What follows belongs to an exercise in optimizing a design on an open flow for small area, a short achievable clock period and few clock cycles; a production flow would make more cautious choices.
Where RTL was checked, it was by simulation tests only, not by an equivalence proof against the original.
The series may have gaps, and a smaller design here may also do less where the tests do not look.
No functional check of the RTL was part of runs 1, 2 and 6.

==> flow/design.v, too long to show whole: its modules and the start of the top module <==
// module convolution: 2521 lines
// module conv_fa: 4 lines
// module conv_ha: 4 lines
// module L1: 41 lines
// module CONV: 156 lines
module  CONV(
	input		  clk,
	input		  reset,
	output		  busy,
	input		  ready,
	output [11:0] iaddr,
	input  [19:0] idata,
	output	 	  cwr,
	output [11:0] caddr_wr,
	output [19:0] cdata_wr,
	output	 	  crd,
	output [11:0] caddr_rd,
	input  [19:0] cdata_rd,
	output [ 2:0] csel
	);
  // ...
==> flow/flow/run.sh <==
#!/bin/bash
# The standard layout (standard.sh), with two changes to how it is made; the
# constraints are unchanged:
#  - repair_timing aims for 9 ns of setup slack at the design's clock period;
#  - the port buffers that buffer_ports inserts on every input and output are buf_4 cells.
# Each tool's output is in orfs/logs/; make's own output is in make.log.
set -euo pipefail
bash standard.sh SETUP_SLACK_MARGIN=9 "BUFFER_PORTS_ARGS=-buffer_cell sky130_fd_sc_hd__buf_4" finish > make.log 2>&1
==> flow/standard.sh <==
#!/bin/bash
# synth_recipe.tcl (not shown) runs the flow's synth.tcl, then flattens the netlist and writes it again
# the make line also repeats each setting of config.mk as NAME=value (left out here)
make -C /OpenROAD-flow-scripts/flow DESIGN_CONFIG=/design/flow/config.mk WORK_HOME=/design/flow/orfs CLKGATE_MAP_FILE= SYNTH_SCRIPT=/design/flow/synth_recipe.tcl "${@:-finish}"
==> flow/config.mk <==
export PLATFORM = sky130hd
export DESIGN_NAME = CONV
export DESIGN_NICKNAME = CONV
export VERILOG_FILES = /design/flow/design.v
export SDC_FILE = /design/flow/constraint.sdc
export NUM_CORES = 4
export LEC_CHECK = 0
export CAP_MARGIN = 20
export CORE_MARGIN = 2
export CORE_UTILIZATION = 65
export CTS_BUF_LIST = sky130_fd_sc_hd__clkbuf_8
export CTS_CLUSTER_DIAMETER = 55
export CTS_CLUSTER_SIZE = 18
export SLEW_MARGIN = 20
export SYNTH_HIERARCHICAL = 1
export SYNTH_MINIMUM_KEEP_SIZE = 0
==> flow/constraint.sdc <==
create_clock -name core_clock -period 12.0 [get_ports {clk}]
set_input_delay 2.4000 -clock core_clock [delete_from_list [all_inputs] [get_ports {clk}]]
set_output_delay 2.4000 -clock core_clock [all_outputs]
set_load 0.01 [all_outputs]
Run 1, sizing map:
(2 px per um)
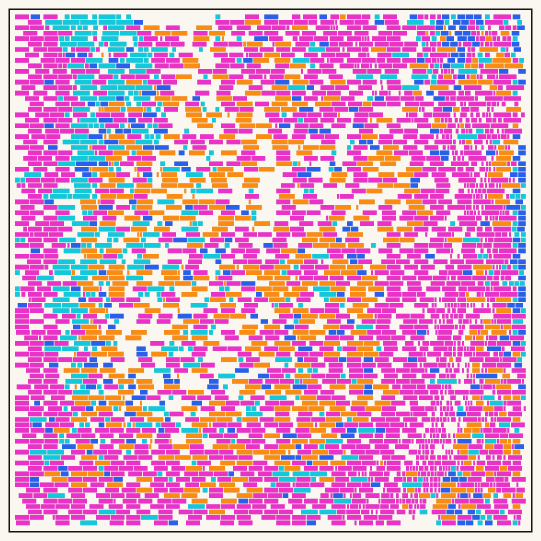
| size | colour | cells | most used |
|---|---|---|---|
| _0 and _1 cells | magenta | 1,958 | fa_1 |
| _2 cells | orange | 576 | fa_2 |
| _3 and _4 cells | cyan | 476 | buf_4 |
| _6 and larger | blue | 295 | buf_6 |
layout-stage area growth over the synthesis result: 19.8%
minimum setup slack in the final design: 8240 ps

Run 1, gate-type map:
(2 px per um)
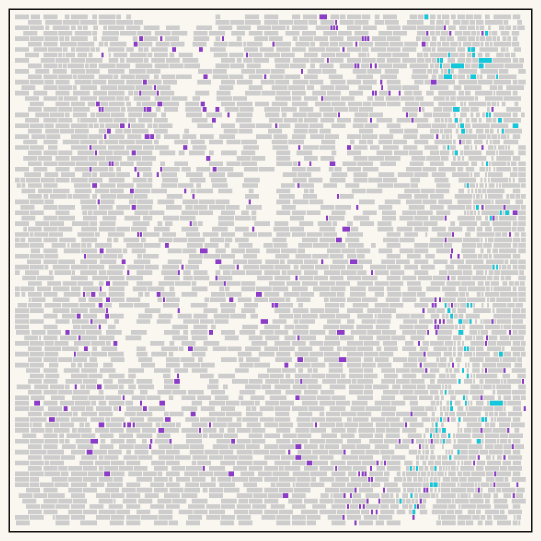
| family | colour | cells | most used | where |
|---|---|---|---|---|
| inv cells | purple | 276 | inv_1 | widely spread |
| nor cells | cyan | 77 | nor2_1 | a column on the right |
most common cell after layout, fill and taps aside: fa_1
multi-input gate share of the layout cell area: 49.7%

Run 1, the metal 2 layer:
(3 px per um)
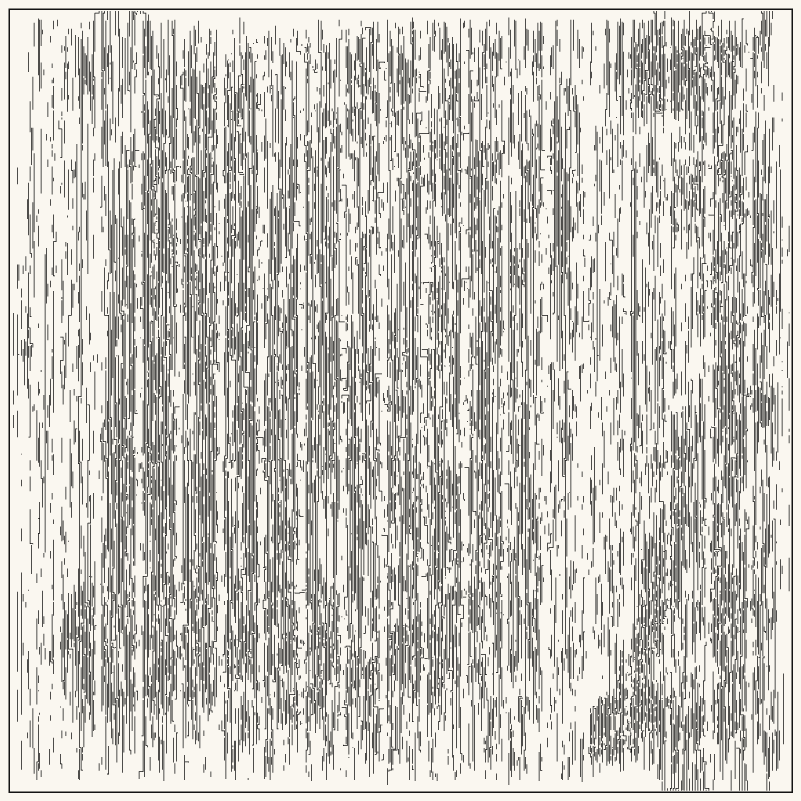
share of all routed wire: 45%
main direction: vertical
longest straight run: 119 um
nets with wire on the layer: 3,971
met2 GRT Util: 60.2%
total via count after detailed routing: 24,900
sum of routed wire length over all layers: 134,000 um

Run 1, ports around the boundary:
(2 px per um) Pins as bars across the die edge, other pins in grey.
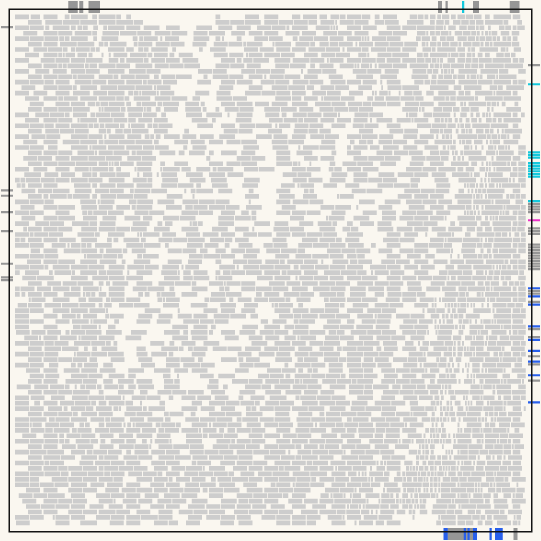
| port | colour | pins | direction | edge |
|---|---|---|---|---|
| cdata_rd | blue | 20 | input | 11 bottom, 9 right |
| caddr_wr | cyan | 12 | output | 11 right, 1 top |
| reset | magenta | 1 | input | right |
all pins by edge: 47 right, 25 top, 25 bottom, 8 left
die height: 260 um
input/output buffers: 102
Horiz. Die Dim: 260 um

==> PnR_summary.wiki, run 1 <==
{| class="wikitable"
! Metric !! Value
|-
| Type of the worst setup path || reg -> out
|-
| Required time of the worst setup path || 9600 ps
|-
| CP endpoint kind || output pin
|-
| Number of distinct library cell variants in the gate-level netlist after synthesis || 80
|-
| Most used cells in the layout excluding fill and tap cells || fa_1, dfxtp_1, fa_2
|-
| Clock-pin transition on the worst setup and hold timing paths || 110 ps
|-
| Fin Clk Skew || about 33 ps
|-
| Max Clk Rate || 0.266 GHz
|-
| Number of standard cells in the final layout excluding fillers || ~4,200
|-
| Initial antenna violation count || 6
|-
| Launching element type of the critical path || register
|-
| Number of flip-flops in the largest register || 460
|-
| Core outline area || around 0.065 mm2
|-
| Unrepaired setup endpoints after global routing || yes
|-
| Wire length of the first global-routing pass || 187,000 um
|-
| Gate Count Post-Synth || 2,799
|-
| Fraction of final layout cells with drive strength greater than 1 || 40.8%
|-
| Crit. path cell count || 2
|-
| DR pass1 iterations || 7
|-
| Bufs on Longest Clock Path || 3
|-
| Number of synthesis warnings || 11
|-
| Mapped cell area || 0.0428 mm2
|-
| Detailed-placement wirelength estimate || 106,000 um
|-
| H-tree levels || 3
|-
| Count of pins on the block boundary || roughly 110
|-
| Count of placed standard cells including taps || 3,732
|-
| Synthesized area per cell || roughly 15 um2
|-
| Detailed-route wire length per cell || 32.1 um
|-
| Result of the run || complete, no violations
|-
| Number of max-cap violations || 0
|-
| Number of inserted filler cells in the final layout || 3,501
|-
| Starting DRT DRC Count || 2,946
|-
| Share of the core filled with cells in the final layout || 78.4%
|-
| Number of nets in the layout || around 4,400
|-
| Placement-stage cell area || roughly 0.045 mm2
|-
| Depth of the worst hold-timing path || 0
|-
| Max Fanout on Critical Path || 2
|-
| Cell chosen for the clock root || clkbuf_8
|-
| Synth top area share || 45.7%
|-
| Setup Viol. Count Final || 0
|-
| Total Die Area || between 0.06 and 0.07 mm2
|-
| Bufs and invs on worst path || 2
|-
| Synthesized Nets || between 3,000 and 4,000
|-
| Final Instance Area || 0.0512 mm2
|-
| Hold-fix buffers, CTS || 0
|-
| CP max stage delay || 420 ps
|-
| Final number of max-transition violations || 0
|-
| Remaining max-slew budget at the tightest pin || 37.8%
|-
| Clock Latency Late Sink || 730 ps
|-
| Clock tree from TritonCTS || yes
|-
| Via density || 5.97
|-
| Synthesis-stage register bit count || between 800 and 900
|-
| Cells on worst reg2reg path || 24
|-
| Shortest clock period the worst path allows after layout || 3760 ps
|-
| Worst-case register-to-register setup slack || 8530 ps
|-
| Post-route fraction of the period consumed by the critical path || 31.3%
|-
| Worst hold-check path type || reg -> reg
|-
| Initial Util || approximately two thirds
|-
| Crit path max-delay cell type || dfrtp_1
|-
| Global-route usage over all layers || 40.5%
|-
| Total clock buffers created by CTS || 72
|-
| Row Count || 94
|-
| Worst path top cell family by delay || flip-flops
|-
| Via count of the first global-routing pass || 27,100
|-
| Most area-hungry cell type in the Yosys netlist || fa_1
|-
| Sequence of cells on the critical path || inv_2 > buf_6
|-
| Number of sinks driven by the clock tree || ~840
|-
| Total negative slack || 0 ps
|-
| Weighted congestion reported at the end of routability-driven placement || between 1 and 1.5
|-
| Primary FF master, synth || dfxtp_1
|-
| Maximum number of pins on one net before global-route repair || 51
|-
| Arrival time of the worst setup path || around 1400 ps
|-
| Portion of the post-synthesis area used by sequential elements || 40.0%
|-
| Congestion Overflow GR || 0
|-
| Leading cell types by total area after synthesis || fa_1, dfxtp_1, dfrtp_1
|-
| Final count of hold timing violations || 0
|-
| Async set or reset register ratio after synthesis || 8.00%
|-
| Slew of the pin with the lowest slew margin || 933 ps
|-
| Number of remaining DRC errors || 0
|-
| EDFF count, synth || 0
|-
| Final ANT Viol Nets || 0
|}
## run 1: final cells by class
type                            instances  area, um2  area share, %
Inverter                              276       1340           2.61
Sequential cell                       837      17800           34.7
Clock inverter                         51        475          0.928
Timing Repair Buffer                  411       4070           7.93
Multi-Input combinational cell       1653      25500           49.7
Tap cell                              864       1080           2.11
Clock buffer                           77       1060           2.07
Antenna cell                            1       2.50        0.00488
## run 1: per-stage QoR
step | hold WS [ps] | worst slack (ps)
final | 322 | 8240
after floorplan | 309 | 8990
after global placement | 309 | 8360
after CTS | 318 | 8220
after global routing | 321 | 8210
after detailed placement | 312 | 8330
## run 1: synth_stat cells (4+ instances only)
master    number
fa_1         977
inv_1        275
xnor2_1       41
o21ai_1        5
o21a_1         5
xor2_1        16
and2_1        24
a31oi_1        8
dfxtp_1      770
a21oi_2        4
clkbuf_1      10
nand2_1      142
buf_4         10
o21ai_0       35
buf_6          6
o211ai_1       4
a21oi_1       47
dfrtp_1       66
buf_2          7
nand4_1       25
nor2_1        44
a21o_1         9
nor2b_1        7
and3_1         9
ha_1          91
nor3_1        13
nor4_1         4
mux2_2        41
nand3_1       14
or3_1          5
## run 1: cell families after synthesis
group | count (synthesis) | synth area share (%)
adders and majority gates | 1068 | 48.4
and+or+nand+nor | 319 | 3.73
DFF | 837 | 40.0
muxes | 45 | 1.20
AOI/OAI and AO/OA | 159 | 2.53
other | 2 | 0.0176
xor gates and xnor gates | 58 | 1.21
buffers and inverters | 311 | 2.94
## run 1: what timing repair did
| item | CTS | global route |
|---|---|---|
| pin swaps | 312 | 155 |
| buffers inserted | 255 | 51 |
| gates cloned | 1 | 1 |
| setup endpoints to repair | 216 | 236 |
| resized for setup | 669 | 122 |
| endpoints found under the hold margin | 0 | 0 |
## run 1: routing by layer
metal | GRT usage, % | vias to the layer above | routed length [um]
li1 | - | 9634 | -
met2 | 60.2 | 1748 | 59700
met3 | 16.5 | 418 | 17700
met1 | 53.6 | 13100 | 49100
met5 | 0.926 | - | 144
met4 | 17.0 | 12 | 7340
--- run 2 (diff from run 1) ---
==> flow/flow/run.sh (replaced) <==
#!/bin/bash
# The standard layout (standard.sh), with two changes to how it is made; the
# constraints are unchanged:
#  - repair_timing aims for 8.5 ns of setup slack at the design's clock period;
#  - the port buffers that buffer_ports inserts on every input and output are buf_4 cells.
# Each tool's output is in orfs/logs/; make's own output is in make.log.
set -euo pipefail
bash standard.sh SETUP_SLACK_MARGIN=8.5 "BUFFER_PORTS_ARGS=-buffer_cell sky130_fd_sc_hd__buf_4" finish > make.log 2>&1
Run 2, ports around the boundary:
(2 px per um) Pins as bars across the die edge, other pins in grey.
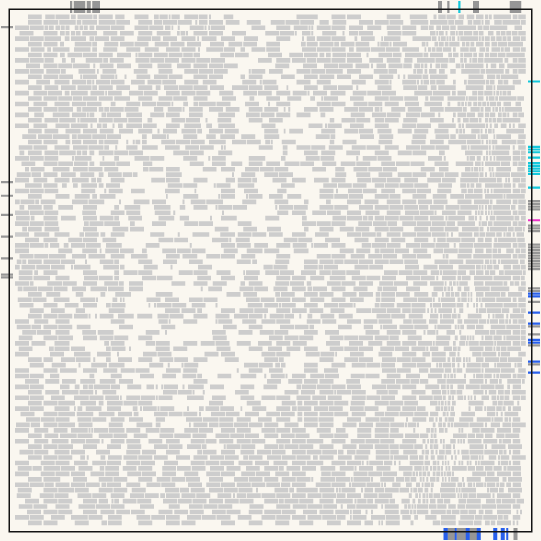
| port | colour | pins | direction | edge |
|---|---|---|---|---|
| caddr_wr | cyan | 12 | output | 11 right, 1 top |
| cdata_rd | blue | 20 | input | 12 bottom, 8 right |
| reset | magenta | 1 | input | right |

Run 2, gate-type map:
(2 px per um)
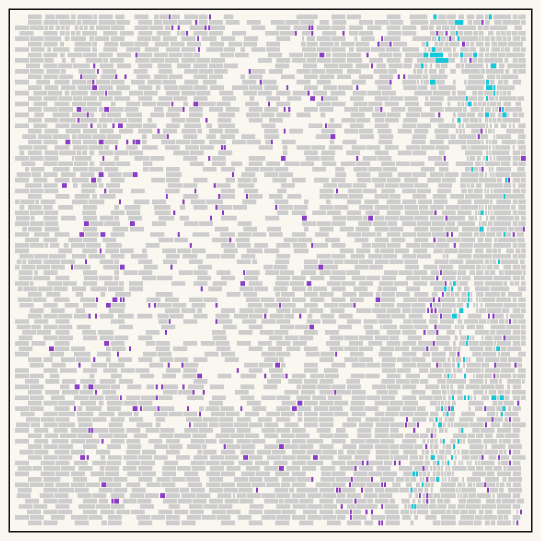
| family | colour | cells | most used | where |
|---|---|---|---|---|
| nor cells | cyan | 77 | nor2_1 | a column on the right |
| inv cells | purple | 276 | inv_1 | widely spread |
multi-input gate share of the layout cell area: 51.0%
number of standard cells in the final layout excluding fillers: 3,996

==> PnR_summary.wiki, run 2 <==
{| class="wikitable"
! Metric !! Value
|-
| Result of the run || complete, no violations
|-
| Most common cell after layout, fill and taps aside || fa_1
|-
| Synthesized area per cell || 15.3 um2 (unchanged)
|-
| Most area-hungry cell type in the Yosys netlist || fa_1
|-
| Arrival time of the worst setup path || 1300 ps (-60 ps)
|-
| Final number of max-transition violations || 0 (unchanged)
|-
| Detailed-placement wirelength estimate || 107,000 um (+1.6%)
|-
| CP endpoint kind || output pin
|-
| Row Count || 94 (unchanged)
|-
| Input/output buffers || 102 (unchanged)
|-
| H-tree levels || 3 (unchanged)
|-
| Clock tree from TritonCTS || yes
|-
| Number of sinks driven by the clock tree || 837 (unchanged)
|-
| Number of synthesis warnings || 11 (unchanged)
|-
| Max Clk Rate || 0.271 GHz (+1.6%)
|-
| Type of the worst setup path || reg -> out
|-
| Bufs on Longest Clock Path || 3 (unchanged)
|-
| Initial antenna violation count || 11 (+5)
|-
| Fin Clk Skew || 43.2 ps (+10.6 ps)
|-
| Number of distinct library cell variants in the gate-level netlist after synthesis || 80 (unchanged)
|-
| Number of remaining DRC errors || 0 (unchanged)
|-
| Primary FF master, synth || dfxtp_1
|-
| Number of flip-flops in the largest register || 460 (unchanged)
|-
| Synth top area share || 45.7% (unchanged)
|-
| Total negative slack || 0 ps (unchanged)
|-
| Post-route fraction of the period consumed by the critical path || 30.8% (-0.50 points)
|-
| Number of inserted filler cells in the final layout || 3,860 (+10%)
|-
| Synthesized Nets || 3,910 (unchanged)
|-
| Portion of the post-synthesis area used by sequential elements || 40.0% (unchanged)
|-
| Cells on worst reg2reg path || 7 (-71%)
|-
| Total Die Area || 0.0679 mm2 (unchanged)
|-
| Most numerous cell in the Yosys netlist || fa_1
|-
| Wire length of the first global-routing pass || 183,000 um (-2.6%)
|-
| Final ANT Viol Nets || 0 (unchanged)
|-
| Storage element area || 0.0175 mm2 (-1.4%)
|-
| Clock Latency Late Sink || 710 ps (-20 ps)
|-
| Via density || 5.98 (about the same)
|-
| Congestion Overflow GR || 0 (unchanged)
|-
| Depth of the worst hold-timing path || 0 (unchanged)
|-
| Weighted congestion reported at the end of routability-driven placement || 1.07 (-1.6%)
|-
| Hold-fix buffers, CTS || 0 (unchanged)
|-
| Remaining max-slew budget at the tightest pin || 42.6% (+4.8 points)
|-
| Max Fanout on Critical Path || 2 (unchanged)
|-
| DR pass1 iterations || 5 (-2)
|-
| Total clock buffers created by CTS || 74 (+2.8%)
|-
| Fraction of final layout cells with drive strength greater than 1 || 23.5% (-17 points)
|-
| Horiz. Die Dim || 260 um (unchanged)
|-
| Sum of routed wire length over all layers || 130,000 um (-3.2%)
|-
| Maximum number of pins on one net before global-route repair || 51 (unchanged)
|-
| Die height || 260 um (unchanged)
|-
| Detailed-route wire length per cell || 32.4 um (+0.97%)
|-
| Clock-pin transition on the worst setup and hold timing paths || 100 ps (about the same)
|-
| Via count of the first global-routing pass || 26,100 (-3.7%)
|-
| Synthesis-stage register bit count || 837 (unchanged)
|-
| Worst-case register-to-register setup slack || 8510 ps (-20 ps)
|-
| Area of the multi-input gates || 0.0245 mm2 (-3.6%)
|-
| Initial Util || 65.4% (unchanged)
|-
| Mapped cell area || 0.0428 mm2 (unchanged)
|-
| Required time of the worst setup path || 9600 ps (about the same)
|-
| Post-synth top cells || fa_1, dfxtp_1, inv_1, nand2_1, ha_1
|-
| Setup Viol. Count Final || 0 (unchanged)
|-
| Launching element type of the critical path || register
|-
| Core outline area || 0.0654 mm2 (unchanged)
|-
| Total via count after detailed routing || 23,900 (-4.1%)
|-
| Most used cells in the layout excluding fill and tap cells || fa_1, dfxtp_1, inv_1
|-
| Worst hold-check path type || reg -> reg
|-
| Layout-stage area growth over the synthesis result || 12.4%
|-
| Number of nets in the layout || 4,189 (-4.0%)
|-
| Count of pins on the block boundary || 105 (unchanged)
|-
| Final count of hold timing violations || 0 (unchanged)
|-
| Global-route usage over all layers || 39.6% (-0.98 points)
|-
| Slew of the pin with the lowest slew margin || 861 ps (-72.5 ps)
|-
| Number of max-cap violations || 0 (unchanged)
|-
| Starting DRT DRC Count || 2,706 (-8.1%)
|-
| Async set or reset register ratio after synthesis || 8.00% (unchanged)
|-
| Cell chosen for the clock root || clkbuf_8
|}
==> run 2: logic make-up (layout without fill, tap and decap cells) <==
logic type	Yosys count	count (layout)	share of synthesized area, %
AOI/OAI and AO/OA	159	159	2.53
xor gates and xnor gates	58	58	1.21
adders and majority gates	1068	1068	48.4
buffers and inverters	311	639	2.94
DFF	837	837	40.0
muxes	45	45	1.20
other	2	7	0.0176
and+or+nand+nor	319	319	3.73
==> run 2: stage by stage <==
stage          cell area [um2]  hold WS [ps]  setup WS (ps)  std cells  util (%)
6_report                 48100           322           8300       3996      73.5
5_1_grt                  48100           323           8270       3994      73.5
4_1_cts                  47400           318           8270       3934      72.4
3_5_place_dp             44400           312           8020       3733      67.9
3_3_place_gp             44400           309           7980       3732      67.9
2_1_floorplan            42800           310           8700       2799         -
==> run 2: metal layers <==
| layer | vias to the layer above | track usage [%] | routed length, um |
|---|---|---|---|
| li1 | 9256 | - | - |
| met1 | 12700 | 53.1 | 49100 |
| met2 | 1634 | 59.6 | 58400 |
| met3 | 319 | 15.6 | 16800 |
| met4 | 4 | 14.0 | 5300 |
| met5 | - | 0 | 19 |
==> run 2: cell type report <==
cell class | instances | share of cell area [%]
diodes | 5 | 0.0260
clock buffers | 76 | 2.18
clock inverters | 49 | 1.16
inverters | 276 | 2.53
multi-input cells | 1651 | 51.0
flip-flops and latches | 837 | 36.4
well taps | 864 | 2.25
repair buffers | 238 | 4.41
==> run 2: worst max-delay path, cell delays in order, from the launching register on <==
cell and delay, ps:
dfrtp_2 430, inv_2 80, buf_6 100
==> run 2: repair_timing <==
item,in CTS,in global routing
pin swaps,2,23
setup endpoints to repair,192,140
gates resized for setup,318,109
setup buffers,76,56
--- run 3 (diff from run 2) ---
--- a/flow/design.v
+++ b/flow/design.v
@@ -2594,6 +2594,7 @@
 reg [ 3:0] rr_r;       
 reg        rv_r;       
 wire       l1_last;
+reg        pool_on;    
 assign busy  = busy_r;
 assign iaddr = ra_r;
 wire rlast = (rr_r == 4'd9);
@@ -2618,7 +2619,7 @@
 		if (run_r) begin
 			if (rlast) begin
 				rr_r  <= 4'd0;
-				prv_r <= !zc_r;
+				prv_r <= !zc_r || (ra_r[11:6] == 6'd63 && pool_on);
 				if (zc_r) begin
 					zc_r <= 1'b0;
 					rv_r <= (ra_r[11:6] != 6'd63);
@@ -2710,7 +2711,6 @@
 		cdat_r <= l1_val;
 	end
 end
-reg pool_on;
 always @(posedge clk or posedge reset) begin
 	if (reset) pool_on <= 1'b0;
 	else if (l0_next && wa_r == 12'd449) pool_on <= 1'b1;    
Run 3, the metal 2 layer:
(3 px per um)
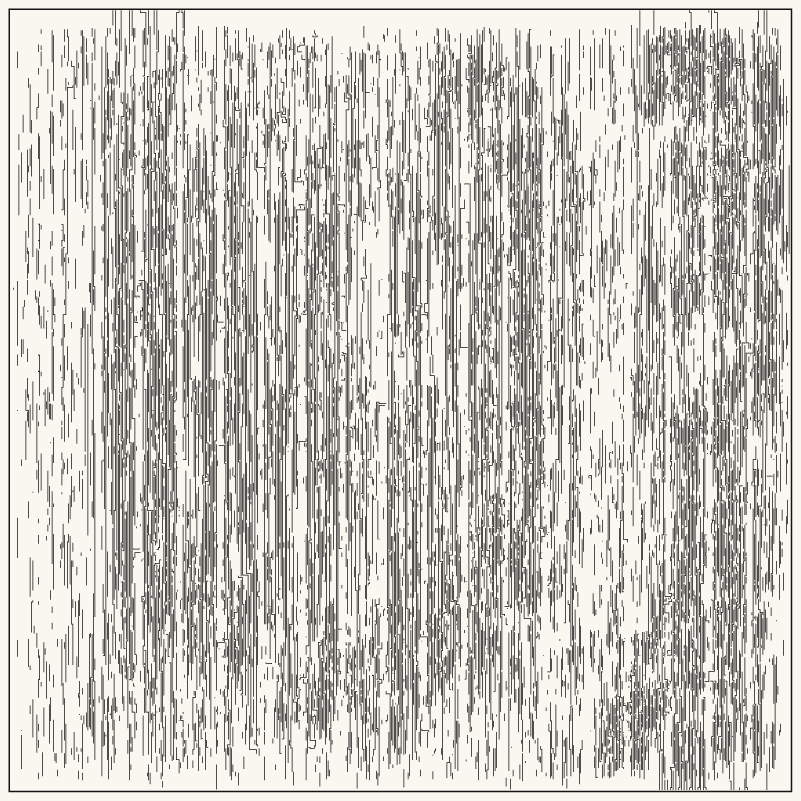
longest straight run: 112 um
share of all routed wire: 44%
nets with wire on the layer: 3,826
main direction: vertical
wire length on this layer: 58.4 mm
total via count after detailed routing: 24,100
sum of routed wire length over all layers: 133,000 um

Run 3, ports around the boundary:
(2 px per um) Pins as bars across the die edge, other pins in grey.
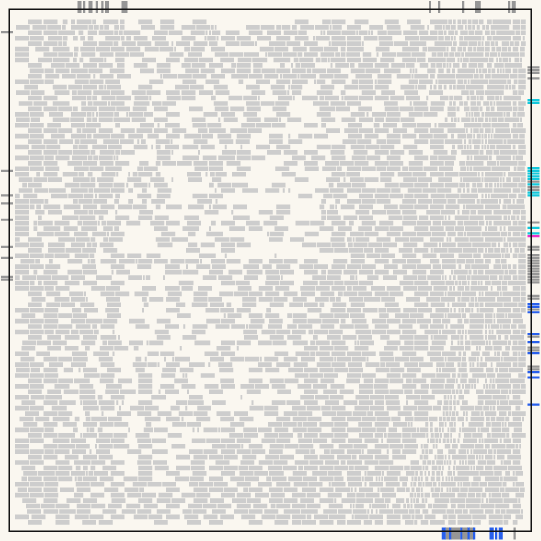
| port | colour | pins | direction | edge |
|---|---|---|---|---|
| caddr_wr | cyan | 12 | output | right |
| cdata_rd | blue | 20 | input | 11 bottom, 9 right |
| reset | magenta | 1 | input | right |
all pins by edge: 51 right, 24 bottom, 21 top, 9 left
die height: 260 um
Horiz. Die Dim: 260 um

==> PnR_summary.wiki, run 3 <==
{| class="wikitable"
! Metric !! Value
|-
| Sequence of cells on the critical path || inv_4 > buf_6
|-
| Depth of the worst hold-timing path || 0 (unchanged)
|-
| Cells on worst reg2reg path || 7 (unchanged)
|-
| Arrival time of the worst setup path || 1320 ps (+20 ps)
|-
| Final Instance Area || 0.0479 mm2 (-0.28%)
|-
| Synthesized Nets || 3,911 (+0.026%)
|-
| Hold-fix buffers, CTS || 0 (unchanged)
|-
| Number of flip-flops in the largest register || 460 (unchanged)
|-
| Async set or reset register ratio after synthesis || 8.00% (unchanged)
|-
| Wire length of the first global-routing pass || 186,000 um (+1.7%)
|-
| Maximum number of pins on one net before global-route repair || 51 (unchanged)
|-
| Starting DRT DRC Count || 2,783 (+2.8%)
|-
| Weighted congestion reported at the end of routability-driven placement || 1.07 (+0.42%)
|-
| Most numerous cell in the Yosys netlist || fa_1
|-
| H-tree levels || 3 (unchanged)
|-
| Max Fanout on Critical Path || 2 (unchanged)
|-
| Leading cell types by total area after synthesis || fa_1, dfxtp_1, dfrtp_1
|-
| Final number of max-transition violations || 0 (unchanged)
|-
| Post-synth top cells || fa_1, dfxtp_1, inv_1, nand2_1, ha_1
|-
| Total negative slack || 0 ps (unchanged)
|-
| CP max stage delay || 440 ps (about the same)
|-
| Layout-stage area growth over the synthesis result || 12.3%
|-
| Total clock buffers created by CTS || 73 (-1.4%)
|-
| Number of distinct library cell variants in the gate-level netlist after synthesis || 75 (-6.3%)
|-
| Launching element type of the critical path || register
|-
| Core outline area || 0.0647 mm2 (-1.1%)
|-
| Type of the worst setup path || reg -> out
|-
| Worst path top cell family by delay || flip-flops
|-
| Clock tree from TritonCTS || yes
|-
| Most area-hungry cell type in the Yosys netlist || fa_1
|-
| Most used cells in the layout excluding fill and tap cells || fa_1, dfxtp_1, inv_1
|-
| Synthesis-stage register bit count || 837 (unchanged)
|-
| Unrepaired setup endpoints after global routing || yes
|-
| Number of remaining DRC errors || 0 (unchanged)
|-
| Crit. path cell count || 2 (unchanged)
|-
| Setup Viol. Count Final || 0 (unchanged)
|-
| Via density || 6.05 (+1.3%)
|-
| Worst hold-check path type || reg -> reg
|-
| CP endpoint kind || output pin
|-
| Input/output buffers || 102 (unchanged)
|-
| Bufs and invs on worst path || 2 (unchanged)
|-
| Fraction of final layout cells with drive strength greater than 1 || 22.7% (-0.78 points)
|-
| Cell chosen for the clock root || clkbuf_8
|-
| Result of the run || complete, no violations
|-
| Max Clk Rate || 0.269 GHz (-0.66%)
|-
| Clock Latency Late Sink || 720 ps (about the same)
|-
| Post-route fraction of the period consumed by the critical path || 31.0% (+0.20 points)
|-
| Fin Clk Skew || 45.4 ps (+2.24 ps)
|-
| Number of sinks driven by the clock tree || 837 (unchanged)
|-
| Detailed-placement wirelength estimate || 109,000 um (+1.4%)
|-
| Congestion Overflow GR || 0 (unchanged)
|-
| Final count of hold timing violations || 0 (unchanged)
|-
| Share of the core filled with cells in the final layout || 74.1% (+0.58 points)
|-
| Global-route usage over all layers || 40.4% (+0.80 points)
|-
| Most common cell after layout, fill and taps aside || fa_1
|-
| Initial antenna violation count || 10 (-1)
|-
| Bufs on Longest Clock Path || 3 (unchanged)
|-
| Portion of the post-synthesis area used by sequential elements || 40.0% (+0.073 points)
|-
| Count of pins on the block boundary || 105 (unchanged)
|-
| Primary FF master, synth || dfxtp_1
|-
| Required time of the worst setup path || 9600 ps (about the same)
|-
| Via count of the first global-routing pass || 26,500 (+1.6%)
|-
| Mapped cell area || 0.0427 mm2 (-0.18%)
|-
| Shortest clock period the worst path allows after layout || 3720 ps
|-
| DR pass1 iterations || 8 (+3)
|-
| Synthesized area per cell || 15.2 um2 (-0.22%)
|-
| Placement-stage cell area || 0.0444 mm2 (-0.18%)
|-
| Detailed-route wire length per cell || 33.3 um (+2.5%)
|-
| Row Count || 93 (-1.1%)
|-
| Worst-case register-to-register setup slack || 8480 ps (-30 ps)
|-
| Synth top area share || 45.8% (+0.083 points)
|-
| Remaining max-slew budget at the tightest pin || 41.0% (-1.6 points)
|-
| EDFF count, synth || 0
|-
| Number of nets in the layout || 4,188 (-0.024%)
|-
| Initial Util || 66.0% (+0.58 points)
|-
| Number of synthesis warnings || 11 (unchanged)
|-
| Final ANT Viol Nets || 0 (unchanged)
|-
| Crit path max-delay cell type || dfrtp_2
|-
| Clock-pin transition on the worst setup and hold timing paths || 110 ps (about the same)
|-
| Number of max-cap violations || 0 (unchanged)
|-
| Slew of the pin with the lowest slew margin || 885 ps (+23.8 ps)
|-
| Total Die Area || 0.0677 mm2 (-0.18%)
|-
| Gate Count Post-Synth || 2,800
|}
Testbench counts for the RTL of run 3, summed over its fixed seeds: cycles 62,844.
==> run 3: changes by cell type after synthesis, sizes merged, moves of 3 or more <==
cell	delta
nand2	-7
a221oi	-3
buf	-3
inv	+3
nand3	+3
==> run 3: layout make-up <==
| cell class | count | area [um2] |
|---|---|---|
| clock buffer | 77 | 1060 |
| antenna | 6 | 15.0 |
| tap | 855 | 1070 |
| sequential | 837 | 17500 |
| fill | 3760 | 16800 |
| timing repair buffer | 235 | 2110 |
| inverter | 279 | 1220 |
| multi-input combinational | 1651 | 24500 |
| clock inverter | 45 | 470 |
==> run 3: kinds of logic after synthesis <==
group           share of synthesized area, %
simple gates                            3.56
flops                                   40.0
xor+xnor                                1.23
compound gates                          2.54
buf+inv                                 2.92
fa+ha+maj                               48.5
other cells                           0.0176
mux                                     1.20
==> run 3: per-layer routing <==
layer	routed length [um]	part of all wire, %	vias to the layer above	global-route usage (%)
met1	50100	38	12800	54.0
met2	58400	44	1703	60.2
li1	-	-	9274	-
met4	5630	4.2	6	14.3
met3	18300	14	338	17.0
met5	45	0.034	-	0
==> run 3: through the flow <==
step | instances | worst slack [ps] | hold slack [ps]
global route | 3982 | 8250 | 312
detailed placement | 3727 | 7900 | 312
finish | 3985 | 8280 | 310
global placement | 3727 | 7920 | 310
CTS | 3925 | 8260 | 319
floorplan | 2800 | 8700 | 310
==> run 3: repair_timing <==
item / in CTS / in global routing
pin swaps: 1 / 23
resized for setup: 306 / 118
buffers inserted: 76 / 53
endpoints found under the setup margin: 190 / 144
--- run 4 (diff from run 3) ---
--- a/flow/config.mk
+++ b/flow/config.mk
@@ -7,7 +7,7 @@
 export LEC_CHECK = 0
 export CAP_MARGIN = 20
 export CORE_MARGIN = 2
-export CORE_UTILIZATION = 65
+export CORE_UTILIZATION = 75
 export CTS_BUF_LIST = sky130_fd_sc_hd__clkbuf_8
 export CTS_CLUSTER_DIAMETER = 55
 export CTS_CLUSTER_SIZE = 18
Run 4, gate-type map:
(2 px per um)
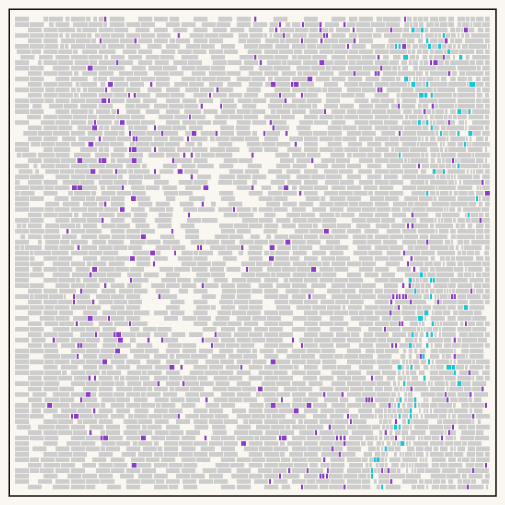
| family | colour | cells | most used | where |
|---|---|---|---|---|
| nor cells | cyan | 76 | nor2_1 | a column on the right |
| inv cells | purple | 279 | inv_1 | widely spread |
number of standard cells in the final layout excluding fillers: 3,875
multi-input gate share of the layout cell area: 51.3%

Run 4, the metal 2 layer:
(3 px per um)
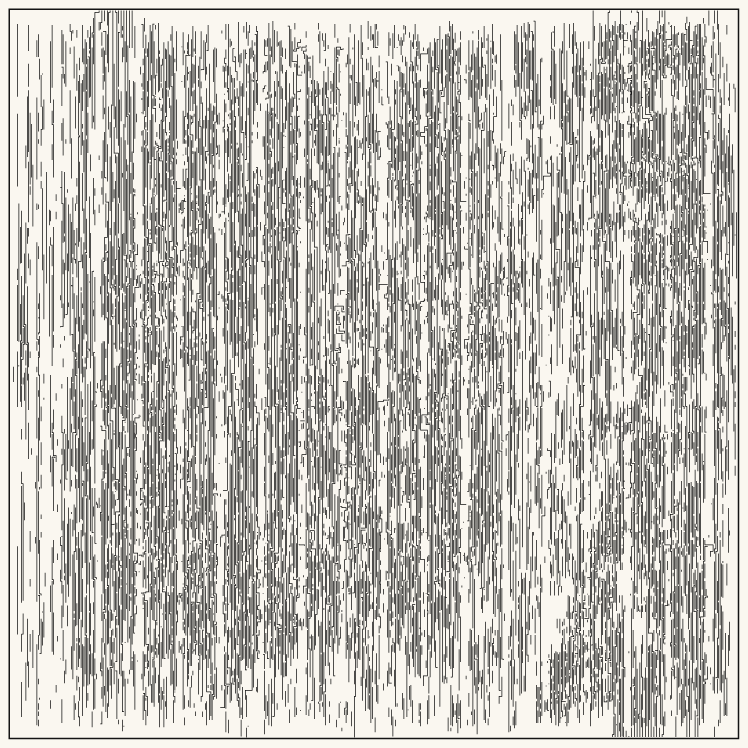
longest straight run: 123 um
share of all routed wire: 45%
wire length on this layer: 59.7 mm
sum of routed wire length over all layers: 134,000 um
total via count after detailed routing: 25,200
met2 GRT Util: 68.4%

==> PnR_summary.wiki, run 4 <==
{| class="wikitable"
! Metric !! Value
|-
| Synthesized area per cell || 15.2 um2 (unchanged)
|-
| H-tree levels || 3 (unchanged)
|-
| Most numerous cell in the Yosys netlist || fa_1
|-
| Area share of fa/ha/maj cells after synthesis || 48.5% (unchanged)
|-
| Cell chosen for the clock root || clkbuf_8
|-
| Sequence of cells on the critical path || inv_4 > buf_6
|-
| Final Instance Area || 0.0477 mm2 (-0.42%)
|-
| Synthesis-stage register bit count || 837 (unchanged)
|-
| Shortest clock period the worst path allows after layout || 3730 ps (+7.04 ps)
|-
| Pre-CTS setup slack || 8000 ps (+95.9 ps)
|-
| Portion of the post-synthesis area used by sequential elements || 40.0% (unchanged)
|-
| Synth top area share || 45.8% (unchanged)
|-
| Weighted congestion reported at the end of routability-driven placement || 1.13 (+5.2%)
|-
| Remaining max-slew budget at the tightest pin || 37.8% (-3.2 points)
|-
| Initial Util || 75.8% (+9.9 points)
|-
| Fin Clk Skew || 50.6 ps (+5.22 ps)
|-
| Mapped cell area || 0.0427 mm2 (unchanged)
|-
| Final number of max-transition violations || 0 (unchanged)
|-
| Post-synthesis compound-gate area fraction || 2.54% (unchanged)
|-
| Worst-case register-to-register setup slack || 8470 ps (about the same)
|-
| Clock-pin transition on the worst setup and hold timing paths || 110 ps (about the same)
|-
| Met1 routing resource usage after global routing || 56.4% (+2.5 points)
|-
| Result of the run || complete, no violations
|-
| Die height || 243 um (-6.8%)
|-
| Total Die Area || 0.0588 mm2 (-13%)
|-
| Final ANT Viol Nets || 0 (unchanged)
|-
| Global-route usage over all layers || 45.6% (+5.3 points)
|-
| Number of flip-flops in the largest register || 460 (unchanged)
|-
| Congestion Overflow GR || 0 (unchanged)
|-
| Via count of the first global-routing pass || 27,600 (+3.9%)
|-
| Main combinational cell family by area after synthesis || adder cells
|-
| Worst hold-check slack || 326 ps (+16.0 ps)
|-
| Slew of the pin with the lowest slew margin || 933 ps (+48.2 ps)
|-
| Simple-gate portion of the synthesized area || 3.56% (unchanged)
|-
| Busiest layer in global routing || met2
|-
| Minimum setup slack in the final design || 8270 ps (-7.04 ps)
|-
| Wire length of the first global-routing pass || 185,000 um (-0.14%)
|-
| Number of max-cap violations || 0 (unchanged)
|-
| Maximum number of pins on one net before global-route repair || 51 (unchanged)
|-
| Detailed-route wire length per cell || 34.5 um (+3.6%)
|-
| Layout-stage area growth over the synthesis result || 11.8%
|-
| EDFF count, synth || 0 (unchanged)
|-
| Most common cell after layout, fill and taps aside || fa_1
|-
| Number of nets in the layout || 4,191 (+0.072%)
|-
| Unrepaired setup endpoints after global routing || yes
|-
| Core outline area || 0.0563 mm2 (-13%)
|-
| Final count of hold timing violations || 0 (unchanged)
|}
run 4: cell counts after synthesis:
Identical to the previous run, type by type.
run 4: cell families after synthesis:
kind of cell	count (synthesis)
AO/OA/AOI/OAI	164
XOR/XNOR	59
adder cells (fa/ha/maj)	1068
buffers and inverters	312
flip-flops	837
multiplexers	45
other	2
AND/OR/NAND/NOR	313
run 4: metal layers:
layer / routed length, um / vias up / share of wire [%]
met5: 62 / - / 0.046
met4: 9340 / 10 / 7.0
met3: 20600 / 676 / 15
met2: 59700 / 2437 / 45
met1: 43900 / 12900 / 33
li1: - / 9259 / -
run 4: layout make-up:
cell class                      count  area [um2]  share of cell area (%)
Antenna cell                        1        2.50                 0.00524
Clock buffer                       72         991                    2.08
Clock inverter                     36         364                   0.763
Inverter                          279        1250                    2.62
Multi-Input combinational cell   1651       24500                    51.3
Sequential cell                   837       17500                    36.8
Tap cell                          756         946                    1.98
Timing Repair Buffer              243        2170                    4.54
run 4: critical path: cells and delay by family, from the launching register on:
kind / cells / cell delay (ps)
buffers and inverters: 2 / 160
flip-flops: 1 / 470
run 4: repair_timing:
item                       CTS  global route
pin swaps                    0            20
setup buffers               67            71
cloned                       0             0
resized for setup          266           187
setup endpoints to repair  191           148
--- run 5 (diff from run 4) ---
==> flow/config.mk (replaced) <==
export PLATFORM = sky130hd
export DESIGN_NAME = CONV
export DESIGN_NICKNAME = CONV
export VERILOG_FILES = /design/flow/design.v
export SDC_FILE = /design/flow/constraint.sdc
export NUM_CORES = 4
export LEC_CHECK = 0
export CAP_MARGIN = 20
export CORE_MARGIN = 2
export CORE_UTILIZATION = 65
export CTS_BUF_LIST = sky130_fd_sc_hd__clkbuf_16
export CTS_CLUSTER_DIAMETER = 80
export CTS_CLUSTER_SIZE = 30
export SLEW_MARGIN = 20
export SYNTH_HIERARCHICAL = 1
export SYNTH_MINIMUM_KEEP_SIZE = 0
Run 5, ports around the boundary:
(2 px per um) Pins as bars across the die edge, other pins in grey.
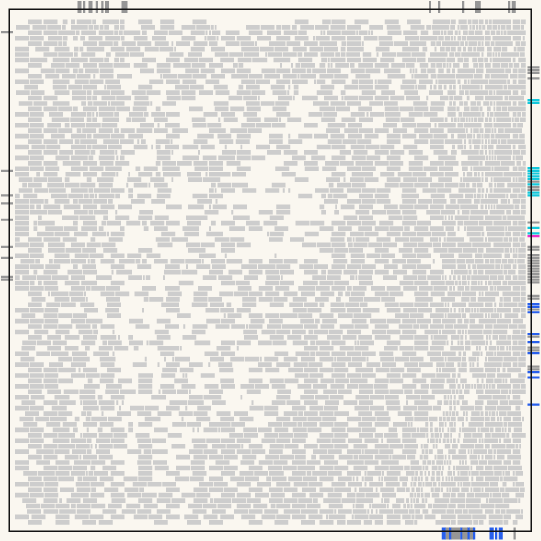
| port | colour | pins | direction | edge |
|---|---|---|---|---|
| reset | magenta | 1 | input | right |
| caddr_wr | cyan | 12 | output | right |
| cdata_rd | blue | 20 | input | 11 bottom, 9 right |

Run 5, the metal 2 layer:
(3 px per um)
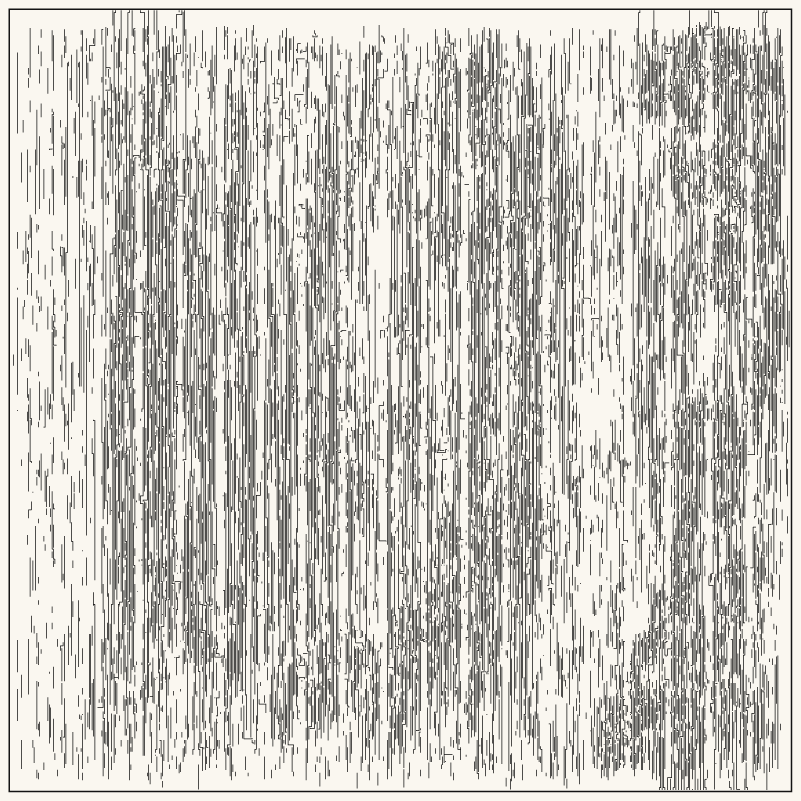
share of all routed wire: 44%
wire length on this layer: 58.9 mm
main direction: vertical
nets with wire on the layer: 3,798
sum of routed wire length over all layers: 133,000 um
total via count after detailed routing: 24,100

==> PnR_summary.wiki, run 5 <==
{| class="wikitable"
! Metric !! Value
|-
| Core outline area || 0.0647 mm2 (+15%)
|-
| Final number of max-transition violations || 0 (unchanged)
|-
| Main combinational cell family by area after synthesis || adder cells
|-
| Die height || 260 um (+7.3%)
|-
| Area share of fa/ha/maj cells after synthesis || 48.5% (unchanged)
|-
| Area of the multi-input gates || 0.0245 mm2 (+0.11%)
|-
| Worst hold-check slack || 313 ps (-12.9 ps)
|-
| Cell chosen for the clock root || clkbuf_16
|-
| Number of inserted filler cells in the final layout || 3,755
|-
| Synthesis-stage register bit count || 837 (unchanged)
|-
| Setup Viol. Count Final || 0
|-
| H-tree levels || 2 (-1)
|-
| Most numerous cell in the Yosys netlist || fa_1
|-
| Most common cell after layout, fill and taps aside || fa_1
|-
| Number of standard cells in the final layout excluding fillers || 3,937 (+1.6%)
|-
| Weighted congestion reported at the end of routability-driven placement || 1.07 (-5.0%)
|-
| Final ANT Viol Nets || 0 (unchanged)
|-
| Total Die Area || 0.0677 mm2 (+15%)
|-
| Final Instance Area || 0.0480 mm2 (+0.55%)
|-
| Global-route usage over all layers || 40.7% (-5.0 points)
|-
| Pre-CTS setup slack || 7900 ps (-95.9 ps)
|-
| Congestion Overflow GR || 0 (unchanged)
|-
| Simple-gate portion of the synthesized area || 3.56% (unchanged)
|-
| Remaining max-slew budget at the tightest pin || 41.4% (+3.6 points)
|-
| Initial Util || 66.0% (-9.9 points)
|-
| Number of synthesis warnings || 11
|-
| Number of flip-flops in the largest register || 460 (unchanged)
|-
| Number of nets in the layout || 4,162 (-0.69%)
|-
| Worst hold-check path type || reg -> reg
|-
| Layout-stage area growth over the synthesis result || 12.4%
|-
| Bufs and invs on worst path || 2 (unchanged)
|-
| Number of max-cap violations || 0 (unchanged)
|-
| Post-synth top cells || fa_1, dfxtp_1, inv_1, nand2_1, ha_1
|-
| Minimum setup slack in the final design || 8360 ps (+83.3 ps)
|-
| Input/output buffers || 102
|-
| EDFF count, synth || 0 (unchanged)
|-
| Number of remaining DRC errors || 0
|-
| CP endpoint kind || output pin
|-
| Fin Clk Skew || 49.6 ps (-1.06 ps)
|-
| Portion of the post-synthesis area used by sequential elements || 40.0% (unchanged)
|-
| Slew of the pin with the lowest slew margin || 878 ps (-54.3 ps)
|-
| Gate Count Post-Synth || around 2,800
|-
| Via count of the first global-routing pass || 26,400 (-4.3%)
|-
| Result of the run || complete, no violations
|-
| DR pass1 iterations || 6
|-
| Sequence of cells on the critical path || inv_4 > buf_6
|-
| Bufs on Longest Clock Path || 3
|-
| Storage element area || 0.0175 mm2 (-0.14%)
|-
| Synthesized area per cell || 15.2 um2 (unchanged)
|-
| Worst-case register-to-register setup slack || 8430 ps (-40 ps)
|-
| Crit. path cell count || 2 (unchanged)
|-
| Shortest clock period the worst path allows after layout || 3640 ps (-83.3 ps)
|-
| Crit path max-delay cell type || dfrtp_2
|-
| Worst path top cell family by delay || flip-flops
|-
| Wire length of the first global-routing pass || 187,000 um (+0.80%)
|-
| Total clock buffers created by CTS || 42
|-
| Starting DRT DRC Count || about 2,900
|-
| Clock-pin transition on the worst setup and hold timing paths || 110 ps (about the same)
|-
| Number of distinct library cell variants in the gate-level netlist after synthesis || 75
|-
| Synth top area share || 45.8% (unchanged)
|-
| Mapped cell area || 0.0427 mm2 (unchanged)
|-
| Unrepaired setup endpoints after global routing || yes
|-
| Detailed-route wire length per cell || 33.8 um (-1.8%)
|-
| Final count of hold timing violations || 0 (unchanged)
|-
| Post-synthesis compound-gate area fraction || 2.54% (unchanged)
|-
| Maximum number of pins on one net before global-route repair || 51 (unchanged)
|}
==> run 5: layout make-up <==
| class | count | area share, % |
|---|---|---|
| Antenna cell | 4 | 0.0209 |
| Inverter | 279 | 2.58 |
| Multi-Input combinational cell | 1651 | 51.0 |
| Tap cell | 855 | 2.23 |
| Sequential cell | 837 | 36.5 |
| Clock inverter | 28 | 0.842 |
| Clock buffer | 43 | 2.24 |
| Timing Repair Buffer | 240 | 4.54 |
==> run 5: cells by family after synthesis <==
family,after synthesis
fa+ha+maj,1068
flops,837
simple gates,313
buf+inv,312
compound gates,164
xor+xnor,59
mux,45
other cells,2
==> run 5: per-layer routing <==
layer | GRT usage (%) | wire (um)
met3 | 17.0 | 17700
met1 | 54.4 | 50500
met2 | 60.8 | 58900
met5 | 0 | 77
met4 | 14.0 | 6020
==> run 5: timing repair <==
action	4_1_cts	5_1_grt
setup buffers	82	52
endpoints found under the setup margin	182	144
gates resized for setup	307	137
pin swaps	4	38
cloned	0	0
--- run 6 (diff from run 5) ---
--- a/flow/design.v
+++ b/flow/design.v
@@ -1201,13 +1201,6 @@
 reg s1_c35_1;
 reg s1_c36_0;
 reg s1_c36_1;
-reg s2_c12_0;
-reg s2_c12_1;
-reg s2_c13_0;
-reg s2_c13_1;
-reg s2_c14_0;
-reg s2_c14_1;
-reg s2_c15_0;
 reg s2_c16_0;
 reg s2_c16_1;
 reg s2_c17_0;
@@ -2292,7 +2285,7 @@
 assign w3005 = (w2944 & 1'b1) | (w2944 & 1'b0) | (1'b1 & 1'b0);
 assign w3006 = w2947 ^ w2945 ^ 1'b1;
 assign w3007 = (w2947 & w2945) | (w2947 & 1'b1) | (w2945 & 1'b1);
-wire [12:0] lowsum = {1'b0, {w2961, w2960, w2959, w2958, w2731, w2957, w2955, w2954, w2953, w2951, w2950, s1_c0_0}} + {1'b0, {w2962, 1'b0, w2893, 1'b0, 1'b0, w2614, w2956, 1'b0, s1_c3_0, w2952, 1'b0, 1'b0}};
+wire [16:0] lowsum = {1'b0, {w2968, w2967, w2965, w2963, w2961, w2960, w2959, w2958, w2731, w2957, w2955, w2954, w2953, w2951, w2950, s1_c0_0}} + {1'b0, {1'b0, w2899, w2966, w2964, w2962, 1'b0, w2893, 1'b0, 1'b0, w2614, w2956, 1'b0, s1_c3_0, w2952, 1'b0, 1'b0}};
 always @(posedge clk) begin
   s1_c0_0 <= w1000;
   s1_c1_0 <= w1003;
@@ -2463,13 +2456,6 @@
   s1_c35_1 <= w2609;
   s1_c36_0 <= w2114;
   s1_c36_1 <= w2612;
-  s2_c12_0 <= w2963;
-  s2_c12_1 <= w2964;
-  s2_c13_0 <= w2965;
-  s2_c13_1 <= w2966;
-  s2_c14_0 <= w2967;
-  s2_c14_1 <= w2899;
-  s2_c15_0 <= w2968;
   s2_c16_0 <= w2969;
   s2_c16_1 <= w2970;
   s2_c17_0 <= w2971;
@@ -2512,12 +2498,12 @@
   s2_c36_1 <= w3006;
   s2_c37_0 <= w3007;
   s2_c37_1 <= w2948;
-  s_cin <= lowsum[12];
+  s_cin <= lowsum[16];
 end
-wire [25:0] ra = {s2_c37_0, s2_c36_0, s2_c35_0, s2_c34_0, s2_c33_0, s2_c32_0, s2_c31_0, s2_c30_0, s2_c29_0, s2_c28_0, s2_c27_0, s2_c26_0, s2_c25_0, s2_c24_0, s2_c23_0, s2_c22_0, s2_c21_0, s2_c20_0, s2_c19_0, s2_c18_0, s2_c17_0, s2_c16_0, s2_c15_0, s2_c14_0, s2_c13_0, s2_c12_0};
-wire [25:0] rb = {s2_c37_1, s2_c36_1, s2_c35_1, s2_c34_1, s2_c33_1, s2_c32_1, 1'b0, s2_c30_1, s2_c29_1, s2_c28_1, s2_c27_1, s2_c26_1, s2_c25_1, s2_c24_1, s2_c23_1, s2_c22_1, s2_c21_1, s2_c20_1, 1'b0, s2_c18_1, s2_c17_1, s2_c16_1, 1'b0, s2_c14_1, s2_c13_1, s2_c12_1};
-wire [25:0] acc = ra + rb + s_cin;
-assign res = acc[25] ? 20'd0 : acc[23:4];
+wire [21:0] ra = {s2_c37_0, s2_c36_0, s2_c35_0, s2_c34_0, s2_c33_0, s2_c32_0, s2_c31_0, s2_c30_0, s2_c29_0, s2_c28_0, s2_c27_0, s2_c26_0, s2_c25_0, s2_c24_0, s2_c23_0, s2_c22_0, s2_c21_0, s2_c20_0, s2_c19_0, s2_c18_0, s2_c17_0, s2_c16_0};
+wire [21:0] rb = {s2_c37_1, s2_c36_1, s2_c35_1, s2_c34_1, s2_c33_1, s2_c32_1, 1'b0, s2_c30_1, s2_c29_1, s2_c28_1, s2_c27_1, s2_c26_1, s2_c25_1, s2_c24_1, s2_c23_1, s2_c22_1, s2_c21_1, s2_c20_1, 1'b0, s2_c18_1, s2_c17_1, s2_c16_1};
+wire [21:0] acc = ra + rb + s_cin;
+assign res = acc[21] ? 20'd0 : acc[19:0];
 endmodule
 module conv_fa(input a, input b, input c, output s, output co);
 assign s = a ^ b ^ c;
==> flow/flow/run.sh (replaced) <==
#!/bin/bash
# The standard layout (standard.sh), with two changes to how it is made; the
# constraints are unchanged:
#  - repair_timing aims for 8.4 ns of setup slack at the design's clock period;
#  - the port buffers that buffer_ports inserts on every input and output are buf_4 cells.
# Each tool's output is in orfs/logs/; make's own output is in make.log.
set -euo pipefail
bash standard.sh SETUP_SLACK_MARGIN=8.4 "BUFFER_PORTS_ARGS=-buffer_cell sky130_fd_sc_hd__buf_4" finish > make.log 2>&1
Run 6, sizing map:
(2 px per um)
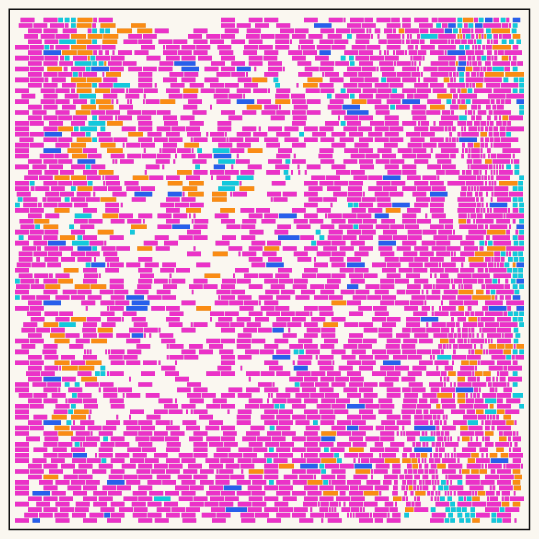
| size | colour | cells | most used |
|---|---|---|---|
| _0 and _1 cells | magenta | 2,454 | fa_1 |
| _6 and larger | blue | 77 | clkbuf_16 |
| _2 cells | orange | 199 | dfxtp_2 |
| _3 and _4 cells | cyan | 229 | buf_4 |
layout-stage area growth over the synthesis result: 9.92%
Final Instance Area: 0.0466 mm2

Run 6, the metal 2 layer:
(3 px per um)
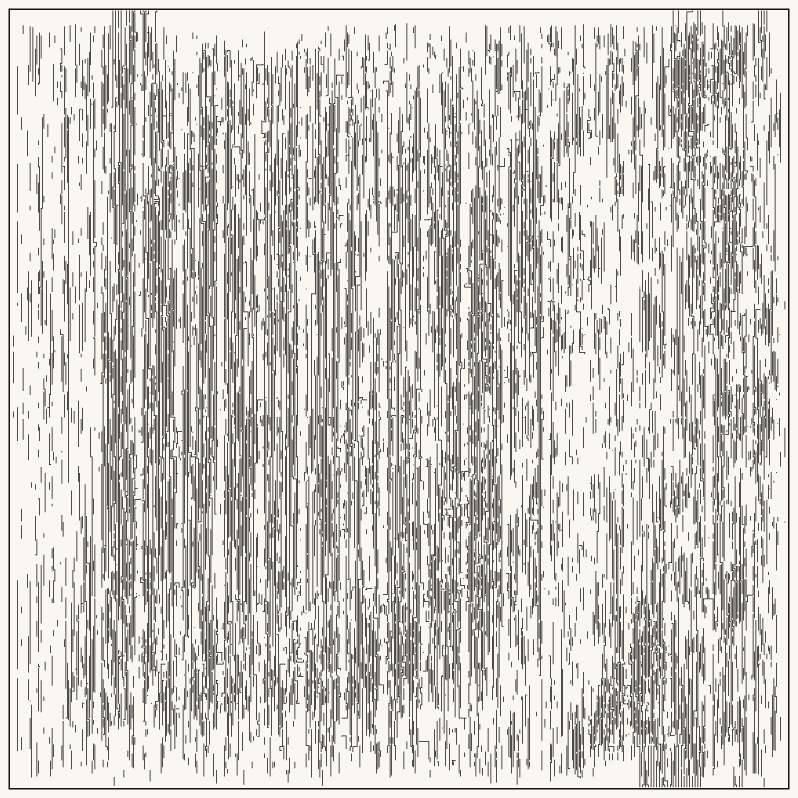
nets with wire on the layer: 3,662
main direction: vertical
sum of routed wire length over all layers: 125,000 um
met2 GRT Util: 57.5%
total via count after detailed routing: 22,500

==> PnR_summary.wiki, run 6 <==
{| class="wikitable"
! Metric !! Value
|-
| Number of synthesis warnings || 11 (unchanged)
|-
| Number of sinks driven by the clock tree || 830
|-
| Bufs on Longest Clock Path || 3 (unchanged)
|-
| Maximum number of pins on one net before global-route repair || 51 (unchanged)
|-
| Shortest clock period the worst path allows after layout || 3630 ps (-15.4 ps)
|-
| Total Die Area || 0.0673 mm2 (-0.71%)
|-
| Setup Viol. Count Final || 0 (unchanged)
|-
| Global-route usage over all layers || 38.6% (-2.0 points)
|-
| Number of max-cap violations || 0 (unchanged)
|-
| Result of the run || complete, no violations
|-
| Unrepaired setup endpoints after global routing || yes
|-
| Core outline area || 0.0645 mm2 (-0.36%)
|-
| Worst hold-check path type || reg -> reg
|-
| Clock-pin transition on the worst setup and hold timing paths || 110 ps (about the same)
|-
| Initial antenna violation count || 4
|-
| Row Count || 93
|-
| Fraction of final layout cells with drive strength greater than 1 || around 17%
|-
| Most used cells in the layout excluding fill and tap cells || fa_1, dfxtp_1, inv_1
|-
| Required time of the worst setup path || 9600 ps
|-
| Post-route fraction of the period consumed by the critical path || between 30% and 40%
|-
| Portion of the post-synthesis area used by sequential elements || 40.0% (about the same)
|-
| Weighted congestion reported at the end of routability-driven placement || 1.08 (+0.40%)
|-
| Sequence of cells on the critical path || inv_2 > buf_6
|-
| Mapped cell area || 0.0424 mm2 (-0.73%)
|-
| Launching element type of the critical path || register
|-
| Depth of the worst hold-timing path || 0
|-
| Input/output buffers || 102 (unchanged)
|-
| Synthesized Nets || 3,850
|-
| Fin Clk Skew || 34.1 ps (-15.4 ps)
|-
| Crit path max-delay cell type || dfrtp_1
|-
| Clock tree from TritonCTS || yes
|-
| Cell chosen for the clock root || clkbuf_16
|-
| Max Fanout on Critical Path || 2
|-
| Leading cell types by total area after synthesis || fa_1, dfxtp_1, dfrtp_1
|-
| Starting DRT DRC Count || 2,581 (-9.6%)
|-
| Final number of max-transition violations || 0 (unchanged)
|-
| Total negative slack || 0 ps
|-
| Slew of the pin with the lowest slew margin || 887 ps (+8.94 ps)
|-
| Die height || 259 um (-0.36%)
|-
| Gate Count Post-Synth || 2,738 (-2.2%)
|-
| DR pass1 iterations || 5 (-1)
|-
| Final count of hold timing violations || 0 (unchanged)
|-
| Synthesized area per cell || 15.5 um2 (+1.5%)
|-
| Congestion Overflow GR || 0 (unchanged)
|-
| Post-synth top cells || fa_1, dfxtp_1, inv_1, nand2_1, ha_1
|-
| Arrival time of the worst setup path || 1230 ps
|-
| Synth top area share || 46.3% (+0.43 points)
|-
| H-tree levels || 2 (unchanged)
|-
| Final ANT Viol Nets || 0 (unchanged)
|-
| Remaining max-slew budget at the tightest pin || 40.8% (-0.55 points)
|-
| Total clock buffers created by CTS || 41 (-2.4%)
|-
| Max Clk Rate || 0.276 GHz
|-
| Wire length of the first global-routing pass || 177,000 um (-5.2%)
|-
| Detailed-placement wirelength estimate || 105,000 um
|-
| Number of remaining DRC errors || 0 (unchanged)
|-
| EDFF count, synth || 0 (unchanged)
|-
| CP endpoint kind || output pin
|-
| Worst-case register-to-register setup slack || 8410 ps (-20 ps)
|-
| Most numerous cell in the Yosys netlist || fa_1
|-
| Initial Util || 65.7% (-0.24 points)
|-
| Detailed-route wire length per cell || 32.6 um (-3.5%)
|-
| Most area-hungry cell type in the Yosys netlist || fa_1
|-
| Synthesis-stage register bit count || 830 (-0.84%)
|-
| Number of nets in the layout || 4,050 (-2.7%)
|-
| Via count of the first global-routing pass || 25,400 (-3.8%)
|-
| Worst hold-check slack || 322 ps (+9.12 ps)
|-
| Most common cell after layout, fill and taps aside || fa_1
|-
| Number of flip-flops in the largest register || 460 (unchanged)
|-
| Number of distinct library cell variants in the gate-level netlist after synthesis || 75 (unchanged)
|}
## run 6: cell types whose count changed after synthesis, moves of 4 or more
| cell | previous run | this run |
|---|---|---|
| o2111ai_1 | 4 | 0 |
| a21oi_1 | 49 | 39 |
| nor2_1 | 47 | 26 |
| nor3_1 | 15 | 25 |
| o21ai_0 | 36 | 21 |
| or3_1 | 6 | 2 |
| dfxtp_1 | 770 | 763 |
| nand2_1 | 135 | 124 |
| o21ai_1 | 5 | 0 |
| inv_1 | 278 | 273 |
## run 6: final cells by class
type	count	area, um2
tap	855	1070
timing repair buffer	192	1550
clock inverter	22	378
multi-input combinational	1600	24200
sequential	830	17100
inverter	273	1140
clock buffer	42	1050
fill	3939	17900
antenna	1	2.50
## run 6: metal layers
layer,up-vias,routed length [um],global-route usage [%]
li1,8852,-,-
met1,12000,47400,51.5
met2,1399,55100,57.5
met3,262,17200,17.4
met4,4,4900,12.0
met5,-,25,0
## run 6: cells by family after synthesis
logic type	share of synthesized area [%]
AOI/OAI and AO/OA	2.10
xor gates and xnor gates	1.16
adders and majority gates	48.9
buffers and inverters	2.94
DFF	40.0
muxes	1.18
other	0.0177
and+or+nand+nor	3.69
## run 6: repair_timing
action	CTS	global route
buffers inserted	62	25
setup endpoints to repair	146	91
resized for setup	126	78
gates cloned	0	0
pin swaps	0	0
hold buffers	0	0
## run 6: metrics by stage
step           setup slack, ps  area (um2)  util [%]  instances
2_1_floorplan             8400       42400         -       2738
3_3_place_gp              8030       44000      68.3       3663
3_5_place_dp              7990       44000      68.3       3663
4_1_cts                   8360       46200      71.6       3789
5_1_grt                   8340       46600      72.3       3814
6_report                  8370       46600      72.3       3815
## run 6: critical path, delay by kind of cell, from the launching register on
kind | cells | cell delay, ps
DFF | 1 | 410
buffers and inverters | 2 | 200
--- run 7 (diff from run 6) ---
--- a/flow/design.v
+++ b/flow/design.v
@@ -2521,14 +2521,16 @@
 	output            crd,
 	output     [11:0] caddr_rd,
 	input      [19:0] cdata_rd,
+	input             stop,       
 	output            wr,         
-	output     [19:0] val
+	output     [19:0] val,
+	output     [ 9:0] addr,
+	output            last        
 	);
 reg        crd_r, rd_d;
 reg [ 2:0] qd;          
 reg [19:0] rd_q;
 reg [11:0] q;           
-reg        qdone;
 reg signed [19:0] r1, r2;
 wire signed [19:0] d = rd_q;
 wire signed [19:0] mx = (r2 > d) ? r2 : d;
@@ -2536,17 +2538,17 @@
 assign caddr_rd = {q[11:9], q[3], q[0], q[1], q[8:4], q[2]};
 assign wr  = rd_d && (qd[2:1] == 2'd3);    
 assign val = mx;
+assign addr = {q[11:9], q[3], qd[0], q[8:4]};
+assign last = (q[11:3] == 9'h1ff) && qd[0];
 always @(posedge clk or posedge reset) begin
 	if (reset) begin
-		crd_r <= 1'b0; q <= 12'd0; qdone <= 1'b0; rd_d <= 1'b0; qd <= 3'd0;
+		crd_r <= 1'b0; q <= 12'd0; rd_d <= 1'b0; qd <= 3'd0;
 	end else begin
-		crd_r <= rd_next && !qdone;
+		crd_r <= rd_next && !stop;
 		rd_d  <= crd_r;
 		qd    <= q[2:0];
-		if (crd_r) begin
-			q <= q + 12'd1;
-			if (q == 12'd4095) qdone <= 1'b1;
-		end
+		if (crd_r) q[2:0] <= q[2:0] + 3'd1;
+		if (wr && qd[0]) q[11:3] <= q[11:3] + 9'd1;    
 	end
 end
 always @(posedge clk) begin
@@ -2659,9 +2661,10 @@
 reg [11:0] cad_r;
 reg [19:0] cdat_r;
 reg [11:0] wa_r;         
-reg [ 9:0] lc_r;         
 wire        l1_wr;       
 wire [19:0] l1_val;
+wire [ 9:0] l1_addr;
+wire        l1_end;      
 assign cwr      = cwr_r;
 assign csel     = csel_r;
 assign caddr_wr = cad_r;
@@ -2670,7 +2673,7 @@
 always @(posedge clk or posedge reset) begin
 	if (reset) begin
 		cwr_r <= 1'b0; csel_r <= 3'd1;
-		wa_r <= 12'd0; l0_done <= 1'b0; lc_r <= 10'd0; done_r <= 1'b0;
+		wa_r <= 12'd0; l0_done <= 1'b0; done_r <= 1'b0;
 	end else begin
 		cwr_r <= (l0_next || l1_wr) && !done_r;
 		if (l0_next) begin
@@ -2681,10 +2684,7 @@
 			if (wa_r == 12'd4095) l0_done <= 1'b1;
 		end else begin
 			csel_r <= l1_wr ? 3'd3 : 3'd1;
-			if (l1_wr) begin
-				lc_r <= lc_r + 10'd1;
-				if (lc_r == 10'd1023) done_r <= 1'b1;
-			end
+			if (l1_wr && l1_end) done_r <= 1'b1;
 		end
 	end
 end
@@ -2693,7 +2693,7 @@
 		cad_r  <= wa_r;
 		cdat_r <= res;
 	end else begin
-		cad_r  <= {2'b00, lc_r[9:7], lc_r[1:0], lc_r[6:2]};
+		cad_r  <= {2'b00, l1_addr};
 		cdat_r <= l1_val;
 	end
 end
@@ -2708,7 +2708,10 @@
 	.crd(crd),
 	.caddr_rd(caddr_rd),
 	.cdata_rd(cdata_rd),
+	.stop(done_r),
 	.wr(l1_wr),
-	.val(l1_val)
+	.val(l1_val),
+	.addr(l1_addr),
+	.last(l1_end)
 );
 endmodule
Run 7, the metal 2 layer:
(3 px per um)
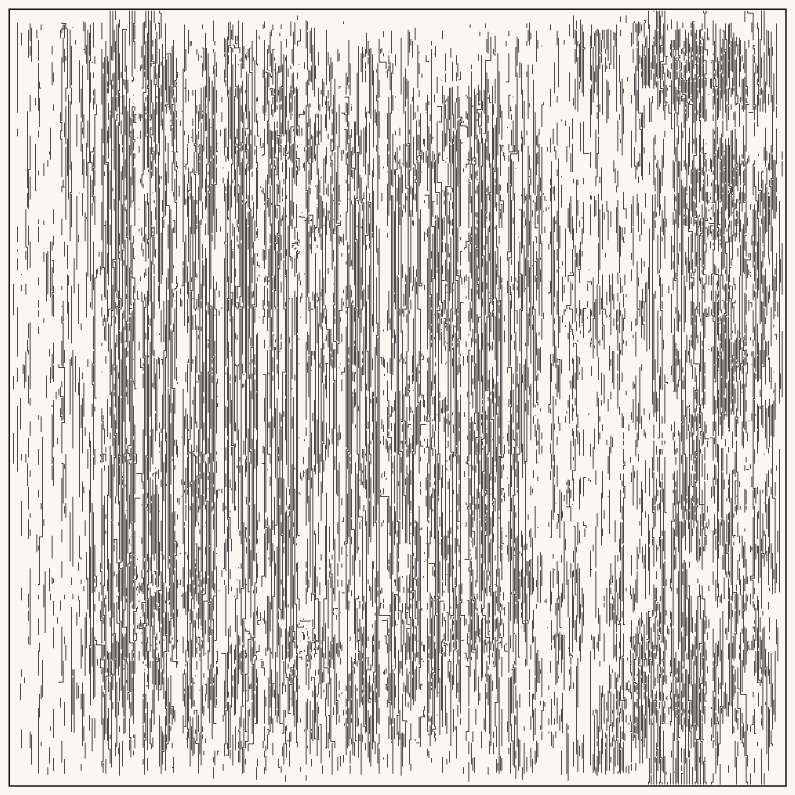
nets with wire on the layer: 3,648
share of all routed wire: 45%
sum of routed wire length over all layers: 127,000 um
total via count after detailed routing: 22,900

Run 7, gate-type map:
(2 px per um)
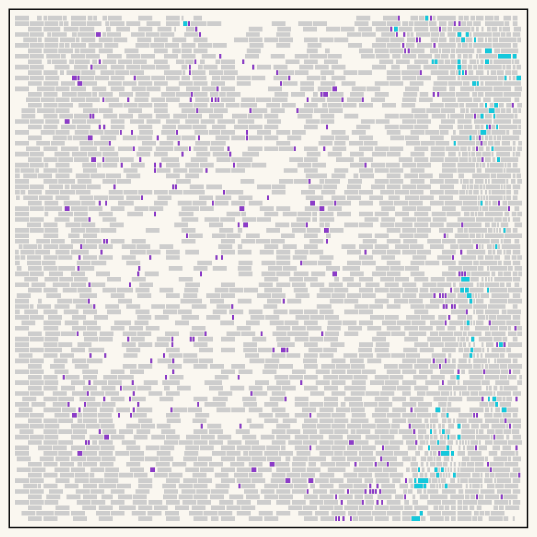
| family | colour | cells | where |
|---|---|---|---|
| inv cells | purple | 273 | widely spread |
| nor cells | cyan | 76 | a column on the right |
multi-input gate share of the layout cell area: 52.1%
number of standard cells in the final layout excluding fillers: 3,796

==> PnR_summary.wiki, run 7 <==
{| class="wikitable"
! Metric !! Value
|-
| Initial Util || 65.5% (-0.24 points)
|-
| Leading cell types by total area after synthesis || fa_1, dfxtp_1, dfrtp_1
|-
| Most numerous cell in the Yosys netlist || fa_1
|-
| Gate Count Post-Synth || 2,724 (-0.51%)
|-
| Placement-stage cell area || 0.0437 mm2 (-0.77%)
|-
| Starting DRT DRC Count || 2,841 (+10%)
|-
| Final Instance Area || 0.0464 mm2 (-0.45%)
|-
| Synthesized area per cell || 15.4 um2 (-0.21%)
|-
| Slew of the pin with the lowest slew margin || 991 ps (+103 ps)
|-
| Most common cell after layout, fill and taps aside || fa_1
|-
| Clock tree from TritonCTS || yes
|-
| Fraction of final layout cells with drive strength greater than 1 || 17.7% (+0.62 points)
|-
| Clock-pin transition on the worst setup and hold timing paths || 120 ps (about the same)
|-
| Wire length of the first global-routing pass || 181,000 um (+1.9%)
|-
| Global-route usage over all layers || 39.6% (+0.98 points)
|-
| Required time of the worst setup path || 9600 ps (about the same)
|-
| Final count of hold timing violations || 0 (unchanged)
|-
| Worst-case register-to-register setup slack || 8380 ps (-30 ps)
|-
| Setup Viol. Count Final || 0 (unchanged)
|-
| DR pass1 iterations || 6 (+1)
|-
| H-tree levels || 2 (unchanged)
|-
| Bufs on Longest Clock Path || 3 (unchanged)
|-
| Number of remaining DRC errors || 0 (unchanged)
|-
| Number of sinks driven by the clock tree || 820 (-1.2%)
|-
| Synth top area share || 46.6% (+0.33 points)
|-
| Unrepaired setup endpoints after global routing || yes
|-
| Initial antenna violation count || 6 (+2)
|-
| Number of max-cap violations || 0 (unchanged)
|-
| Number of flip-flops in the largest register || 460 (unchanged)
|-
| Mapped cell area || 0.0421 mm2 (-0.72%)
|-
| Synthesized Nets || 3,837 (-0.34%)
|-
| Max Clk Rate || 0.274 GHz (-0.63%)
|-
| Layout-stage area growth over the synthesis result || 10.2%
|-
| Post-route fraction of the period consumed by the critical path || 30.4% (+0.19 points)
|-
| Most used cells in the layout excluding fill and tap cells || fa_1, dfxtp_1, inv_1
|-
| Number of nets in the layout || 4,028 (-0.54%)
|-
| Number of synthesis warnings || 11 (unchanged)
|-
| Weighted congestion reported at the end of routability-driven placement || 1.05 (-2.8%)
|-
| Synthesis-stage register bit count || 820 (-1.2%)
|-
| Via count of the first global-routing pass || 25,600 (+0.89%)
|-
| Total Die Area || 0.0668 mm2 (-0.71%)
|-
| Congestion Overflow GR || 0 (unchanged)
|-
| Max Fanout on Critical Path || 2 (unchanged)
|-
| Count of placed standard cells including taps || 3,643 (-0.55%)
|-
| CP endpoint kind || output pin
|-
| Most area-hungry cell type in the Yosys netlist || fa_1
|-
| Fin Clk Skew || 35.0 ps (+0.902 ps)
|-
| Result of the run || complete, no violations
|-
| Input/output buffers || 102 (unchanged)
|-
| Total negative slack || 0 ps (unchanged)
|}
Testbench counts for the RTL of run 7, summed over its fixed seeds: cycles 62,844.
[run 7: cell types whose count changed after synthesis, moves of 4 or more]
cell | before | now
a21oi_1 | 39 | 32
and3_1 | 8 | 3
and4_1 | 6 | 2
buf_4 | 10 | 19
dfrtp_1 | 66 | 56
nand2_1 | 124 | 133
nand4_1 | 23 | 19
xnor2_1 | 37 | 29
xor2_1 | 19 | 14
[run 7: logic make-up after synthesis]
family / count (synthesis) / share of synthesized area [%]
AOI/OAI and AO/OA: 125 / 2.07
xor gates and xnor gates: 43 / 0.895
adders and majority gates: 1071 / 49.3
buffers and inverters: 315 / 3.08
DFF: 820 / 39.7
muxes: 46 / 1.24
other: 2 / 0.0179
and+or+nand+nor: 302 / 3.68
[run 7: cell type report]
| cell class | count | area [um2] | area share (%) |
|---|---|---|---|
| Multi-Input combinational cell | 1589 | 24200 | 52.1 |
| Clock inverter | 26 | 437 | 0.942 |
| Sequential cell | 820 | 16900 | 36.5 |
| Tap cell | 855 | 1070 | 2.31 |
| Timing Repair Buffer | 188 | 1580 | 3.41 |
| Clock buffer | 44 | 1100 | 2.37 |
| Inverter | 273 | 1120 | 2.41 |
| Antenna cell | 1 | 2.50 | 0.00540 |
[run 7: routing by layer]
| layer | wire length [um] | global-route usage, % | vias up |
|---|---|---|---|
| met5 | 0 | 0 | - |
| met4 | 4850 | 12.1 | 0 |
| met3 | 16900 | 15.9 | 312 |
| met2 | 56700 | 59.6 | 1602 |
| met1 | 48900 | 53.8 | 12200 |
| li1 | - | - | 8773 |
[run 7: stage by stage]
| stage | utilization [%] | hold slack (ps) |
|---|---|---|
| final | 72.2 | 328 |
| after CTS | 71.6 | 330 |
| after global placement | 68.0 | 310 |
| after detailed placement | 68.0 | 312 |
| after floorplan | - | 310 |
| after global routing | 72.2 | 334 |
[run 7: what timing repair did]
item,4_1_cts,5_1_grt
endpoints found under the hold margin,0,0
pin swaps,0,1
setup endpoints to repair,147,107
gates resized for setup,141,89
hold buffers,0,0
buffers inserted,64,18
[run 7: critical path: stages, from the launching register on]
cell and delay, ps:
dfrtp_2 440, inv_2 70, buf_6 100
--- run 8 (diff from run 7) ---
==> flow/flow/run.sh (replaced) <==
#!/bin/bash
# The standard layout (standard.sh), with two changes to how it is made; the
# constraints are unchanged:
#  - repair_timing aims for 8.4 ns of setup slack at the design's clock period;
#  - the port buffers that buffer_ports inserts on every input and output are buf_2 cells (repair_timing may upsize them).
# Each tool's output is in orfs/logs/; make's own output is in make.log.
set -euo pipefail
bash standard.sh SETUP_SLACK_MARGIN=8.4 "BUFFER_PORTS_ARGS=-buffer_cell sky130_fd_sc_hd__buf_2" finish > make.log 2>&1
Run 8, gate-type map:
(2 px per um)
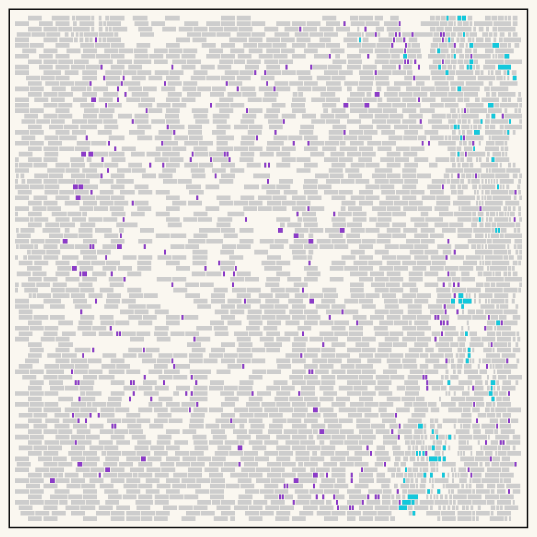
| family | colour | cells | most used | where |
|---|---|---|---|---|
| inv cells | purple | 273 | inv_1 | widely spread |
| nor cells | cyan | 76 | nor2_1 | a column on the right |
multi-input gate share of the layout cell area: 52.6%
number of standard cells in the final layout excluding fillers: 3,786

Run 8, the metal 2 layer:
(3 px per um)
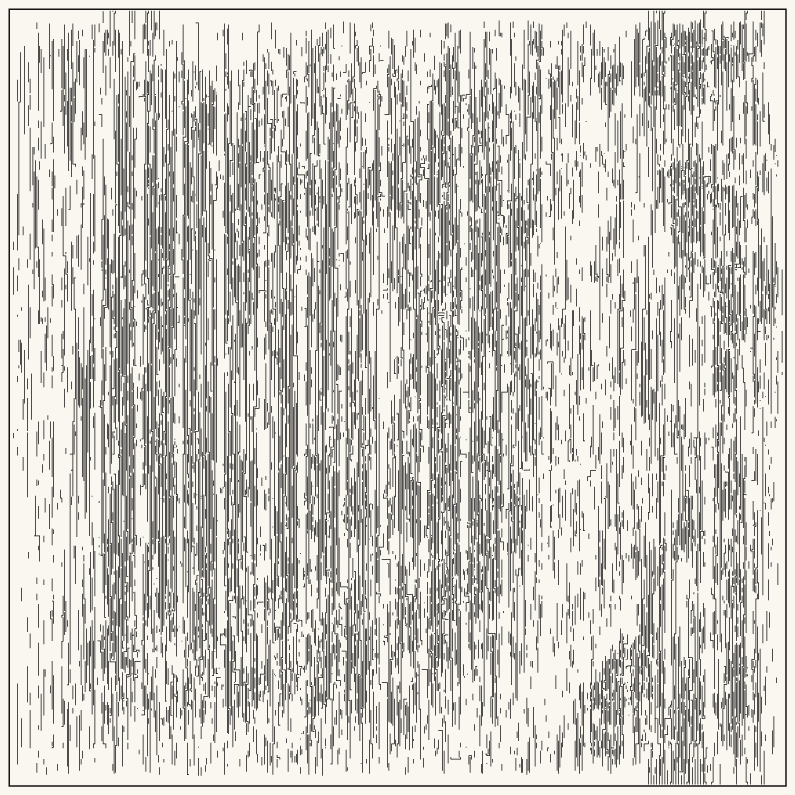
wire length on this layer: 55.3 mm
nets with wire on the layer: 3,639
main direction: vertical
sum of routed wire length over all layers: 123,000 um
met2 GRT Util: 58.0%
total via count after detailed routing: 22,500

==> PnR_summary.wiki, run 8 <==
{| class="wikitable"
! Metric !! Value
|-
| Global-route usage over all layers || 38.3% (-1.3 points)
|-
| Worst hold-check path type || reg -> reg
|-
| Initial Util || 65.5% (unchanged)
|-
| Final number of max-transition violations || 0
|-
| Worst hold-check slack || 318 ps (-9.94 ps)
|-
| Via density || 5.95
|-
| Number of sinks driven by the clock tree || 820 (unchanged)
|-
| Most common cell after layout, fill and taps aside || fa_1
|-
| Weighted congestion reported at the end of routability-driven placement || 1.11 (+5.7%)
|-
| Final Instance Area || 0.0458 mm2 (-1.1%)
|-
| Clock tree from TritonCTS || yes
|-
| Most area-hungry cell type in the Yosys netlist || fa_1
|-
| H-tree levels || 2 (unchanged)
|-
| Fraction of final layout cells with drive strength greater than 1 || 17.2% (-0.45 points)
|-
| Result of the run || complete, no violations
|-
| Required time of the worst setup path || 9600 ps (about the same)
|-
| Input/output buffers || 102 (unchanged)
|-
| Post-synth top cells || fa_1, dfxtp_1, inv_1, nand2_1, ha_1
|-
| Met3 routing resource usage after global routing || 16.3% (+0.38 points)
|-
| Share of the core filled with cells in the final layout || 71.4% (-0.82 points)
|-
| Pre-CTS setup slack || 8090 ps
|-
| Storage element area || 0.0169 mm2 (about the same)
|-
| Initial antenna violation count || 5 (-1)
|-
| Busiest layer in global routing || met2
|-
| Most used cells in the layout excluding fill and tap cells || fa_1, dfxtp_1, inv_1
|-
| Number of synthesis warnings || 11 (unchanged)
|-
| Synth top area share || 46.6% (unchanged)
|-
| Clock Latency Late Sink || 640 ps
|-
| Max Clk Rate || 0.275 GHz (+0.26%)
|-
| Area of the multi-input gates || 0.0241 mm2 (-0.11%)
|-
| Most numerous cell in the Yosys netlist || fa_1
|-
| Number of remaining DRC errors || 0 (unchanged)
|-
| Via count of the first global-routing pass || 25,200 (-1.8%)
|-
| Congestion Overflow GR || 0 (unchanged)
|-
| Minimum setup slack in the final design || 8360 ps
|-
| Starting DRT DRC Count || 2,660 (-6.4%)
|-
| Wire length of the first global-routing pass || 175,000 um (-2.8%)
|-
| Leading cell types by total area after synthesis || fa_1, dfxtp_1, dfrtp_1
|-
| Total negative slack || 0 ps (unchanged)
|-
| CP max stage delay || 430 ps (about the same)
|-
| Launching element type of the critical path || register
|-
| Synthesized Nets || 3,837 (unchanged)
|-
| Gate Count Post-Synth || 2,724 (unchanged)
|-
| Mapped cell area || 0.0421 mm2 (unchanged)
|-
| Total clock buffers created by CTS || 41
|-
| Sequence of cells on the critical path || inv_2 > buf_6
|-
| EDFF count, synth || 0
|-
| Number of nets in the layout || 4,021 (-0.17%)
|-
| Fin Clk Skew || 50.4 ps (+15.3 ps)
|-
| CP endpoint kind || output pin
|-
| Bufs on Longest Clock Path || 3 (unchanged)
|-
| Hold-fix buffers, CTS || 0 (unchanged)
|-
| Total Die Area || 0.0668 mm2 (unchanged)
|-
| Synthesized area per cell || 15.4 um2 (unchanged)
|-
| Crit path max-delay cell type || dfrtp_1
|-
| Unrepaired setup endpoints after global routing || yes
|-
| Die height || approximately 260 um
|-
| Layout-stage area growth over the synthesis result || 8.98%
|-
| Setup Viol. Count Final || 0 (unchanged)
|-
| Type of the worst setup path || reg -> out
|-
| Detailed-route wire length per cell || 32.5 um
|-
| Count of placed standard cells including taps || 3,643 (unchanged)
|-
| Final count of hold timing violations || 0 (unchanged)
|-
| DR pass1 iterations || 7 (+1)
|-
| Number of max-cap violations || 0 (unchanged)
|-
| Worst-case register-to-register setup slack || 8360 ps (-20 ps)
|-
| Synthesis-stage register bit count || 820 (unchanged)
|-
| Post-route fraction of the period consumed by the critical path || 30.3% (-0.079 points)
|-
| Max Fanout on Critical Path || 2 (unchanged)
|-
| Number of flip-flops in the largest register || 460 (unchanged)
|-
| Clock-pin transition on the worst setup and hold timing paths || 110 ps (about the same)
|-
| Slew of the pin with the lowest slew margin || 885 ps (-106 ps)
|-
| Met1 routing resource usage after global routing || 50.9% (-3.0 points)
|-
| Placement-stage cell area || 0.0434 mm2 (-0.57%)
|-
| Final ANT Viol Nets || 0
|}
[run 8: cell types whose count changed in the layout (fill, tap and decap cells not counted), sizes merged]
cell | previous run | this run
inv | 261 | 260
clkbuf | 44 | 41
bufinv | 0 | 1
clkinvlp | 25 | 28
clkinv | 13 | 8
buf | 188 | 183
[run 8: logic make-up (layout without fill, tap and decap cells)]
kind of cell / Yosys count / after routing / share of synthesized area, %
AO/OA/AOI/OAI: 125 / 125 / 2.07
XOR/XNOR: 43 / 43 / 0.895
adder cells (fa/ha/maj): 1071 / 1071 / 49.3
buffers and inverters: 315 / 521 / 3.08
flip-flops: 820 / 820 / 39.7
multiplexers: 46 / 46 / 1.24
other: 2 / 3 / 0.0179
AND/OR/NAND/NOR: 302 / 302 / 3.68
[run 8: timing repair]
| item | in CTS | in global routing |
|---|---|---|
| setup endpoints to repair | 145 | 77 |
| resized for setup | 131 | 81 |
| buffers inserted | 59 | 18 |
[run 8: layout make-up]
type                       count  share of cell area, %
antenna                        1                0.00546
clock buffer                  41                   2.24
clock inverter                24                  0.797
inverter                     273                   2.46
multi-input combinational   1589                   52.6
sequential                   820                   36.9
tap                          855                   2.33
timing repair buffer         183                   2.64
[run 8: metal layers]
layer	share of wire [%]	wire length, um
met5	0.021	26
met4	3.9	4830
met3	13	16600
met2	45	55300
met1	38	46300
[run 8: critical path: cells and delay by family, from the launching register on]
family                 cells  cell delay (ps)
buffers and inverters      2              200
DFF                        1              430
--- run 9 (diff from run 8) ---
==> flow/flow/run.sh (replaced) <==
#!/bin/bash
# The standard layout (standard.sh), with two changes to how it is made; the
# constraints are unchanged:
#  - repair_timing aims for 8.4 ns of setup slack at the design's clock period;
#  - the port buffers that buffer_ports inserts on every input and output are buf_1 cells (repair_timing may upsize them).
# Each tool's output is in orfs/logs/; make's own output is in make.log.
set -euo pipefail
bash standard.sh SETUP_SLACK_MARGIN=8.4 "BUFFER_PORTS_ARGS=-buffer_cell sky130_fd_sc_hd__buf_1" finish > make.log 2>&1
--- a/flow/config.mk
+++ b/flow/config.mk
@@ -11,6 +11,8 @@
 export CTS_BUF_LIST = sky130_fd_sc_hd__clkbuf_16
 export CTS_CLUSTER_DIAMETER = 80
 export CTS_CLUSTER_SIZE = 30
+export GPL_TIMING_DRIVEN = 1
+export PLACE_DENSITY = 0.75
 export SLEW_MARGIN = 20
 export SYNTH_HIERARCHICAL = 1
 export SYNTH_MINIMUM_KEEP_SIZE = 0
Run 9, ports around the boundary:
(2 px per um) Pins as bars across the die edge, other pins in grey.
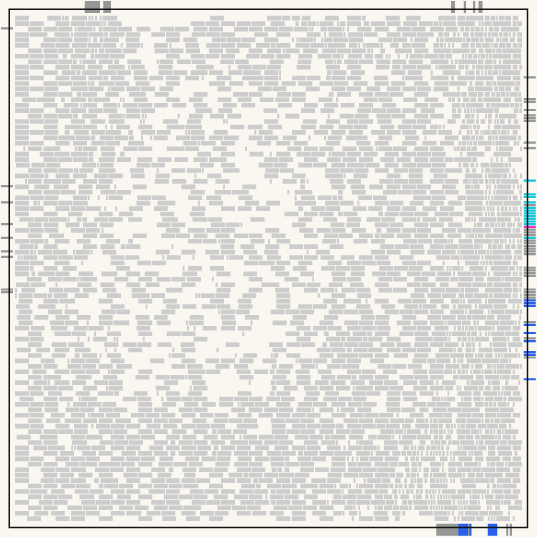
| port | colour | pins | direction | edge |
|---|---|---|---|---|
| reset | magenta | 1 | input | right |
| cdata_rd | blue | 20 | input | 11 bottom, 9 right |
| caddr_wr | cyan | 12 | output | right |
all pins by edge: 52 right, 26 bottom, 18 top, 9 left
die height: 258 um
Horiz. Die Dim: 258 um

Run 9, sizing map:
(2 px per um)
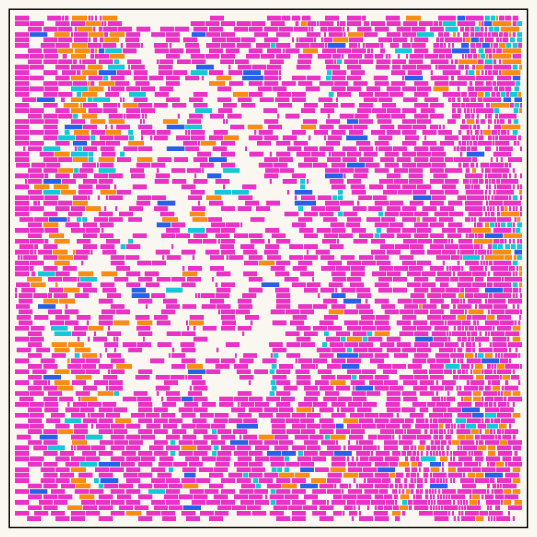
| size | colour | cells | most used |
|---|---|---|---|
| _3 and _4 cells | cyan | 147 | buf_4 |
| _2 cells | orange | 218 | dfxtp_2 |
| _0 and _1 cells | magenta | 2,497 | fa_1 |
| _6 and larger | blue | 74 | clkbuf_16 |
layout-stage area growth over the synthesis result: 9.18%
non-clock buffer total of the final layout: 184
Final Instance Area: 0.0459 mm2

==> PnR_summary.wiki, run 9 <==
{| class="wikitable"
! Metric !! Value
|-
| Number of standard cells in the final layout excluding fillers || 3,796 (+0.26%)
|-
| Number of nets in the layout || 4,023 (+0.050%)
|-
| Leading cell types by total area after synthesis || fa_1, dfxtp_1, dfrtp_1
|-
| Clock Latency Late Sink || 630 ps (about the same)
|-
| Total clock buffers created by CTS || 42 (+2.4%)
|-
| Initial antenna violation count || 6 (+1)
|-
| Fraction of final layout cells with drive strength greater than 1 || 15.0% (-2.3 points)
|-
| Most used cells in the layout excluding fill and tap cells || fa_1, dfxtp_1, inv_1
|-
| Synth Area in XOR/XNOR || 0.895% (unchanged)
|-
| Fin Clk Skew || 43.9 ps (-6.52 ps)
|-
| Share of cell area taken by muxes after synthesis || 1.24% (unchanged)
|-
| Global-route usage over all layers || 40.3% (+2.0 points)
|-
| Number of max-cap violations || 0 (unchanged)
|-
| Slew of the pin with the lowest slew margin || 909 ps (+24.4 ps)
|-
| H-tree levels || 2 (unchanged)
|-
| Sum of routed wire length over all layers || 130,000 um (+5.5%)
|-
| Launching element type of the critical path || register
|-
| Via count of the first global-routing pass || 25,600 (+1.6%)
|-
| Number of flip-flops in the largest register || 460 (unchanged)
|-
| Post-route fraction of the period consumed by the critical path || 30.3% (-0.070 points)
|-
| Number of remaining DRC errors || 0 (unchanged)
|-
| Simple-gate portion of the synthesized area || 3.68% (unchanged)
|-
| Wire length of the first global-routing pass || 183,000 um (+4.6%)
|-
| Max Fanout on Critical Path || 2 (unchanged)
|-
| Total negative slack || 0 ps (unchanged)
|-
| Most area-hungry cell type in the Yosys netlist || fa_1
|-
| CP endpoint kind || output pin
|-
| Final ANT Viol Nets || 0 (unchanged)
|-
| Bufs and invs on worst path || 2 (unchanged)
|-
| Detailed-route wire length per cell || 34.2 um (+5.2%)
|-
| Type of the worst setup path || reg -> out
|-
| Most common cell after layout, fill and taps aside || fa_1
|-
| Bufs on Longest Clock Path || 3 (unchanged)
|-
| Post-synth top cells || fa_1, dfxtp_1, inv_1, nand2_1, ha_1
|-
| Area of the multi-input gates || 0.0241 mm2 (about the same)
|-
| Total via count after detailed routing || 22,900 (+1.5%)
|-
| Clock-pin transition on the worst setup and hold timing paths || 110 ps (about the same)
|-
| Required time of the worst setup path || 9600 ps (about the same)
|-
| Clock tree from TritonCTS || yes
|-
| Area share of fa/ha/maj cells after synthesis || 49.3% (unchanged)
|-
| Main combinational cell family by area after synthesis || adder cells
|-
| Initial Util || 65.5% (unchanged)
|-
| Result of the run || complete, no violations
|-
| Post-synthesis compound-gate area fraction || 2.07% (unchanged)
|-
| Synth top area share || 46.6% (unchanged)
|-
| Worst-case register-to-register setup slack || 8390 ps (+30 ps)
|}
run 9: cell types whose count changed in the layout (fill, tap and decap cells not counted), sizes merged:
cell      before  now
diode          1    5
clkinvlp      28   27
clkinv         8   13
inv          260  259
buf          183  174
clkbuf        41   53
run 9: worst register-to-register path: cells and delay by family, from the launching register on:
kind / cells / cell delay [ps]
fa+ha+maj: 5 / 2710
buf+inv: 1 / 270
flops: 1 / 520
run 9: per-stage QoR:
stage	hold slack (ps)	worst slack, ps
detailed placement	312	7950
global placement	310	7970
global route	328	8330
finish	321	8370
floorplan	310	8680
CTS	328	8340
run 9: area by class of cell:
type / instances / area share (%)
flip-flops and latches: 820 / 36.9
inverters: 273 / 2.45
clock buffers: 43 / 2.34
diodes: 5 / 0.0272
well taps: 855 / 2.33
clock inverters: 27 / 0.921
multi-input cells: 1589 / 52.6
repair buffers: 184 / 2.46
run 9: what timing repair did:
action                     4_1_cts  5_1_grt
setup buffers                   61       17
gates resized for setup        160       98
setup endpoints to repair      146       90
run 9: cell families (layout without fill, tap and decap cells):
family / Yosys count / count (layout)
flip-flops: 820 / 820
AND/OR/NAND/NOR: 302 / 302
buffers and inverters: 315 / 527
XOR/XNOR: 43 / 43
multiplexers: 46 / 46
AO/OA/AOI/OAI: 125 / 125
adder cells (fa/ha/maj): 1071 / 1071
other: 2 / 7
run 9: routing by layer:
metal,track usage [%],vias to the layer above,wire length [um]
met2,60.3,1507,57600
met3,16.2,270,16900
met5,0,-,0
met4,12.3,0,4870
li1,-,8779,-
met1,55.2,12300,50300
--- run 10 (diff from run 9) ---
--- a/flow/config.mk
+++ b/flow/config.mk
@@ -11,7 +11,6 @@
 export CTS_BUF_LIST = sky130_fd_sc_hd__clkbuf_16
 export CTS_CLUSTER_DIAMETER = 80
 export CTS_CLUSTER_SIZE = 30
-export GPL_TIMING_DRIVEN = 1
 export PLACE_DENSITY = 0.75
 export SLEW_MARGIN = 20
 export SYNTH_HIERARCHICAL = 1
Run 10, the metal 2 layer:
(3 px per um)
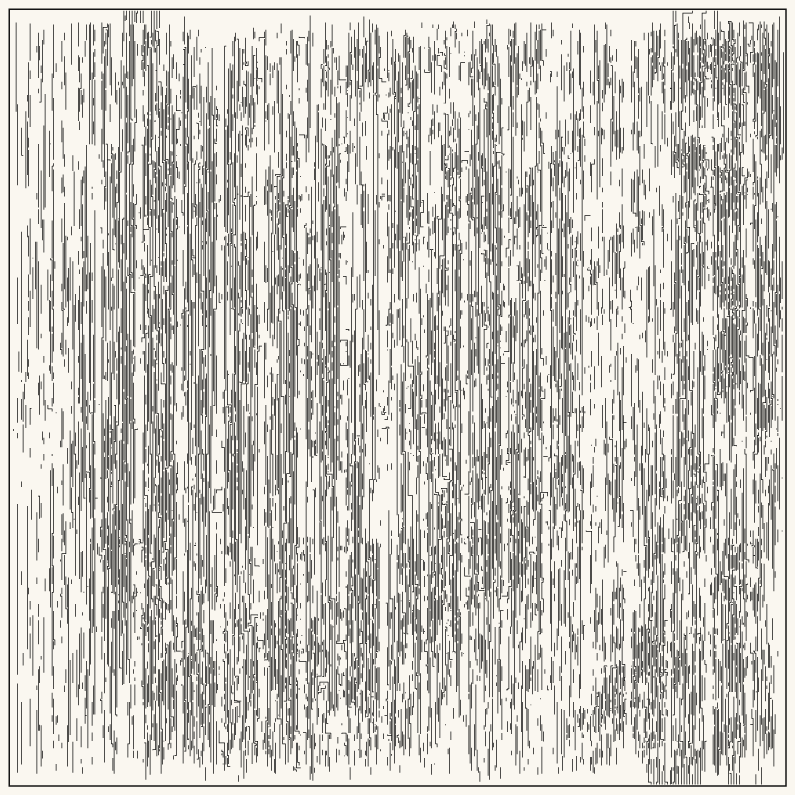
nets with wire on the layer: 3,672
wire length on this layer: 57.6 mm
sum of routed wire length over all layers: 130,000 um
total via count after detailed routing: 22,900
met2 GRT Util: 60.3%

Run 10, gate-type map:
(2 px per um)
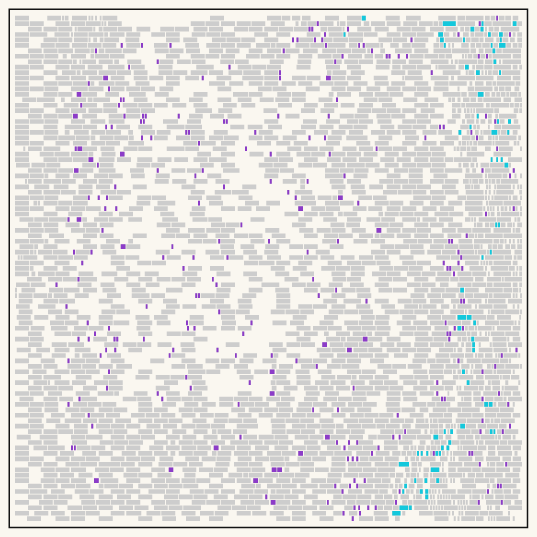
| family | colour | cells | most used | where |
|---|---|---|---|---|
| nor cells | cyan | 76 | nor2_1 | a column on the right |
| inv cells | purple | 273 | inv_1 | widely spread |
multi-input gate share of the layout cell area: 52.6%
number of standard cells in the final layout excluding fillers: 3,796

==> PnR_summary.wiki, run 10 <==
{| class="wikitable"
! Metric !! Value
|-
| Result of the run || complete, no violations
|-
| Worst hold-check slack || 321 ps (unchanged)
|-
| Required time of the worst setup path || 9600 ps (about the same)
|-
| Detailed-placement wirelength estimate || 109,000 um
|-
| Number of max-cap violations || 0 (unchanged)
|-
| Post-synthesis compound-gate area fraction || 2.07% (unchanged)
|-
| Weighted congestion reported at the end of routability-driven placement || 1.03
|-
| Number of distinct library cell variants in the gate-level netlist after synthesis || 81
|-
| Synth top area share || 46.6% (unchanged)
|-
| Initial Util || 65.5% (unchanged)
|-
| Share of cell area taken by muxes after synthesis || 1.24% (unchanged)
|-
| Primary FF master, synth || dfxtp_1
|-
| Total negative slack || 0 ps (unchanged)
|-
| Clock tree from TritonCTS || yes
|-
| Core outline area || 0.0642 mm2
|-
| Fraction of final layout cells with drive strength greater than 1 || 15.0% (unchanged)
|-
| Leading cell types by total area after synthesis || fa_1, dfxtp_1, dfrtp_1
|-
| Via density || approximately 6.0
|-
| Die height || 258 um (unchanged)
|-
| Remaining max-slew budget at the tightest pin || approximately 39%
|-
| Synthesized Nets || 3,837
|-
| Total Die Area || 0.0668 mm2
|-
| Simple-gate portion of the synthesized area || 3.68% (unchanged)
|-
| Setup Viol. Count Final || 0
|-
| Count of pins on the block boundary || 105
|-
| Cell chosen for the clock root || clkbuf_16
|-
| Synth Area in XOR/XNOR || 0.895% (unchanged)
|-
| Max Clk Rate || approximately 0.28 GHz
|-
| Share of the core filled with cells in the final layout || 71.5%
|-
| Starting DRT DRC Count || 2,716
|-
| Synthesized area per cell || 15.4 um2
|-
| Slew of the pin with the lowest slew margin || 909 ps (unchanged)
|-
| Congestion Overflow GR || 0
|-
| Number of remaining DRC errors || 0 (unchanged)
|-
| Total clock buffers created by CTS || 42 (unchanged)
|-
| Initial antenna violation count || 6 (unchanged)
|-
| Shortest clock period the worst path allows after layout || between 3000 and 4000 ps
|-
| H-tree levels || 2 (unchanged)
|-
| Post-route fraction of the period consumed by the critical path || 30.3% (unchanged)
|-
| Most used cells in the layout excluding fill and tap cells || fa_1, dfxtp_1, inv_1
|-
| Post-synth top cells || fa_1, dfxtp_1, inv_1, nand2_1, ha_1
|-
| Number of sinks driven by the clock tree || 820
|-
| Input/output buffers || 102
|-
| Portion of the post-synthesis area used by sequential elements || 39.7%
|-
| Mapped cell area || between 0.04 and 0.05 mm2
|-
| Arrival time of the worst setup path || 1230 ps
|-
| EDFF count, synth || 0
|-
| Final number of max-transition violations || 0
|-
| Bufs on Longest Clock Path || 3 (unchanged)
|-
| Detailed-route wire length per cell || 34.2 um (unchanged)
|-
| Fin Clk Skew || 43.9 ps (unchanged)
|-
| Main combinational cell family by area after synthesis || adder cells
|-
| Final count of hold timing violations || 0
|-
| Global-route usage over all layers || 40.3% (unchanged)
|-
| Unrepaired setup endpoints after global routing || yes
|-
| Row Count || 93
|-
| Gate Count Post-Synth || 2,724
|-
| Async set or reset register ratio after synthesis || 6.95%
|-
| Clock-pin transition on the worst setup and hold timing paths || 110 ps (about the same)
|-
| Wire length of the first global-routing pass || 183,000 um (unchanged)
|-
| Most numerous cell in the Yosys netlist || fa_1
|-
| Number of flip-flops in the largest register || 460 (unchanged)
|-
| Maximum number of pins on one net before global-route repair || 41
|-
| Synthesis-stage register bit count || 820
|-
| Via count of the first global-routing pass || 25,600 (unchanged)
|-
| DR pass1 iterations || 5
|-
| Area share of fa/ha/maj cells after synthesis || 49.3% (unchanged)
|-
| Number of nets in the layout || 4,023 (unchanged)
|-
| Worst-case register-to-register setup slack || 8390 ps (about the same)
|-
| Worst hold-check path type || reg -> reg
|-
| Type of the worst setup path || reg -> out
|-
| CP endpoint kind || output pin
|-
| Max Fanout on Critical Path || 2 (unchanged)
|-
| Most common cell after layout, fill and taps aside || fa_1
|-
| Most area-hungry cell type in the Yosys netlist || fa_1
|-
| Number of synthesis warnings || 11
|-
| Horiz. Die Dim || 258 um (unchanged)
|-
| Launching element type of the critical path || register
|-
| Final ANT Viol Nets || 0 (unchanged)
|-
| Depth of the worst hold-timing path || 0
|-
| Layout-stage area growth over the synthesis result || 9.18% (unchanged)
|-
| Clock Latency Late Sink || 630 ps (about the same)
|-
| Cells on worst reg2reg path || 6
|}
[run 10: cell counts after synthesis]
No cell type changed its count.
[run 10: logic make-up (layout without fill, tap and decap cells)]
family / after synthesis / after routing
mux: 46 / 46
other cells: 2 / 7
compound gates: 125 / 125
flops: 820 / 820
xor+xnor: 43 / 43
buf+inv: 315 / 527
simple gates: 302 / 302
fa+ha+maj: 1071 / 1071
[run 10: timing repair]
item	4_1_cts	5_1_grt
setup buffers	61	17
cloned	0	0
endpoints found under the setup margin	146	90
resized for setup	160	98
hold buffers	0	0
[run 10: cell type report]
cell class                      count  area [um2]
Inverter                          273        1130
Fill cell                        3913       18300
Antenna cell                        5        12.5
Sequential cell                   820       17000
Timing Repair Buffer              184        1130
Clock inverter                     27         423
Clock buffer                       43        1080
Multi-Input combinational cell   1589       24100
Tap cell                          855        1070
[run 10: critical path, stage by stage, from the launching register on]
cell and delay, ps:
dfrtp_1 420, inv_2 90, buf_6 100
[run 10: metal layers]
layer  track usage [%]  up-vias  wire, um
met5                 0        -         0
met4              12.3        0      4870
met1              55.2    12300     50300
met3              16.2      270     16900
met2              60.3     1507     57600
li1                  -     8779         -
[run 10: stage by stage]
step	worst slack (ps)	cells	cell area (um2)
after floorplan	8680	2724	42100
after global placement	7970	3643	43300
after detailed placement	7950	3643	43300
after CTS	8340	3774	45600
after global routing	8330	3791	45900
final	8370	3796	45900
--- run 11 (diff from run 10) ---
--- a/flow/config.mk
+++ b/flow/config.mk
@@ -7,11 +7,11 @@
 export LEC_CHECK = 0
 export CAP_MARGIN = 20
 export CORE_MARGIN = 2
-export CORE_UTILIZATION = 65
+export CORE_UTILIZATION = 80
 export CTS_BUF_LIST = sky130_fd_sc_hd__clkbuf_16
 export CTS_CLUSTER_DIAMETER = 80
 export CTS_CLUSTER_SIZE = 30
-export PLACE_DENSITY = 0.75
+export PLACE_DENSITY = 0.85
 export SLEW_MARGIN = 20
 export SYNTH_HIERARCHICAL = 1
 export SYNTH_MINIMUM_KEEP_SIZE = 0
==> PnR_summary.wiki, run 11 <==
{| class="wikitable"
! Metric !! Value
|-
| Synthesized Nets || 3,837 (unchanged)
|-
| Error || [ERROR GRT-0232] Routing congestion too high. Check the congestion heatmap in the GUI.
|-
| Post-synth top cells || fa_1, dfxtp_1, inv_1, nand2_1, ha_1
|-
| Initial Util || 80.5% (+15 points)
|-
| H-tree levels || 2 (unchanged)
|-
| Portion of the post-synthesis area used by sequential elements || 39.7% (unchanged)
|-
| Result of the run || stopped before the end
|-
| Hold-fix buffers, CTS || 0 (unchanged)
|-
| Row Count || 84 (-9.7%)
|-
| Number of sinks driven by the clock tree || 820 (unchanged)
|-
| Synthesized area per cell || 15.4 um2 (unchanged)
|-
| Die height || 233 um (-9.7%)
|-
| Async set or reset register ratio after synthesis || 6.95% (unchanged)
|-
| Weighted congestion reported at the end of routability-driven placement || 1.17 (+13%)
|-
| Most area-hungry cell type in the Yosys netlist || fa_1
|-
| Leading cell types by total area after synthesis || fa_1, dfxtp_1, dfrtp_1
|-
| Primary FF master, synth || dfxtp_1
|-
| Global-route usage over all layers || 75.9%
|-
| Count of placed standard cells including taps || 3,476 (-4.6%)
|-
| Synth top area share || 46.6% (unchanged)
|-
| Input/output buffers || 102 (unchanged)
|-
| Number of distinct library cell variants in the gate-level netlist after synthesis || 81 (unchanged)
|-
| Count of pins on the block boundary || 105 (unchanged)
|-
| EDFF count, synth || 0 (unchanged)
|-
| Gate Count Post-Synth || 2,724 (unchanged)
|-
| Most numerous cell in the Yosys netlist || fa_1
|-
| Initial antenna violation count || 24
|-
| Detailed-placement wirelength estimate || 101,000 um (-7.6%)
|-
| Stage reached || global routing (5_1_grt)
|-
| Maximum number of pins on one net before global-route repair || between 40 and 50
|-
| Congestion Overflow GR || 20
|-
| Number of synthesis warnings || 11 (unchanged)
|-
| Total clock buffers created by CTS || 38 (-9.5%)
|-
| Cell chosen for the clock root || clkbuf_16
|-
| Synthesis-stage register bit count || 820 (unchanged)
|-
| Bufs on Longest Clock Path || 3 (unchanged)
|-
| Mapped cell area || 0.0421 mm2 (unchanged)
|-
| Worst End Pin Type || register data pin
|-
| Horiz. Die Dim || 233 um (-9.7%)
|}
==> run 11: cell counts after synthesis <==
Identical to the previous run, type by type.
==> run 11: cells by family after synthesis <==
group | count (synthesis) | synth area share [%]
buffers and inverters | 315 | 3.08
DFF | 820 | 39.7
and+or+nand+nor | 302 | 3.68
adders and majority gates | 1071 | 49.3
other | 2 | 0.0179
xor gates and xnor gates | 43 | 0.895
AOI/OAI and AO/OA | 125 | 2.07
muxes | 46 | 1.24
==> run 11: repair_timing <==
action | 4_1_cts
gates resized for setup | 193
buffers inserted | 73
pin swaps | 2
setup endpoints to repair | 150
==> run 11: layer usage <==
metal  GRT overflow  track usage, %
met5              0            44.1
met3              1            65.6
met2             10            90.4
met4              8            75.9
met1              1            72.6
==> run 11: metrics by stage <==
stage,cell area (um2),worst slack (ps),utilization (%)
after floorplan,42100,8680,-
after global placement,43100,8050,82.5
after detailed placement,43100,7960,82.5
after CTS,45300,8310,86.8
--- run 12 (diff from run 11) ---
--- a/flow/design.v
+++ b/flow/design.v
@@ -2699,7 +2699,7 @@
 end
 always @(posedge clk or posedge reset) begin
 	if (reset) pool_on <= 1'b0;
-	else if (l0_next && wa_r == 12'd449) pool_on <= 1'b1;    
+	else if (l0_next && wa_r == 12'd448) pool_on <= 1'b1;    
 end
 L1 u_pool (
 	.clk(clk),
--- a/flow/config.mk
+++ b/flow/config.mk
@@ -7,11 +7,11 @@
 export LEC_CHECK = 0
 export CAP_MARGIN = 20
 export CORE_MARGIN = 2
-export CORE_UTILIZATION = 80
+export CORE_UTILIZATION = 65
 export CTS_BUF_LIST = sky130_fd_sc_hd__clkbuf_16
 export CTS_CLUSTER_DIAMETER = 80
 export CTS_CLUSTER_SIZE = 30
-export PLACE_DENSITY = 0.85
+export PLACE_DENSITY = 0.75
 export SLEW_MARGIN = 20
 export SYNTH_HIERARCHICAL = 1
 export SYNTH_MINIMUM_KEEP_SIZE = 0
Run 12, sizing map:
(2 px per um)
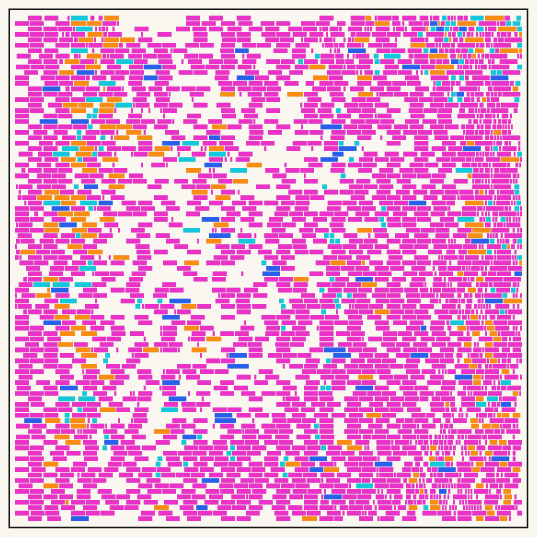
| size | colour | cells | most used |
|---|---|---|---|
| _0 and _1 cells | magenta | 2,507 | fa_1 |
| _6 and larger | blue | 69 | clkbuf_16 |
| _3 and _4 cells | cyan | 157 | buf_4 |
| _2 cells | orange | 206 | dfxtp_2 |
non-clock buffer total of the final layout: 194
Final Instance Area: 0.0459 mm2
layout-stage area growth over the synthesis result: 9.11%
minimum setup slack in the final design: 8360 ps

Run 12, the metal 2 layer:
(3 px per um)
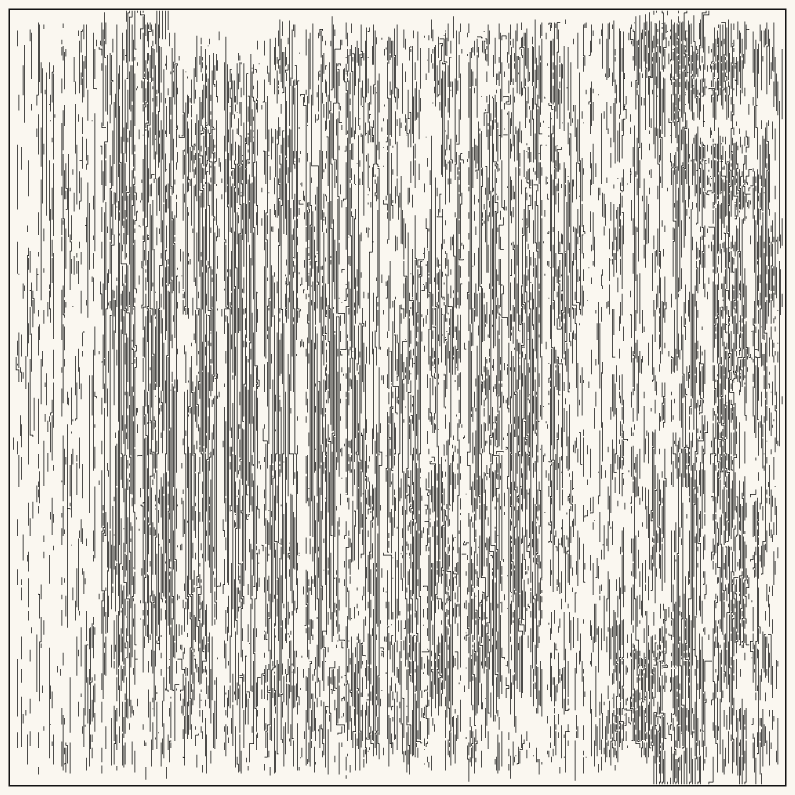
longest straight run: 101 um
main direction: vertical
sum of routed wire length over all layers: 127,000 um
met2 GRT Util: 59.5%
total via count after detailed routing: 22,800

==> PnR_summary.wiki, run 12 <==
{| class="wikitable"
! Metric !! Value
|-
| Number of distinct library cell variants in the gate-level netlist after synthesis || 75 (-7.4%)
|-
| Portion of the post-synthesis area used by sequential elements || 39.7% (about the same)
|-
| Max Clk Rate || approximately 0.28 GHz
|-
| Synthesized area per cell || 15.4 um2 (about the same)
|-
| Weighted congestion reported at the end of routability-driven placement || 1.08 (-7.2%)
|-
| Row Count || 93 (+11%)
|-
| Post-synth top cells || fa_1, dfxtp_1, inv_1, nand2_1, ha_1
|-
| Fin Clk Skew || 41.4 ps
|-
| Die height || 258 um (+11%)
|-
| Number of max-cap violations || 0
|-
| Leading cell types by total area after synthesis || fa_1, dfxtp_1, dfrtp_1
|-
| H-tree levels || 2 (unchanged)
|-
| DR pass1 iterations || 6
|-
| Mapped cell area || 0.0421 mm2 (about the same)
|-
| Result of the run || complete, no violations
|-
| Input/output buffers || 102 (unchanged)
|-
| EDFF count, synth || 0 (unchanged)
|-
| Total clock buffers created by CTS || 41 (+7.9%)
|-
| Synth top area share || 46.6% (about the same)
|-
| Congestion Overflow GR || 0
|-
| Clock tree from TritonCTS || yes
|-
| Number of sinks driven by the clock tree || 820 (unchanged)
|-
| Gate Count Post-Synth || 2,724 (unchanged)
|-
| Synthesis-stage register bit count || 820 (unchanged)
|-
| Initial antenna violation count || 13
|-
| Synthesized Nets || 3,837 (unchanged)
|-
| Primary FF master, synth || dfxtp_1
|-
| Bufs on Longest Clock Path || 3 (unchanged)
|-
| Detailed-route wire length per cell || 33.5 um
|-
| Maximum number of pins on one net before global-route repair || 42
|-
| Global-route usage over all layers || about two fifths
|-
| Count of pins on the block boundary || 105 (unchanged)
|-
| Number of synthesis warnings || 11 (unchanged)
|-
| Count of placed standard cells including taps || 3,643 (+4.8%)
|-
| Final number of max-transition violations || 0
|-
| CP endpoint kind || output pin
|-
| Horiz. Die Dim || 258 um (+11%)
|-
| Most numerous cell in the Yosys netlist || fa_1
|-
| Async set or reset register ratio after synthesis || 6.95% (unchanged)
|-
| Cell chosen for the clock root || clkbuf_16
|}
Testbench counts for the RTL of run 12, summed over its fixed seeds: cycles 62,724.
## run 12: layout make-up
cell class / instances / share of cell area [%]
diodes: 2 / 0.0109
inverters: 274 / 2.51
well taps: 855 / 2.33
clock buffers: 42 / 2.29
repair buffers: 194 / 2.62
clock inverters: 22 / 0.758
multi-input cells: 1587 / 52.6
flip-flops and latches: 820 / 36.9
## run 12: cells by family (layout without fill, tap and decap cells)
group           after synthesis  in the layout  synth area share (%)
fa+ha+maj                  1071           1071                  49.3
flops                       820            820                  39.7
buf+inv                     317            532                  3.10
simple gates                301            301                  3.64
compound gates              124            124                  2.06
mux                          46             46                  1.24
xor+xnor                     43             43                 0.896
other cells                   2              4                0.0179
## run 12: per-layer routing
metal  global-route usage (%)  part of all wire (%)  vias to the layer above
met5                        0                 0.057                        -
met4                     11.4                   3.6                       12
met3                     16.3                    14                      275
met2                     59.5                    44                     1448
met1                     54.1                    39                    12300
li1                         -                     -                     8778
## run 12: what timing repair did
item,CTS,global route
hold buffers,0,0
setup endpoints to repair,150,83
gates resized for setup,156,89
pin swaps,0,1
setup buffers,67,20
## run 12: worst reg2reg max path: stages (launching register included)
cell and delay (ps):
dfxtp_4 480, inv_1 230, fa_1 580, fa_1 670
fa_1 490, fa_1 510, fa_1 510
## run 12: through the flow
step	area, um2	worst slack (ps)	hold slack [ps]	util [%]
4_1_cts	45500	8360	324	70.9
3_3_place_gp	43300	8020	310	67.4
6_report	45900	8360	321	71.4
2_1_floorplan	42100	8680	310	-
3_5_place_dp	43300	8000	312	67.4
5_1_grt	45900	8340	326	71.4

## separate check: timing with driven ports
Ports are ideal in the flow. The routed layouts listed here were re-timed in OpenROAD. Step 1, drivers: a clkbuf_16 drives clk and a buf_2 each remaining input, both assumed. Step 2, shift: input delay + t, output delay - t, t = (earliest + latest rising clock arrival at the registers) / 2. This alone moves slack from input paths to output paths. a / b / c = ideal / step 1 / step 2; a / b = the first two.
run	shift t [ns]	slack for setup (ns)	worst setup path after step 2	worst register clock-pin slew, ns	worst slew at a driven data input, ns
run 1	0.772	8.244 / 8.181 / 8.528	register to register	0.11 / 0.11	0.06
run 2	0.747	8.305 / 8.245 / 8.513	register to register	0.11 / 0.11	0.05
run 3	0.753	8.280 / 8.220 / 8.479	register to register	0.11 / 0.11	0.05
run 4	0.744	8.273 / 8.212 / 8.475	register to register	0.12 / 0.12	0.06
run 5	0.686	8.356 / 8.292 / 8.427	register to register	0.11 / 0.11	0.05
run 6	0.666	8.372 / 8.308 / 8.415	register to register	0.11 / 0.11	0.06
run 7	0.690	8.349 / 8.279 / 8.378	register to register	0.12 / 0.12	0.06
run 8	0.684	8.358 / 8.292 / 8.359	register to register	0.12 / 0.12	0.04
run 9	0.681	8.367 / 8.297 / 8.386	register to register	0.12 / 0.12	0.05
run 10	0.681	8.367 / 8.297 / 8.386	register to register	0.12 / 0.12	0.05
run 12	0.671	8.365 / 8.300 / 8.405	register to register	0.11 / 0.11	0.04
After both steps setup and hold are still met in every run listed.
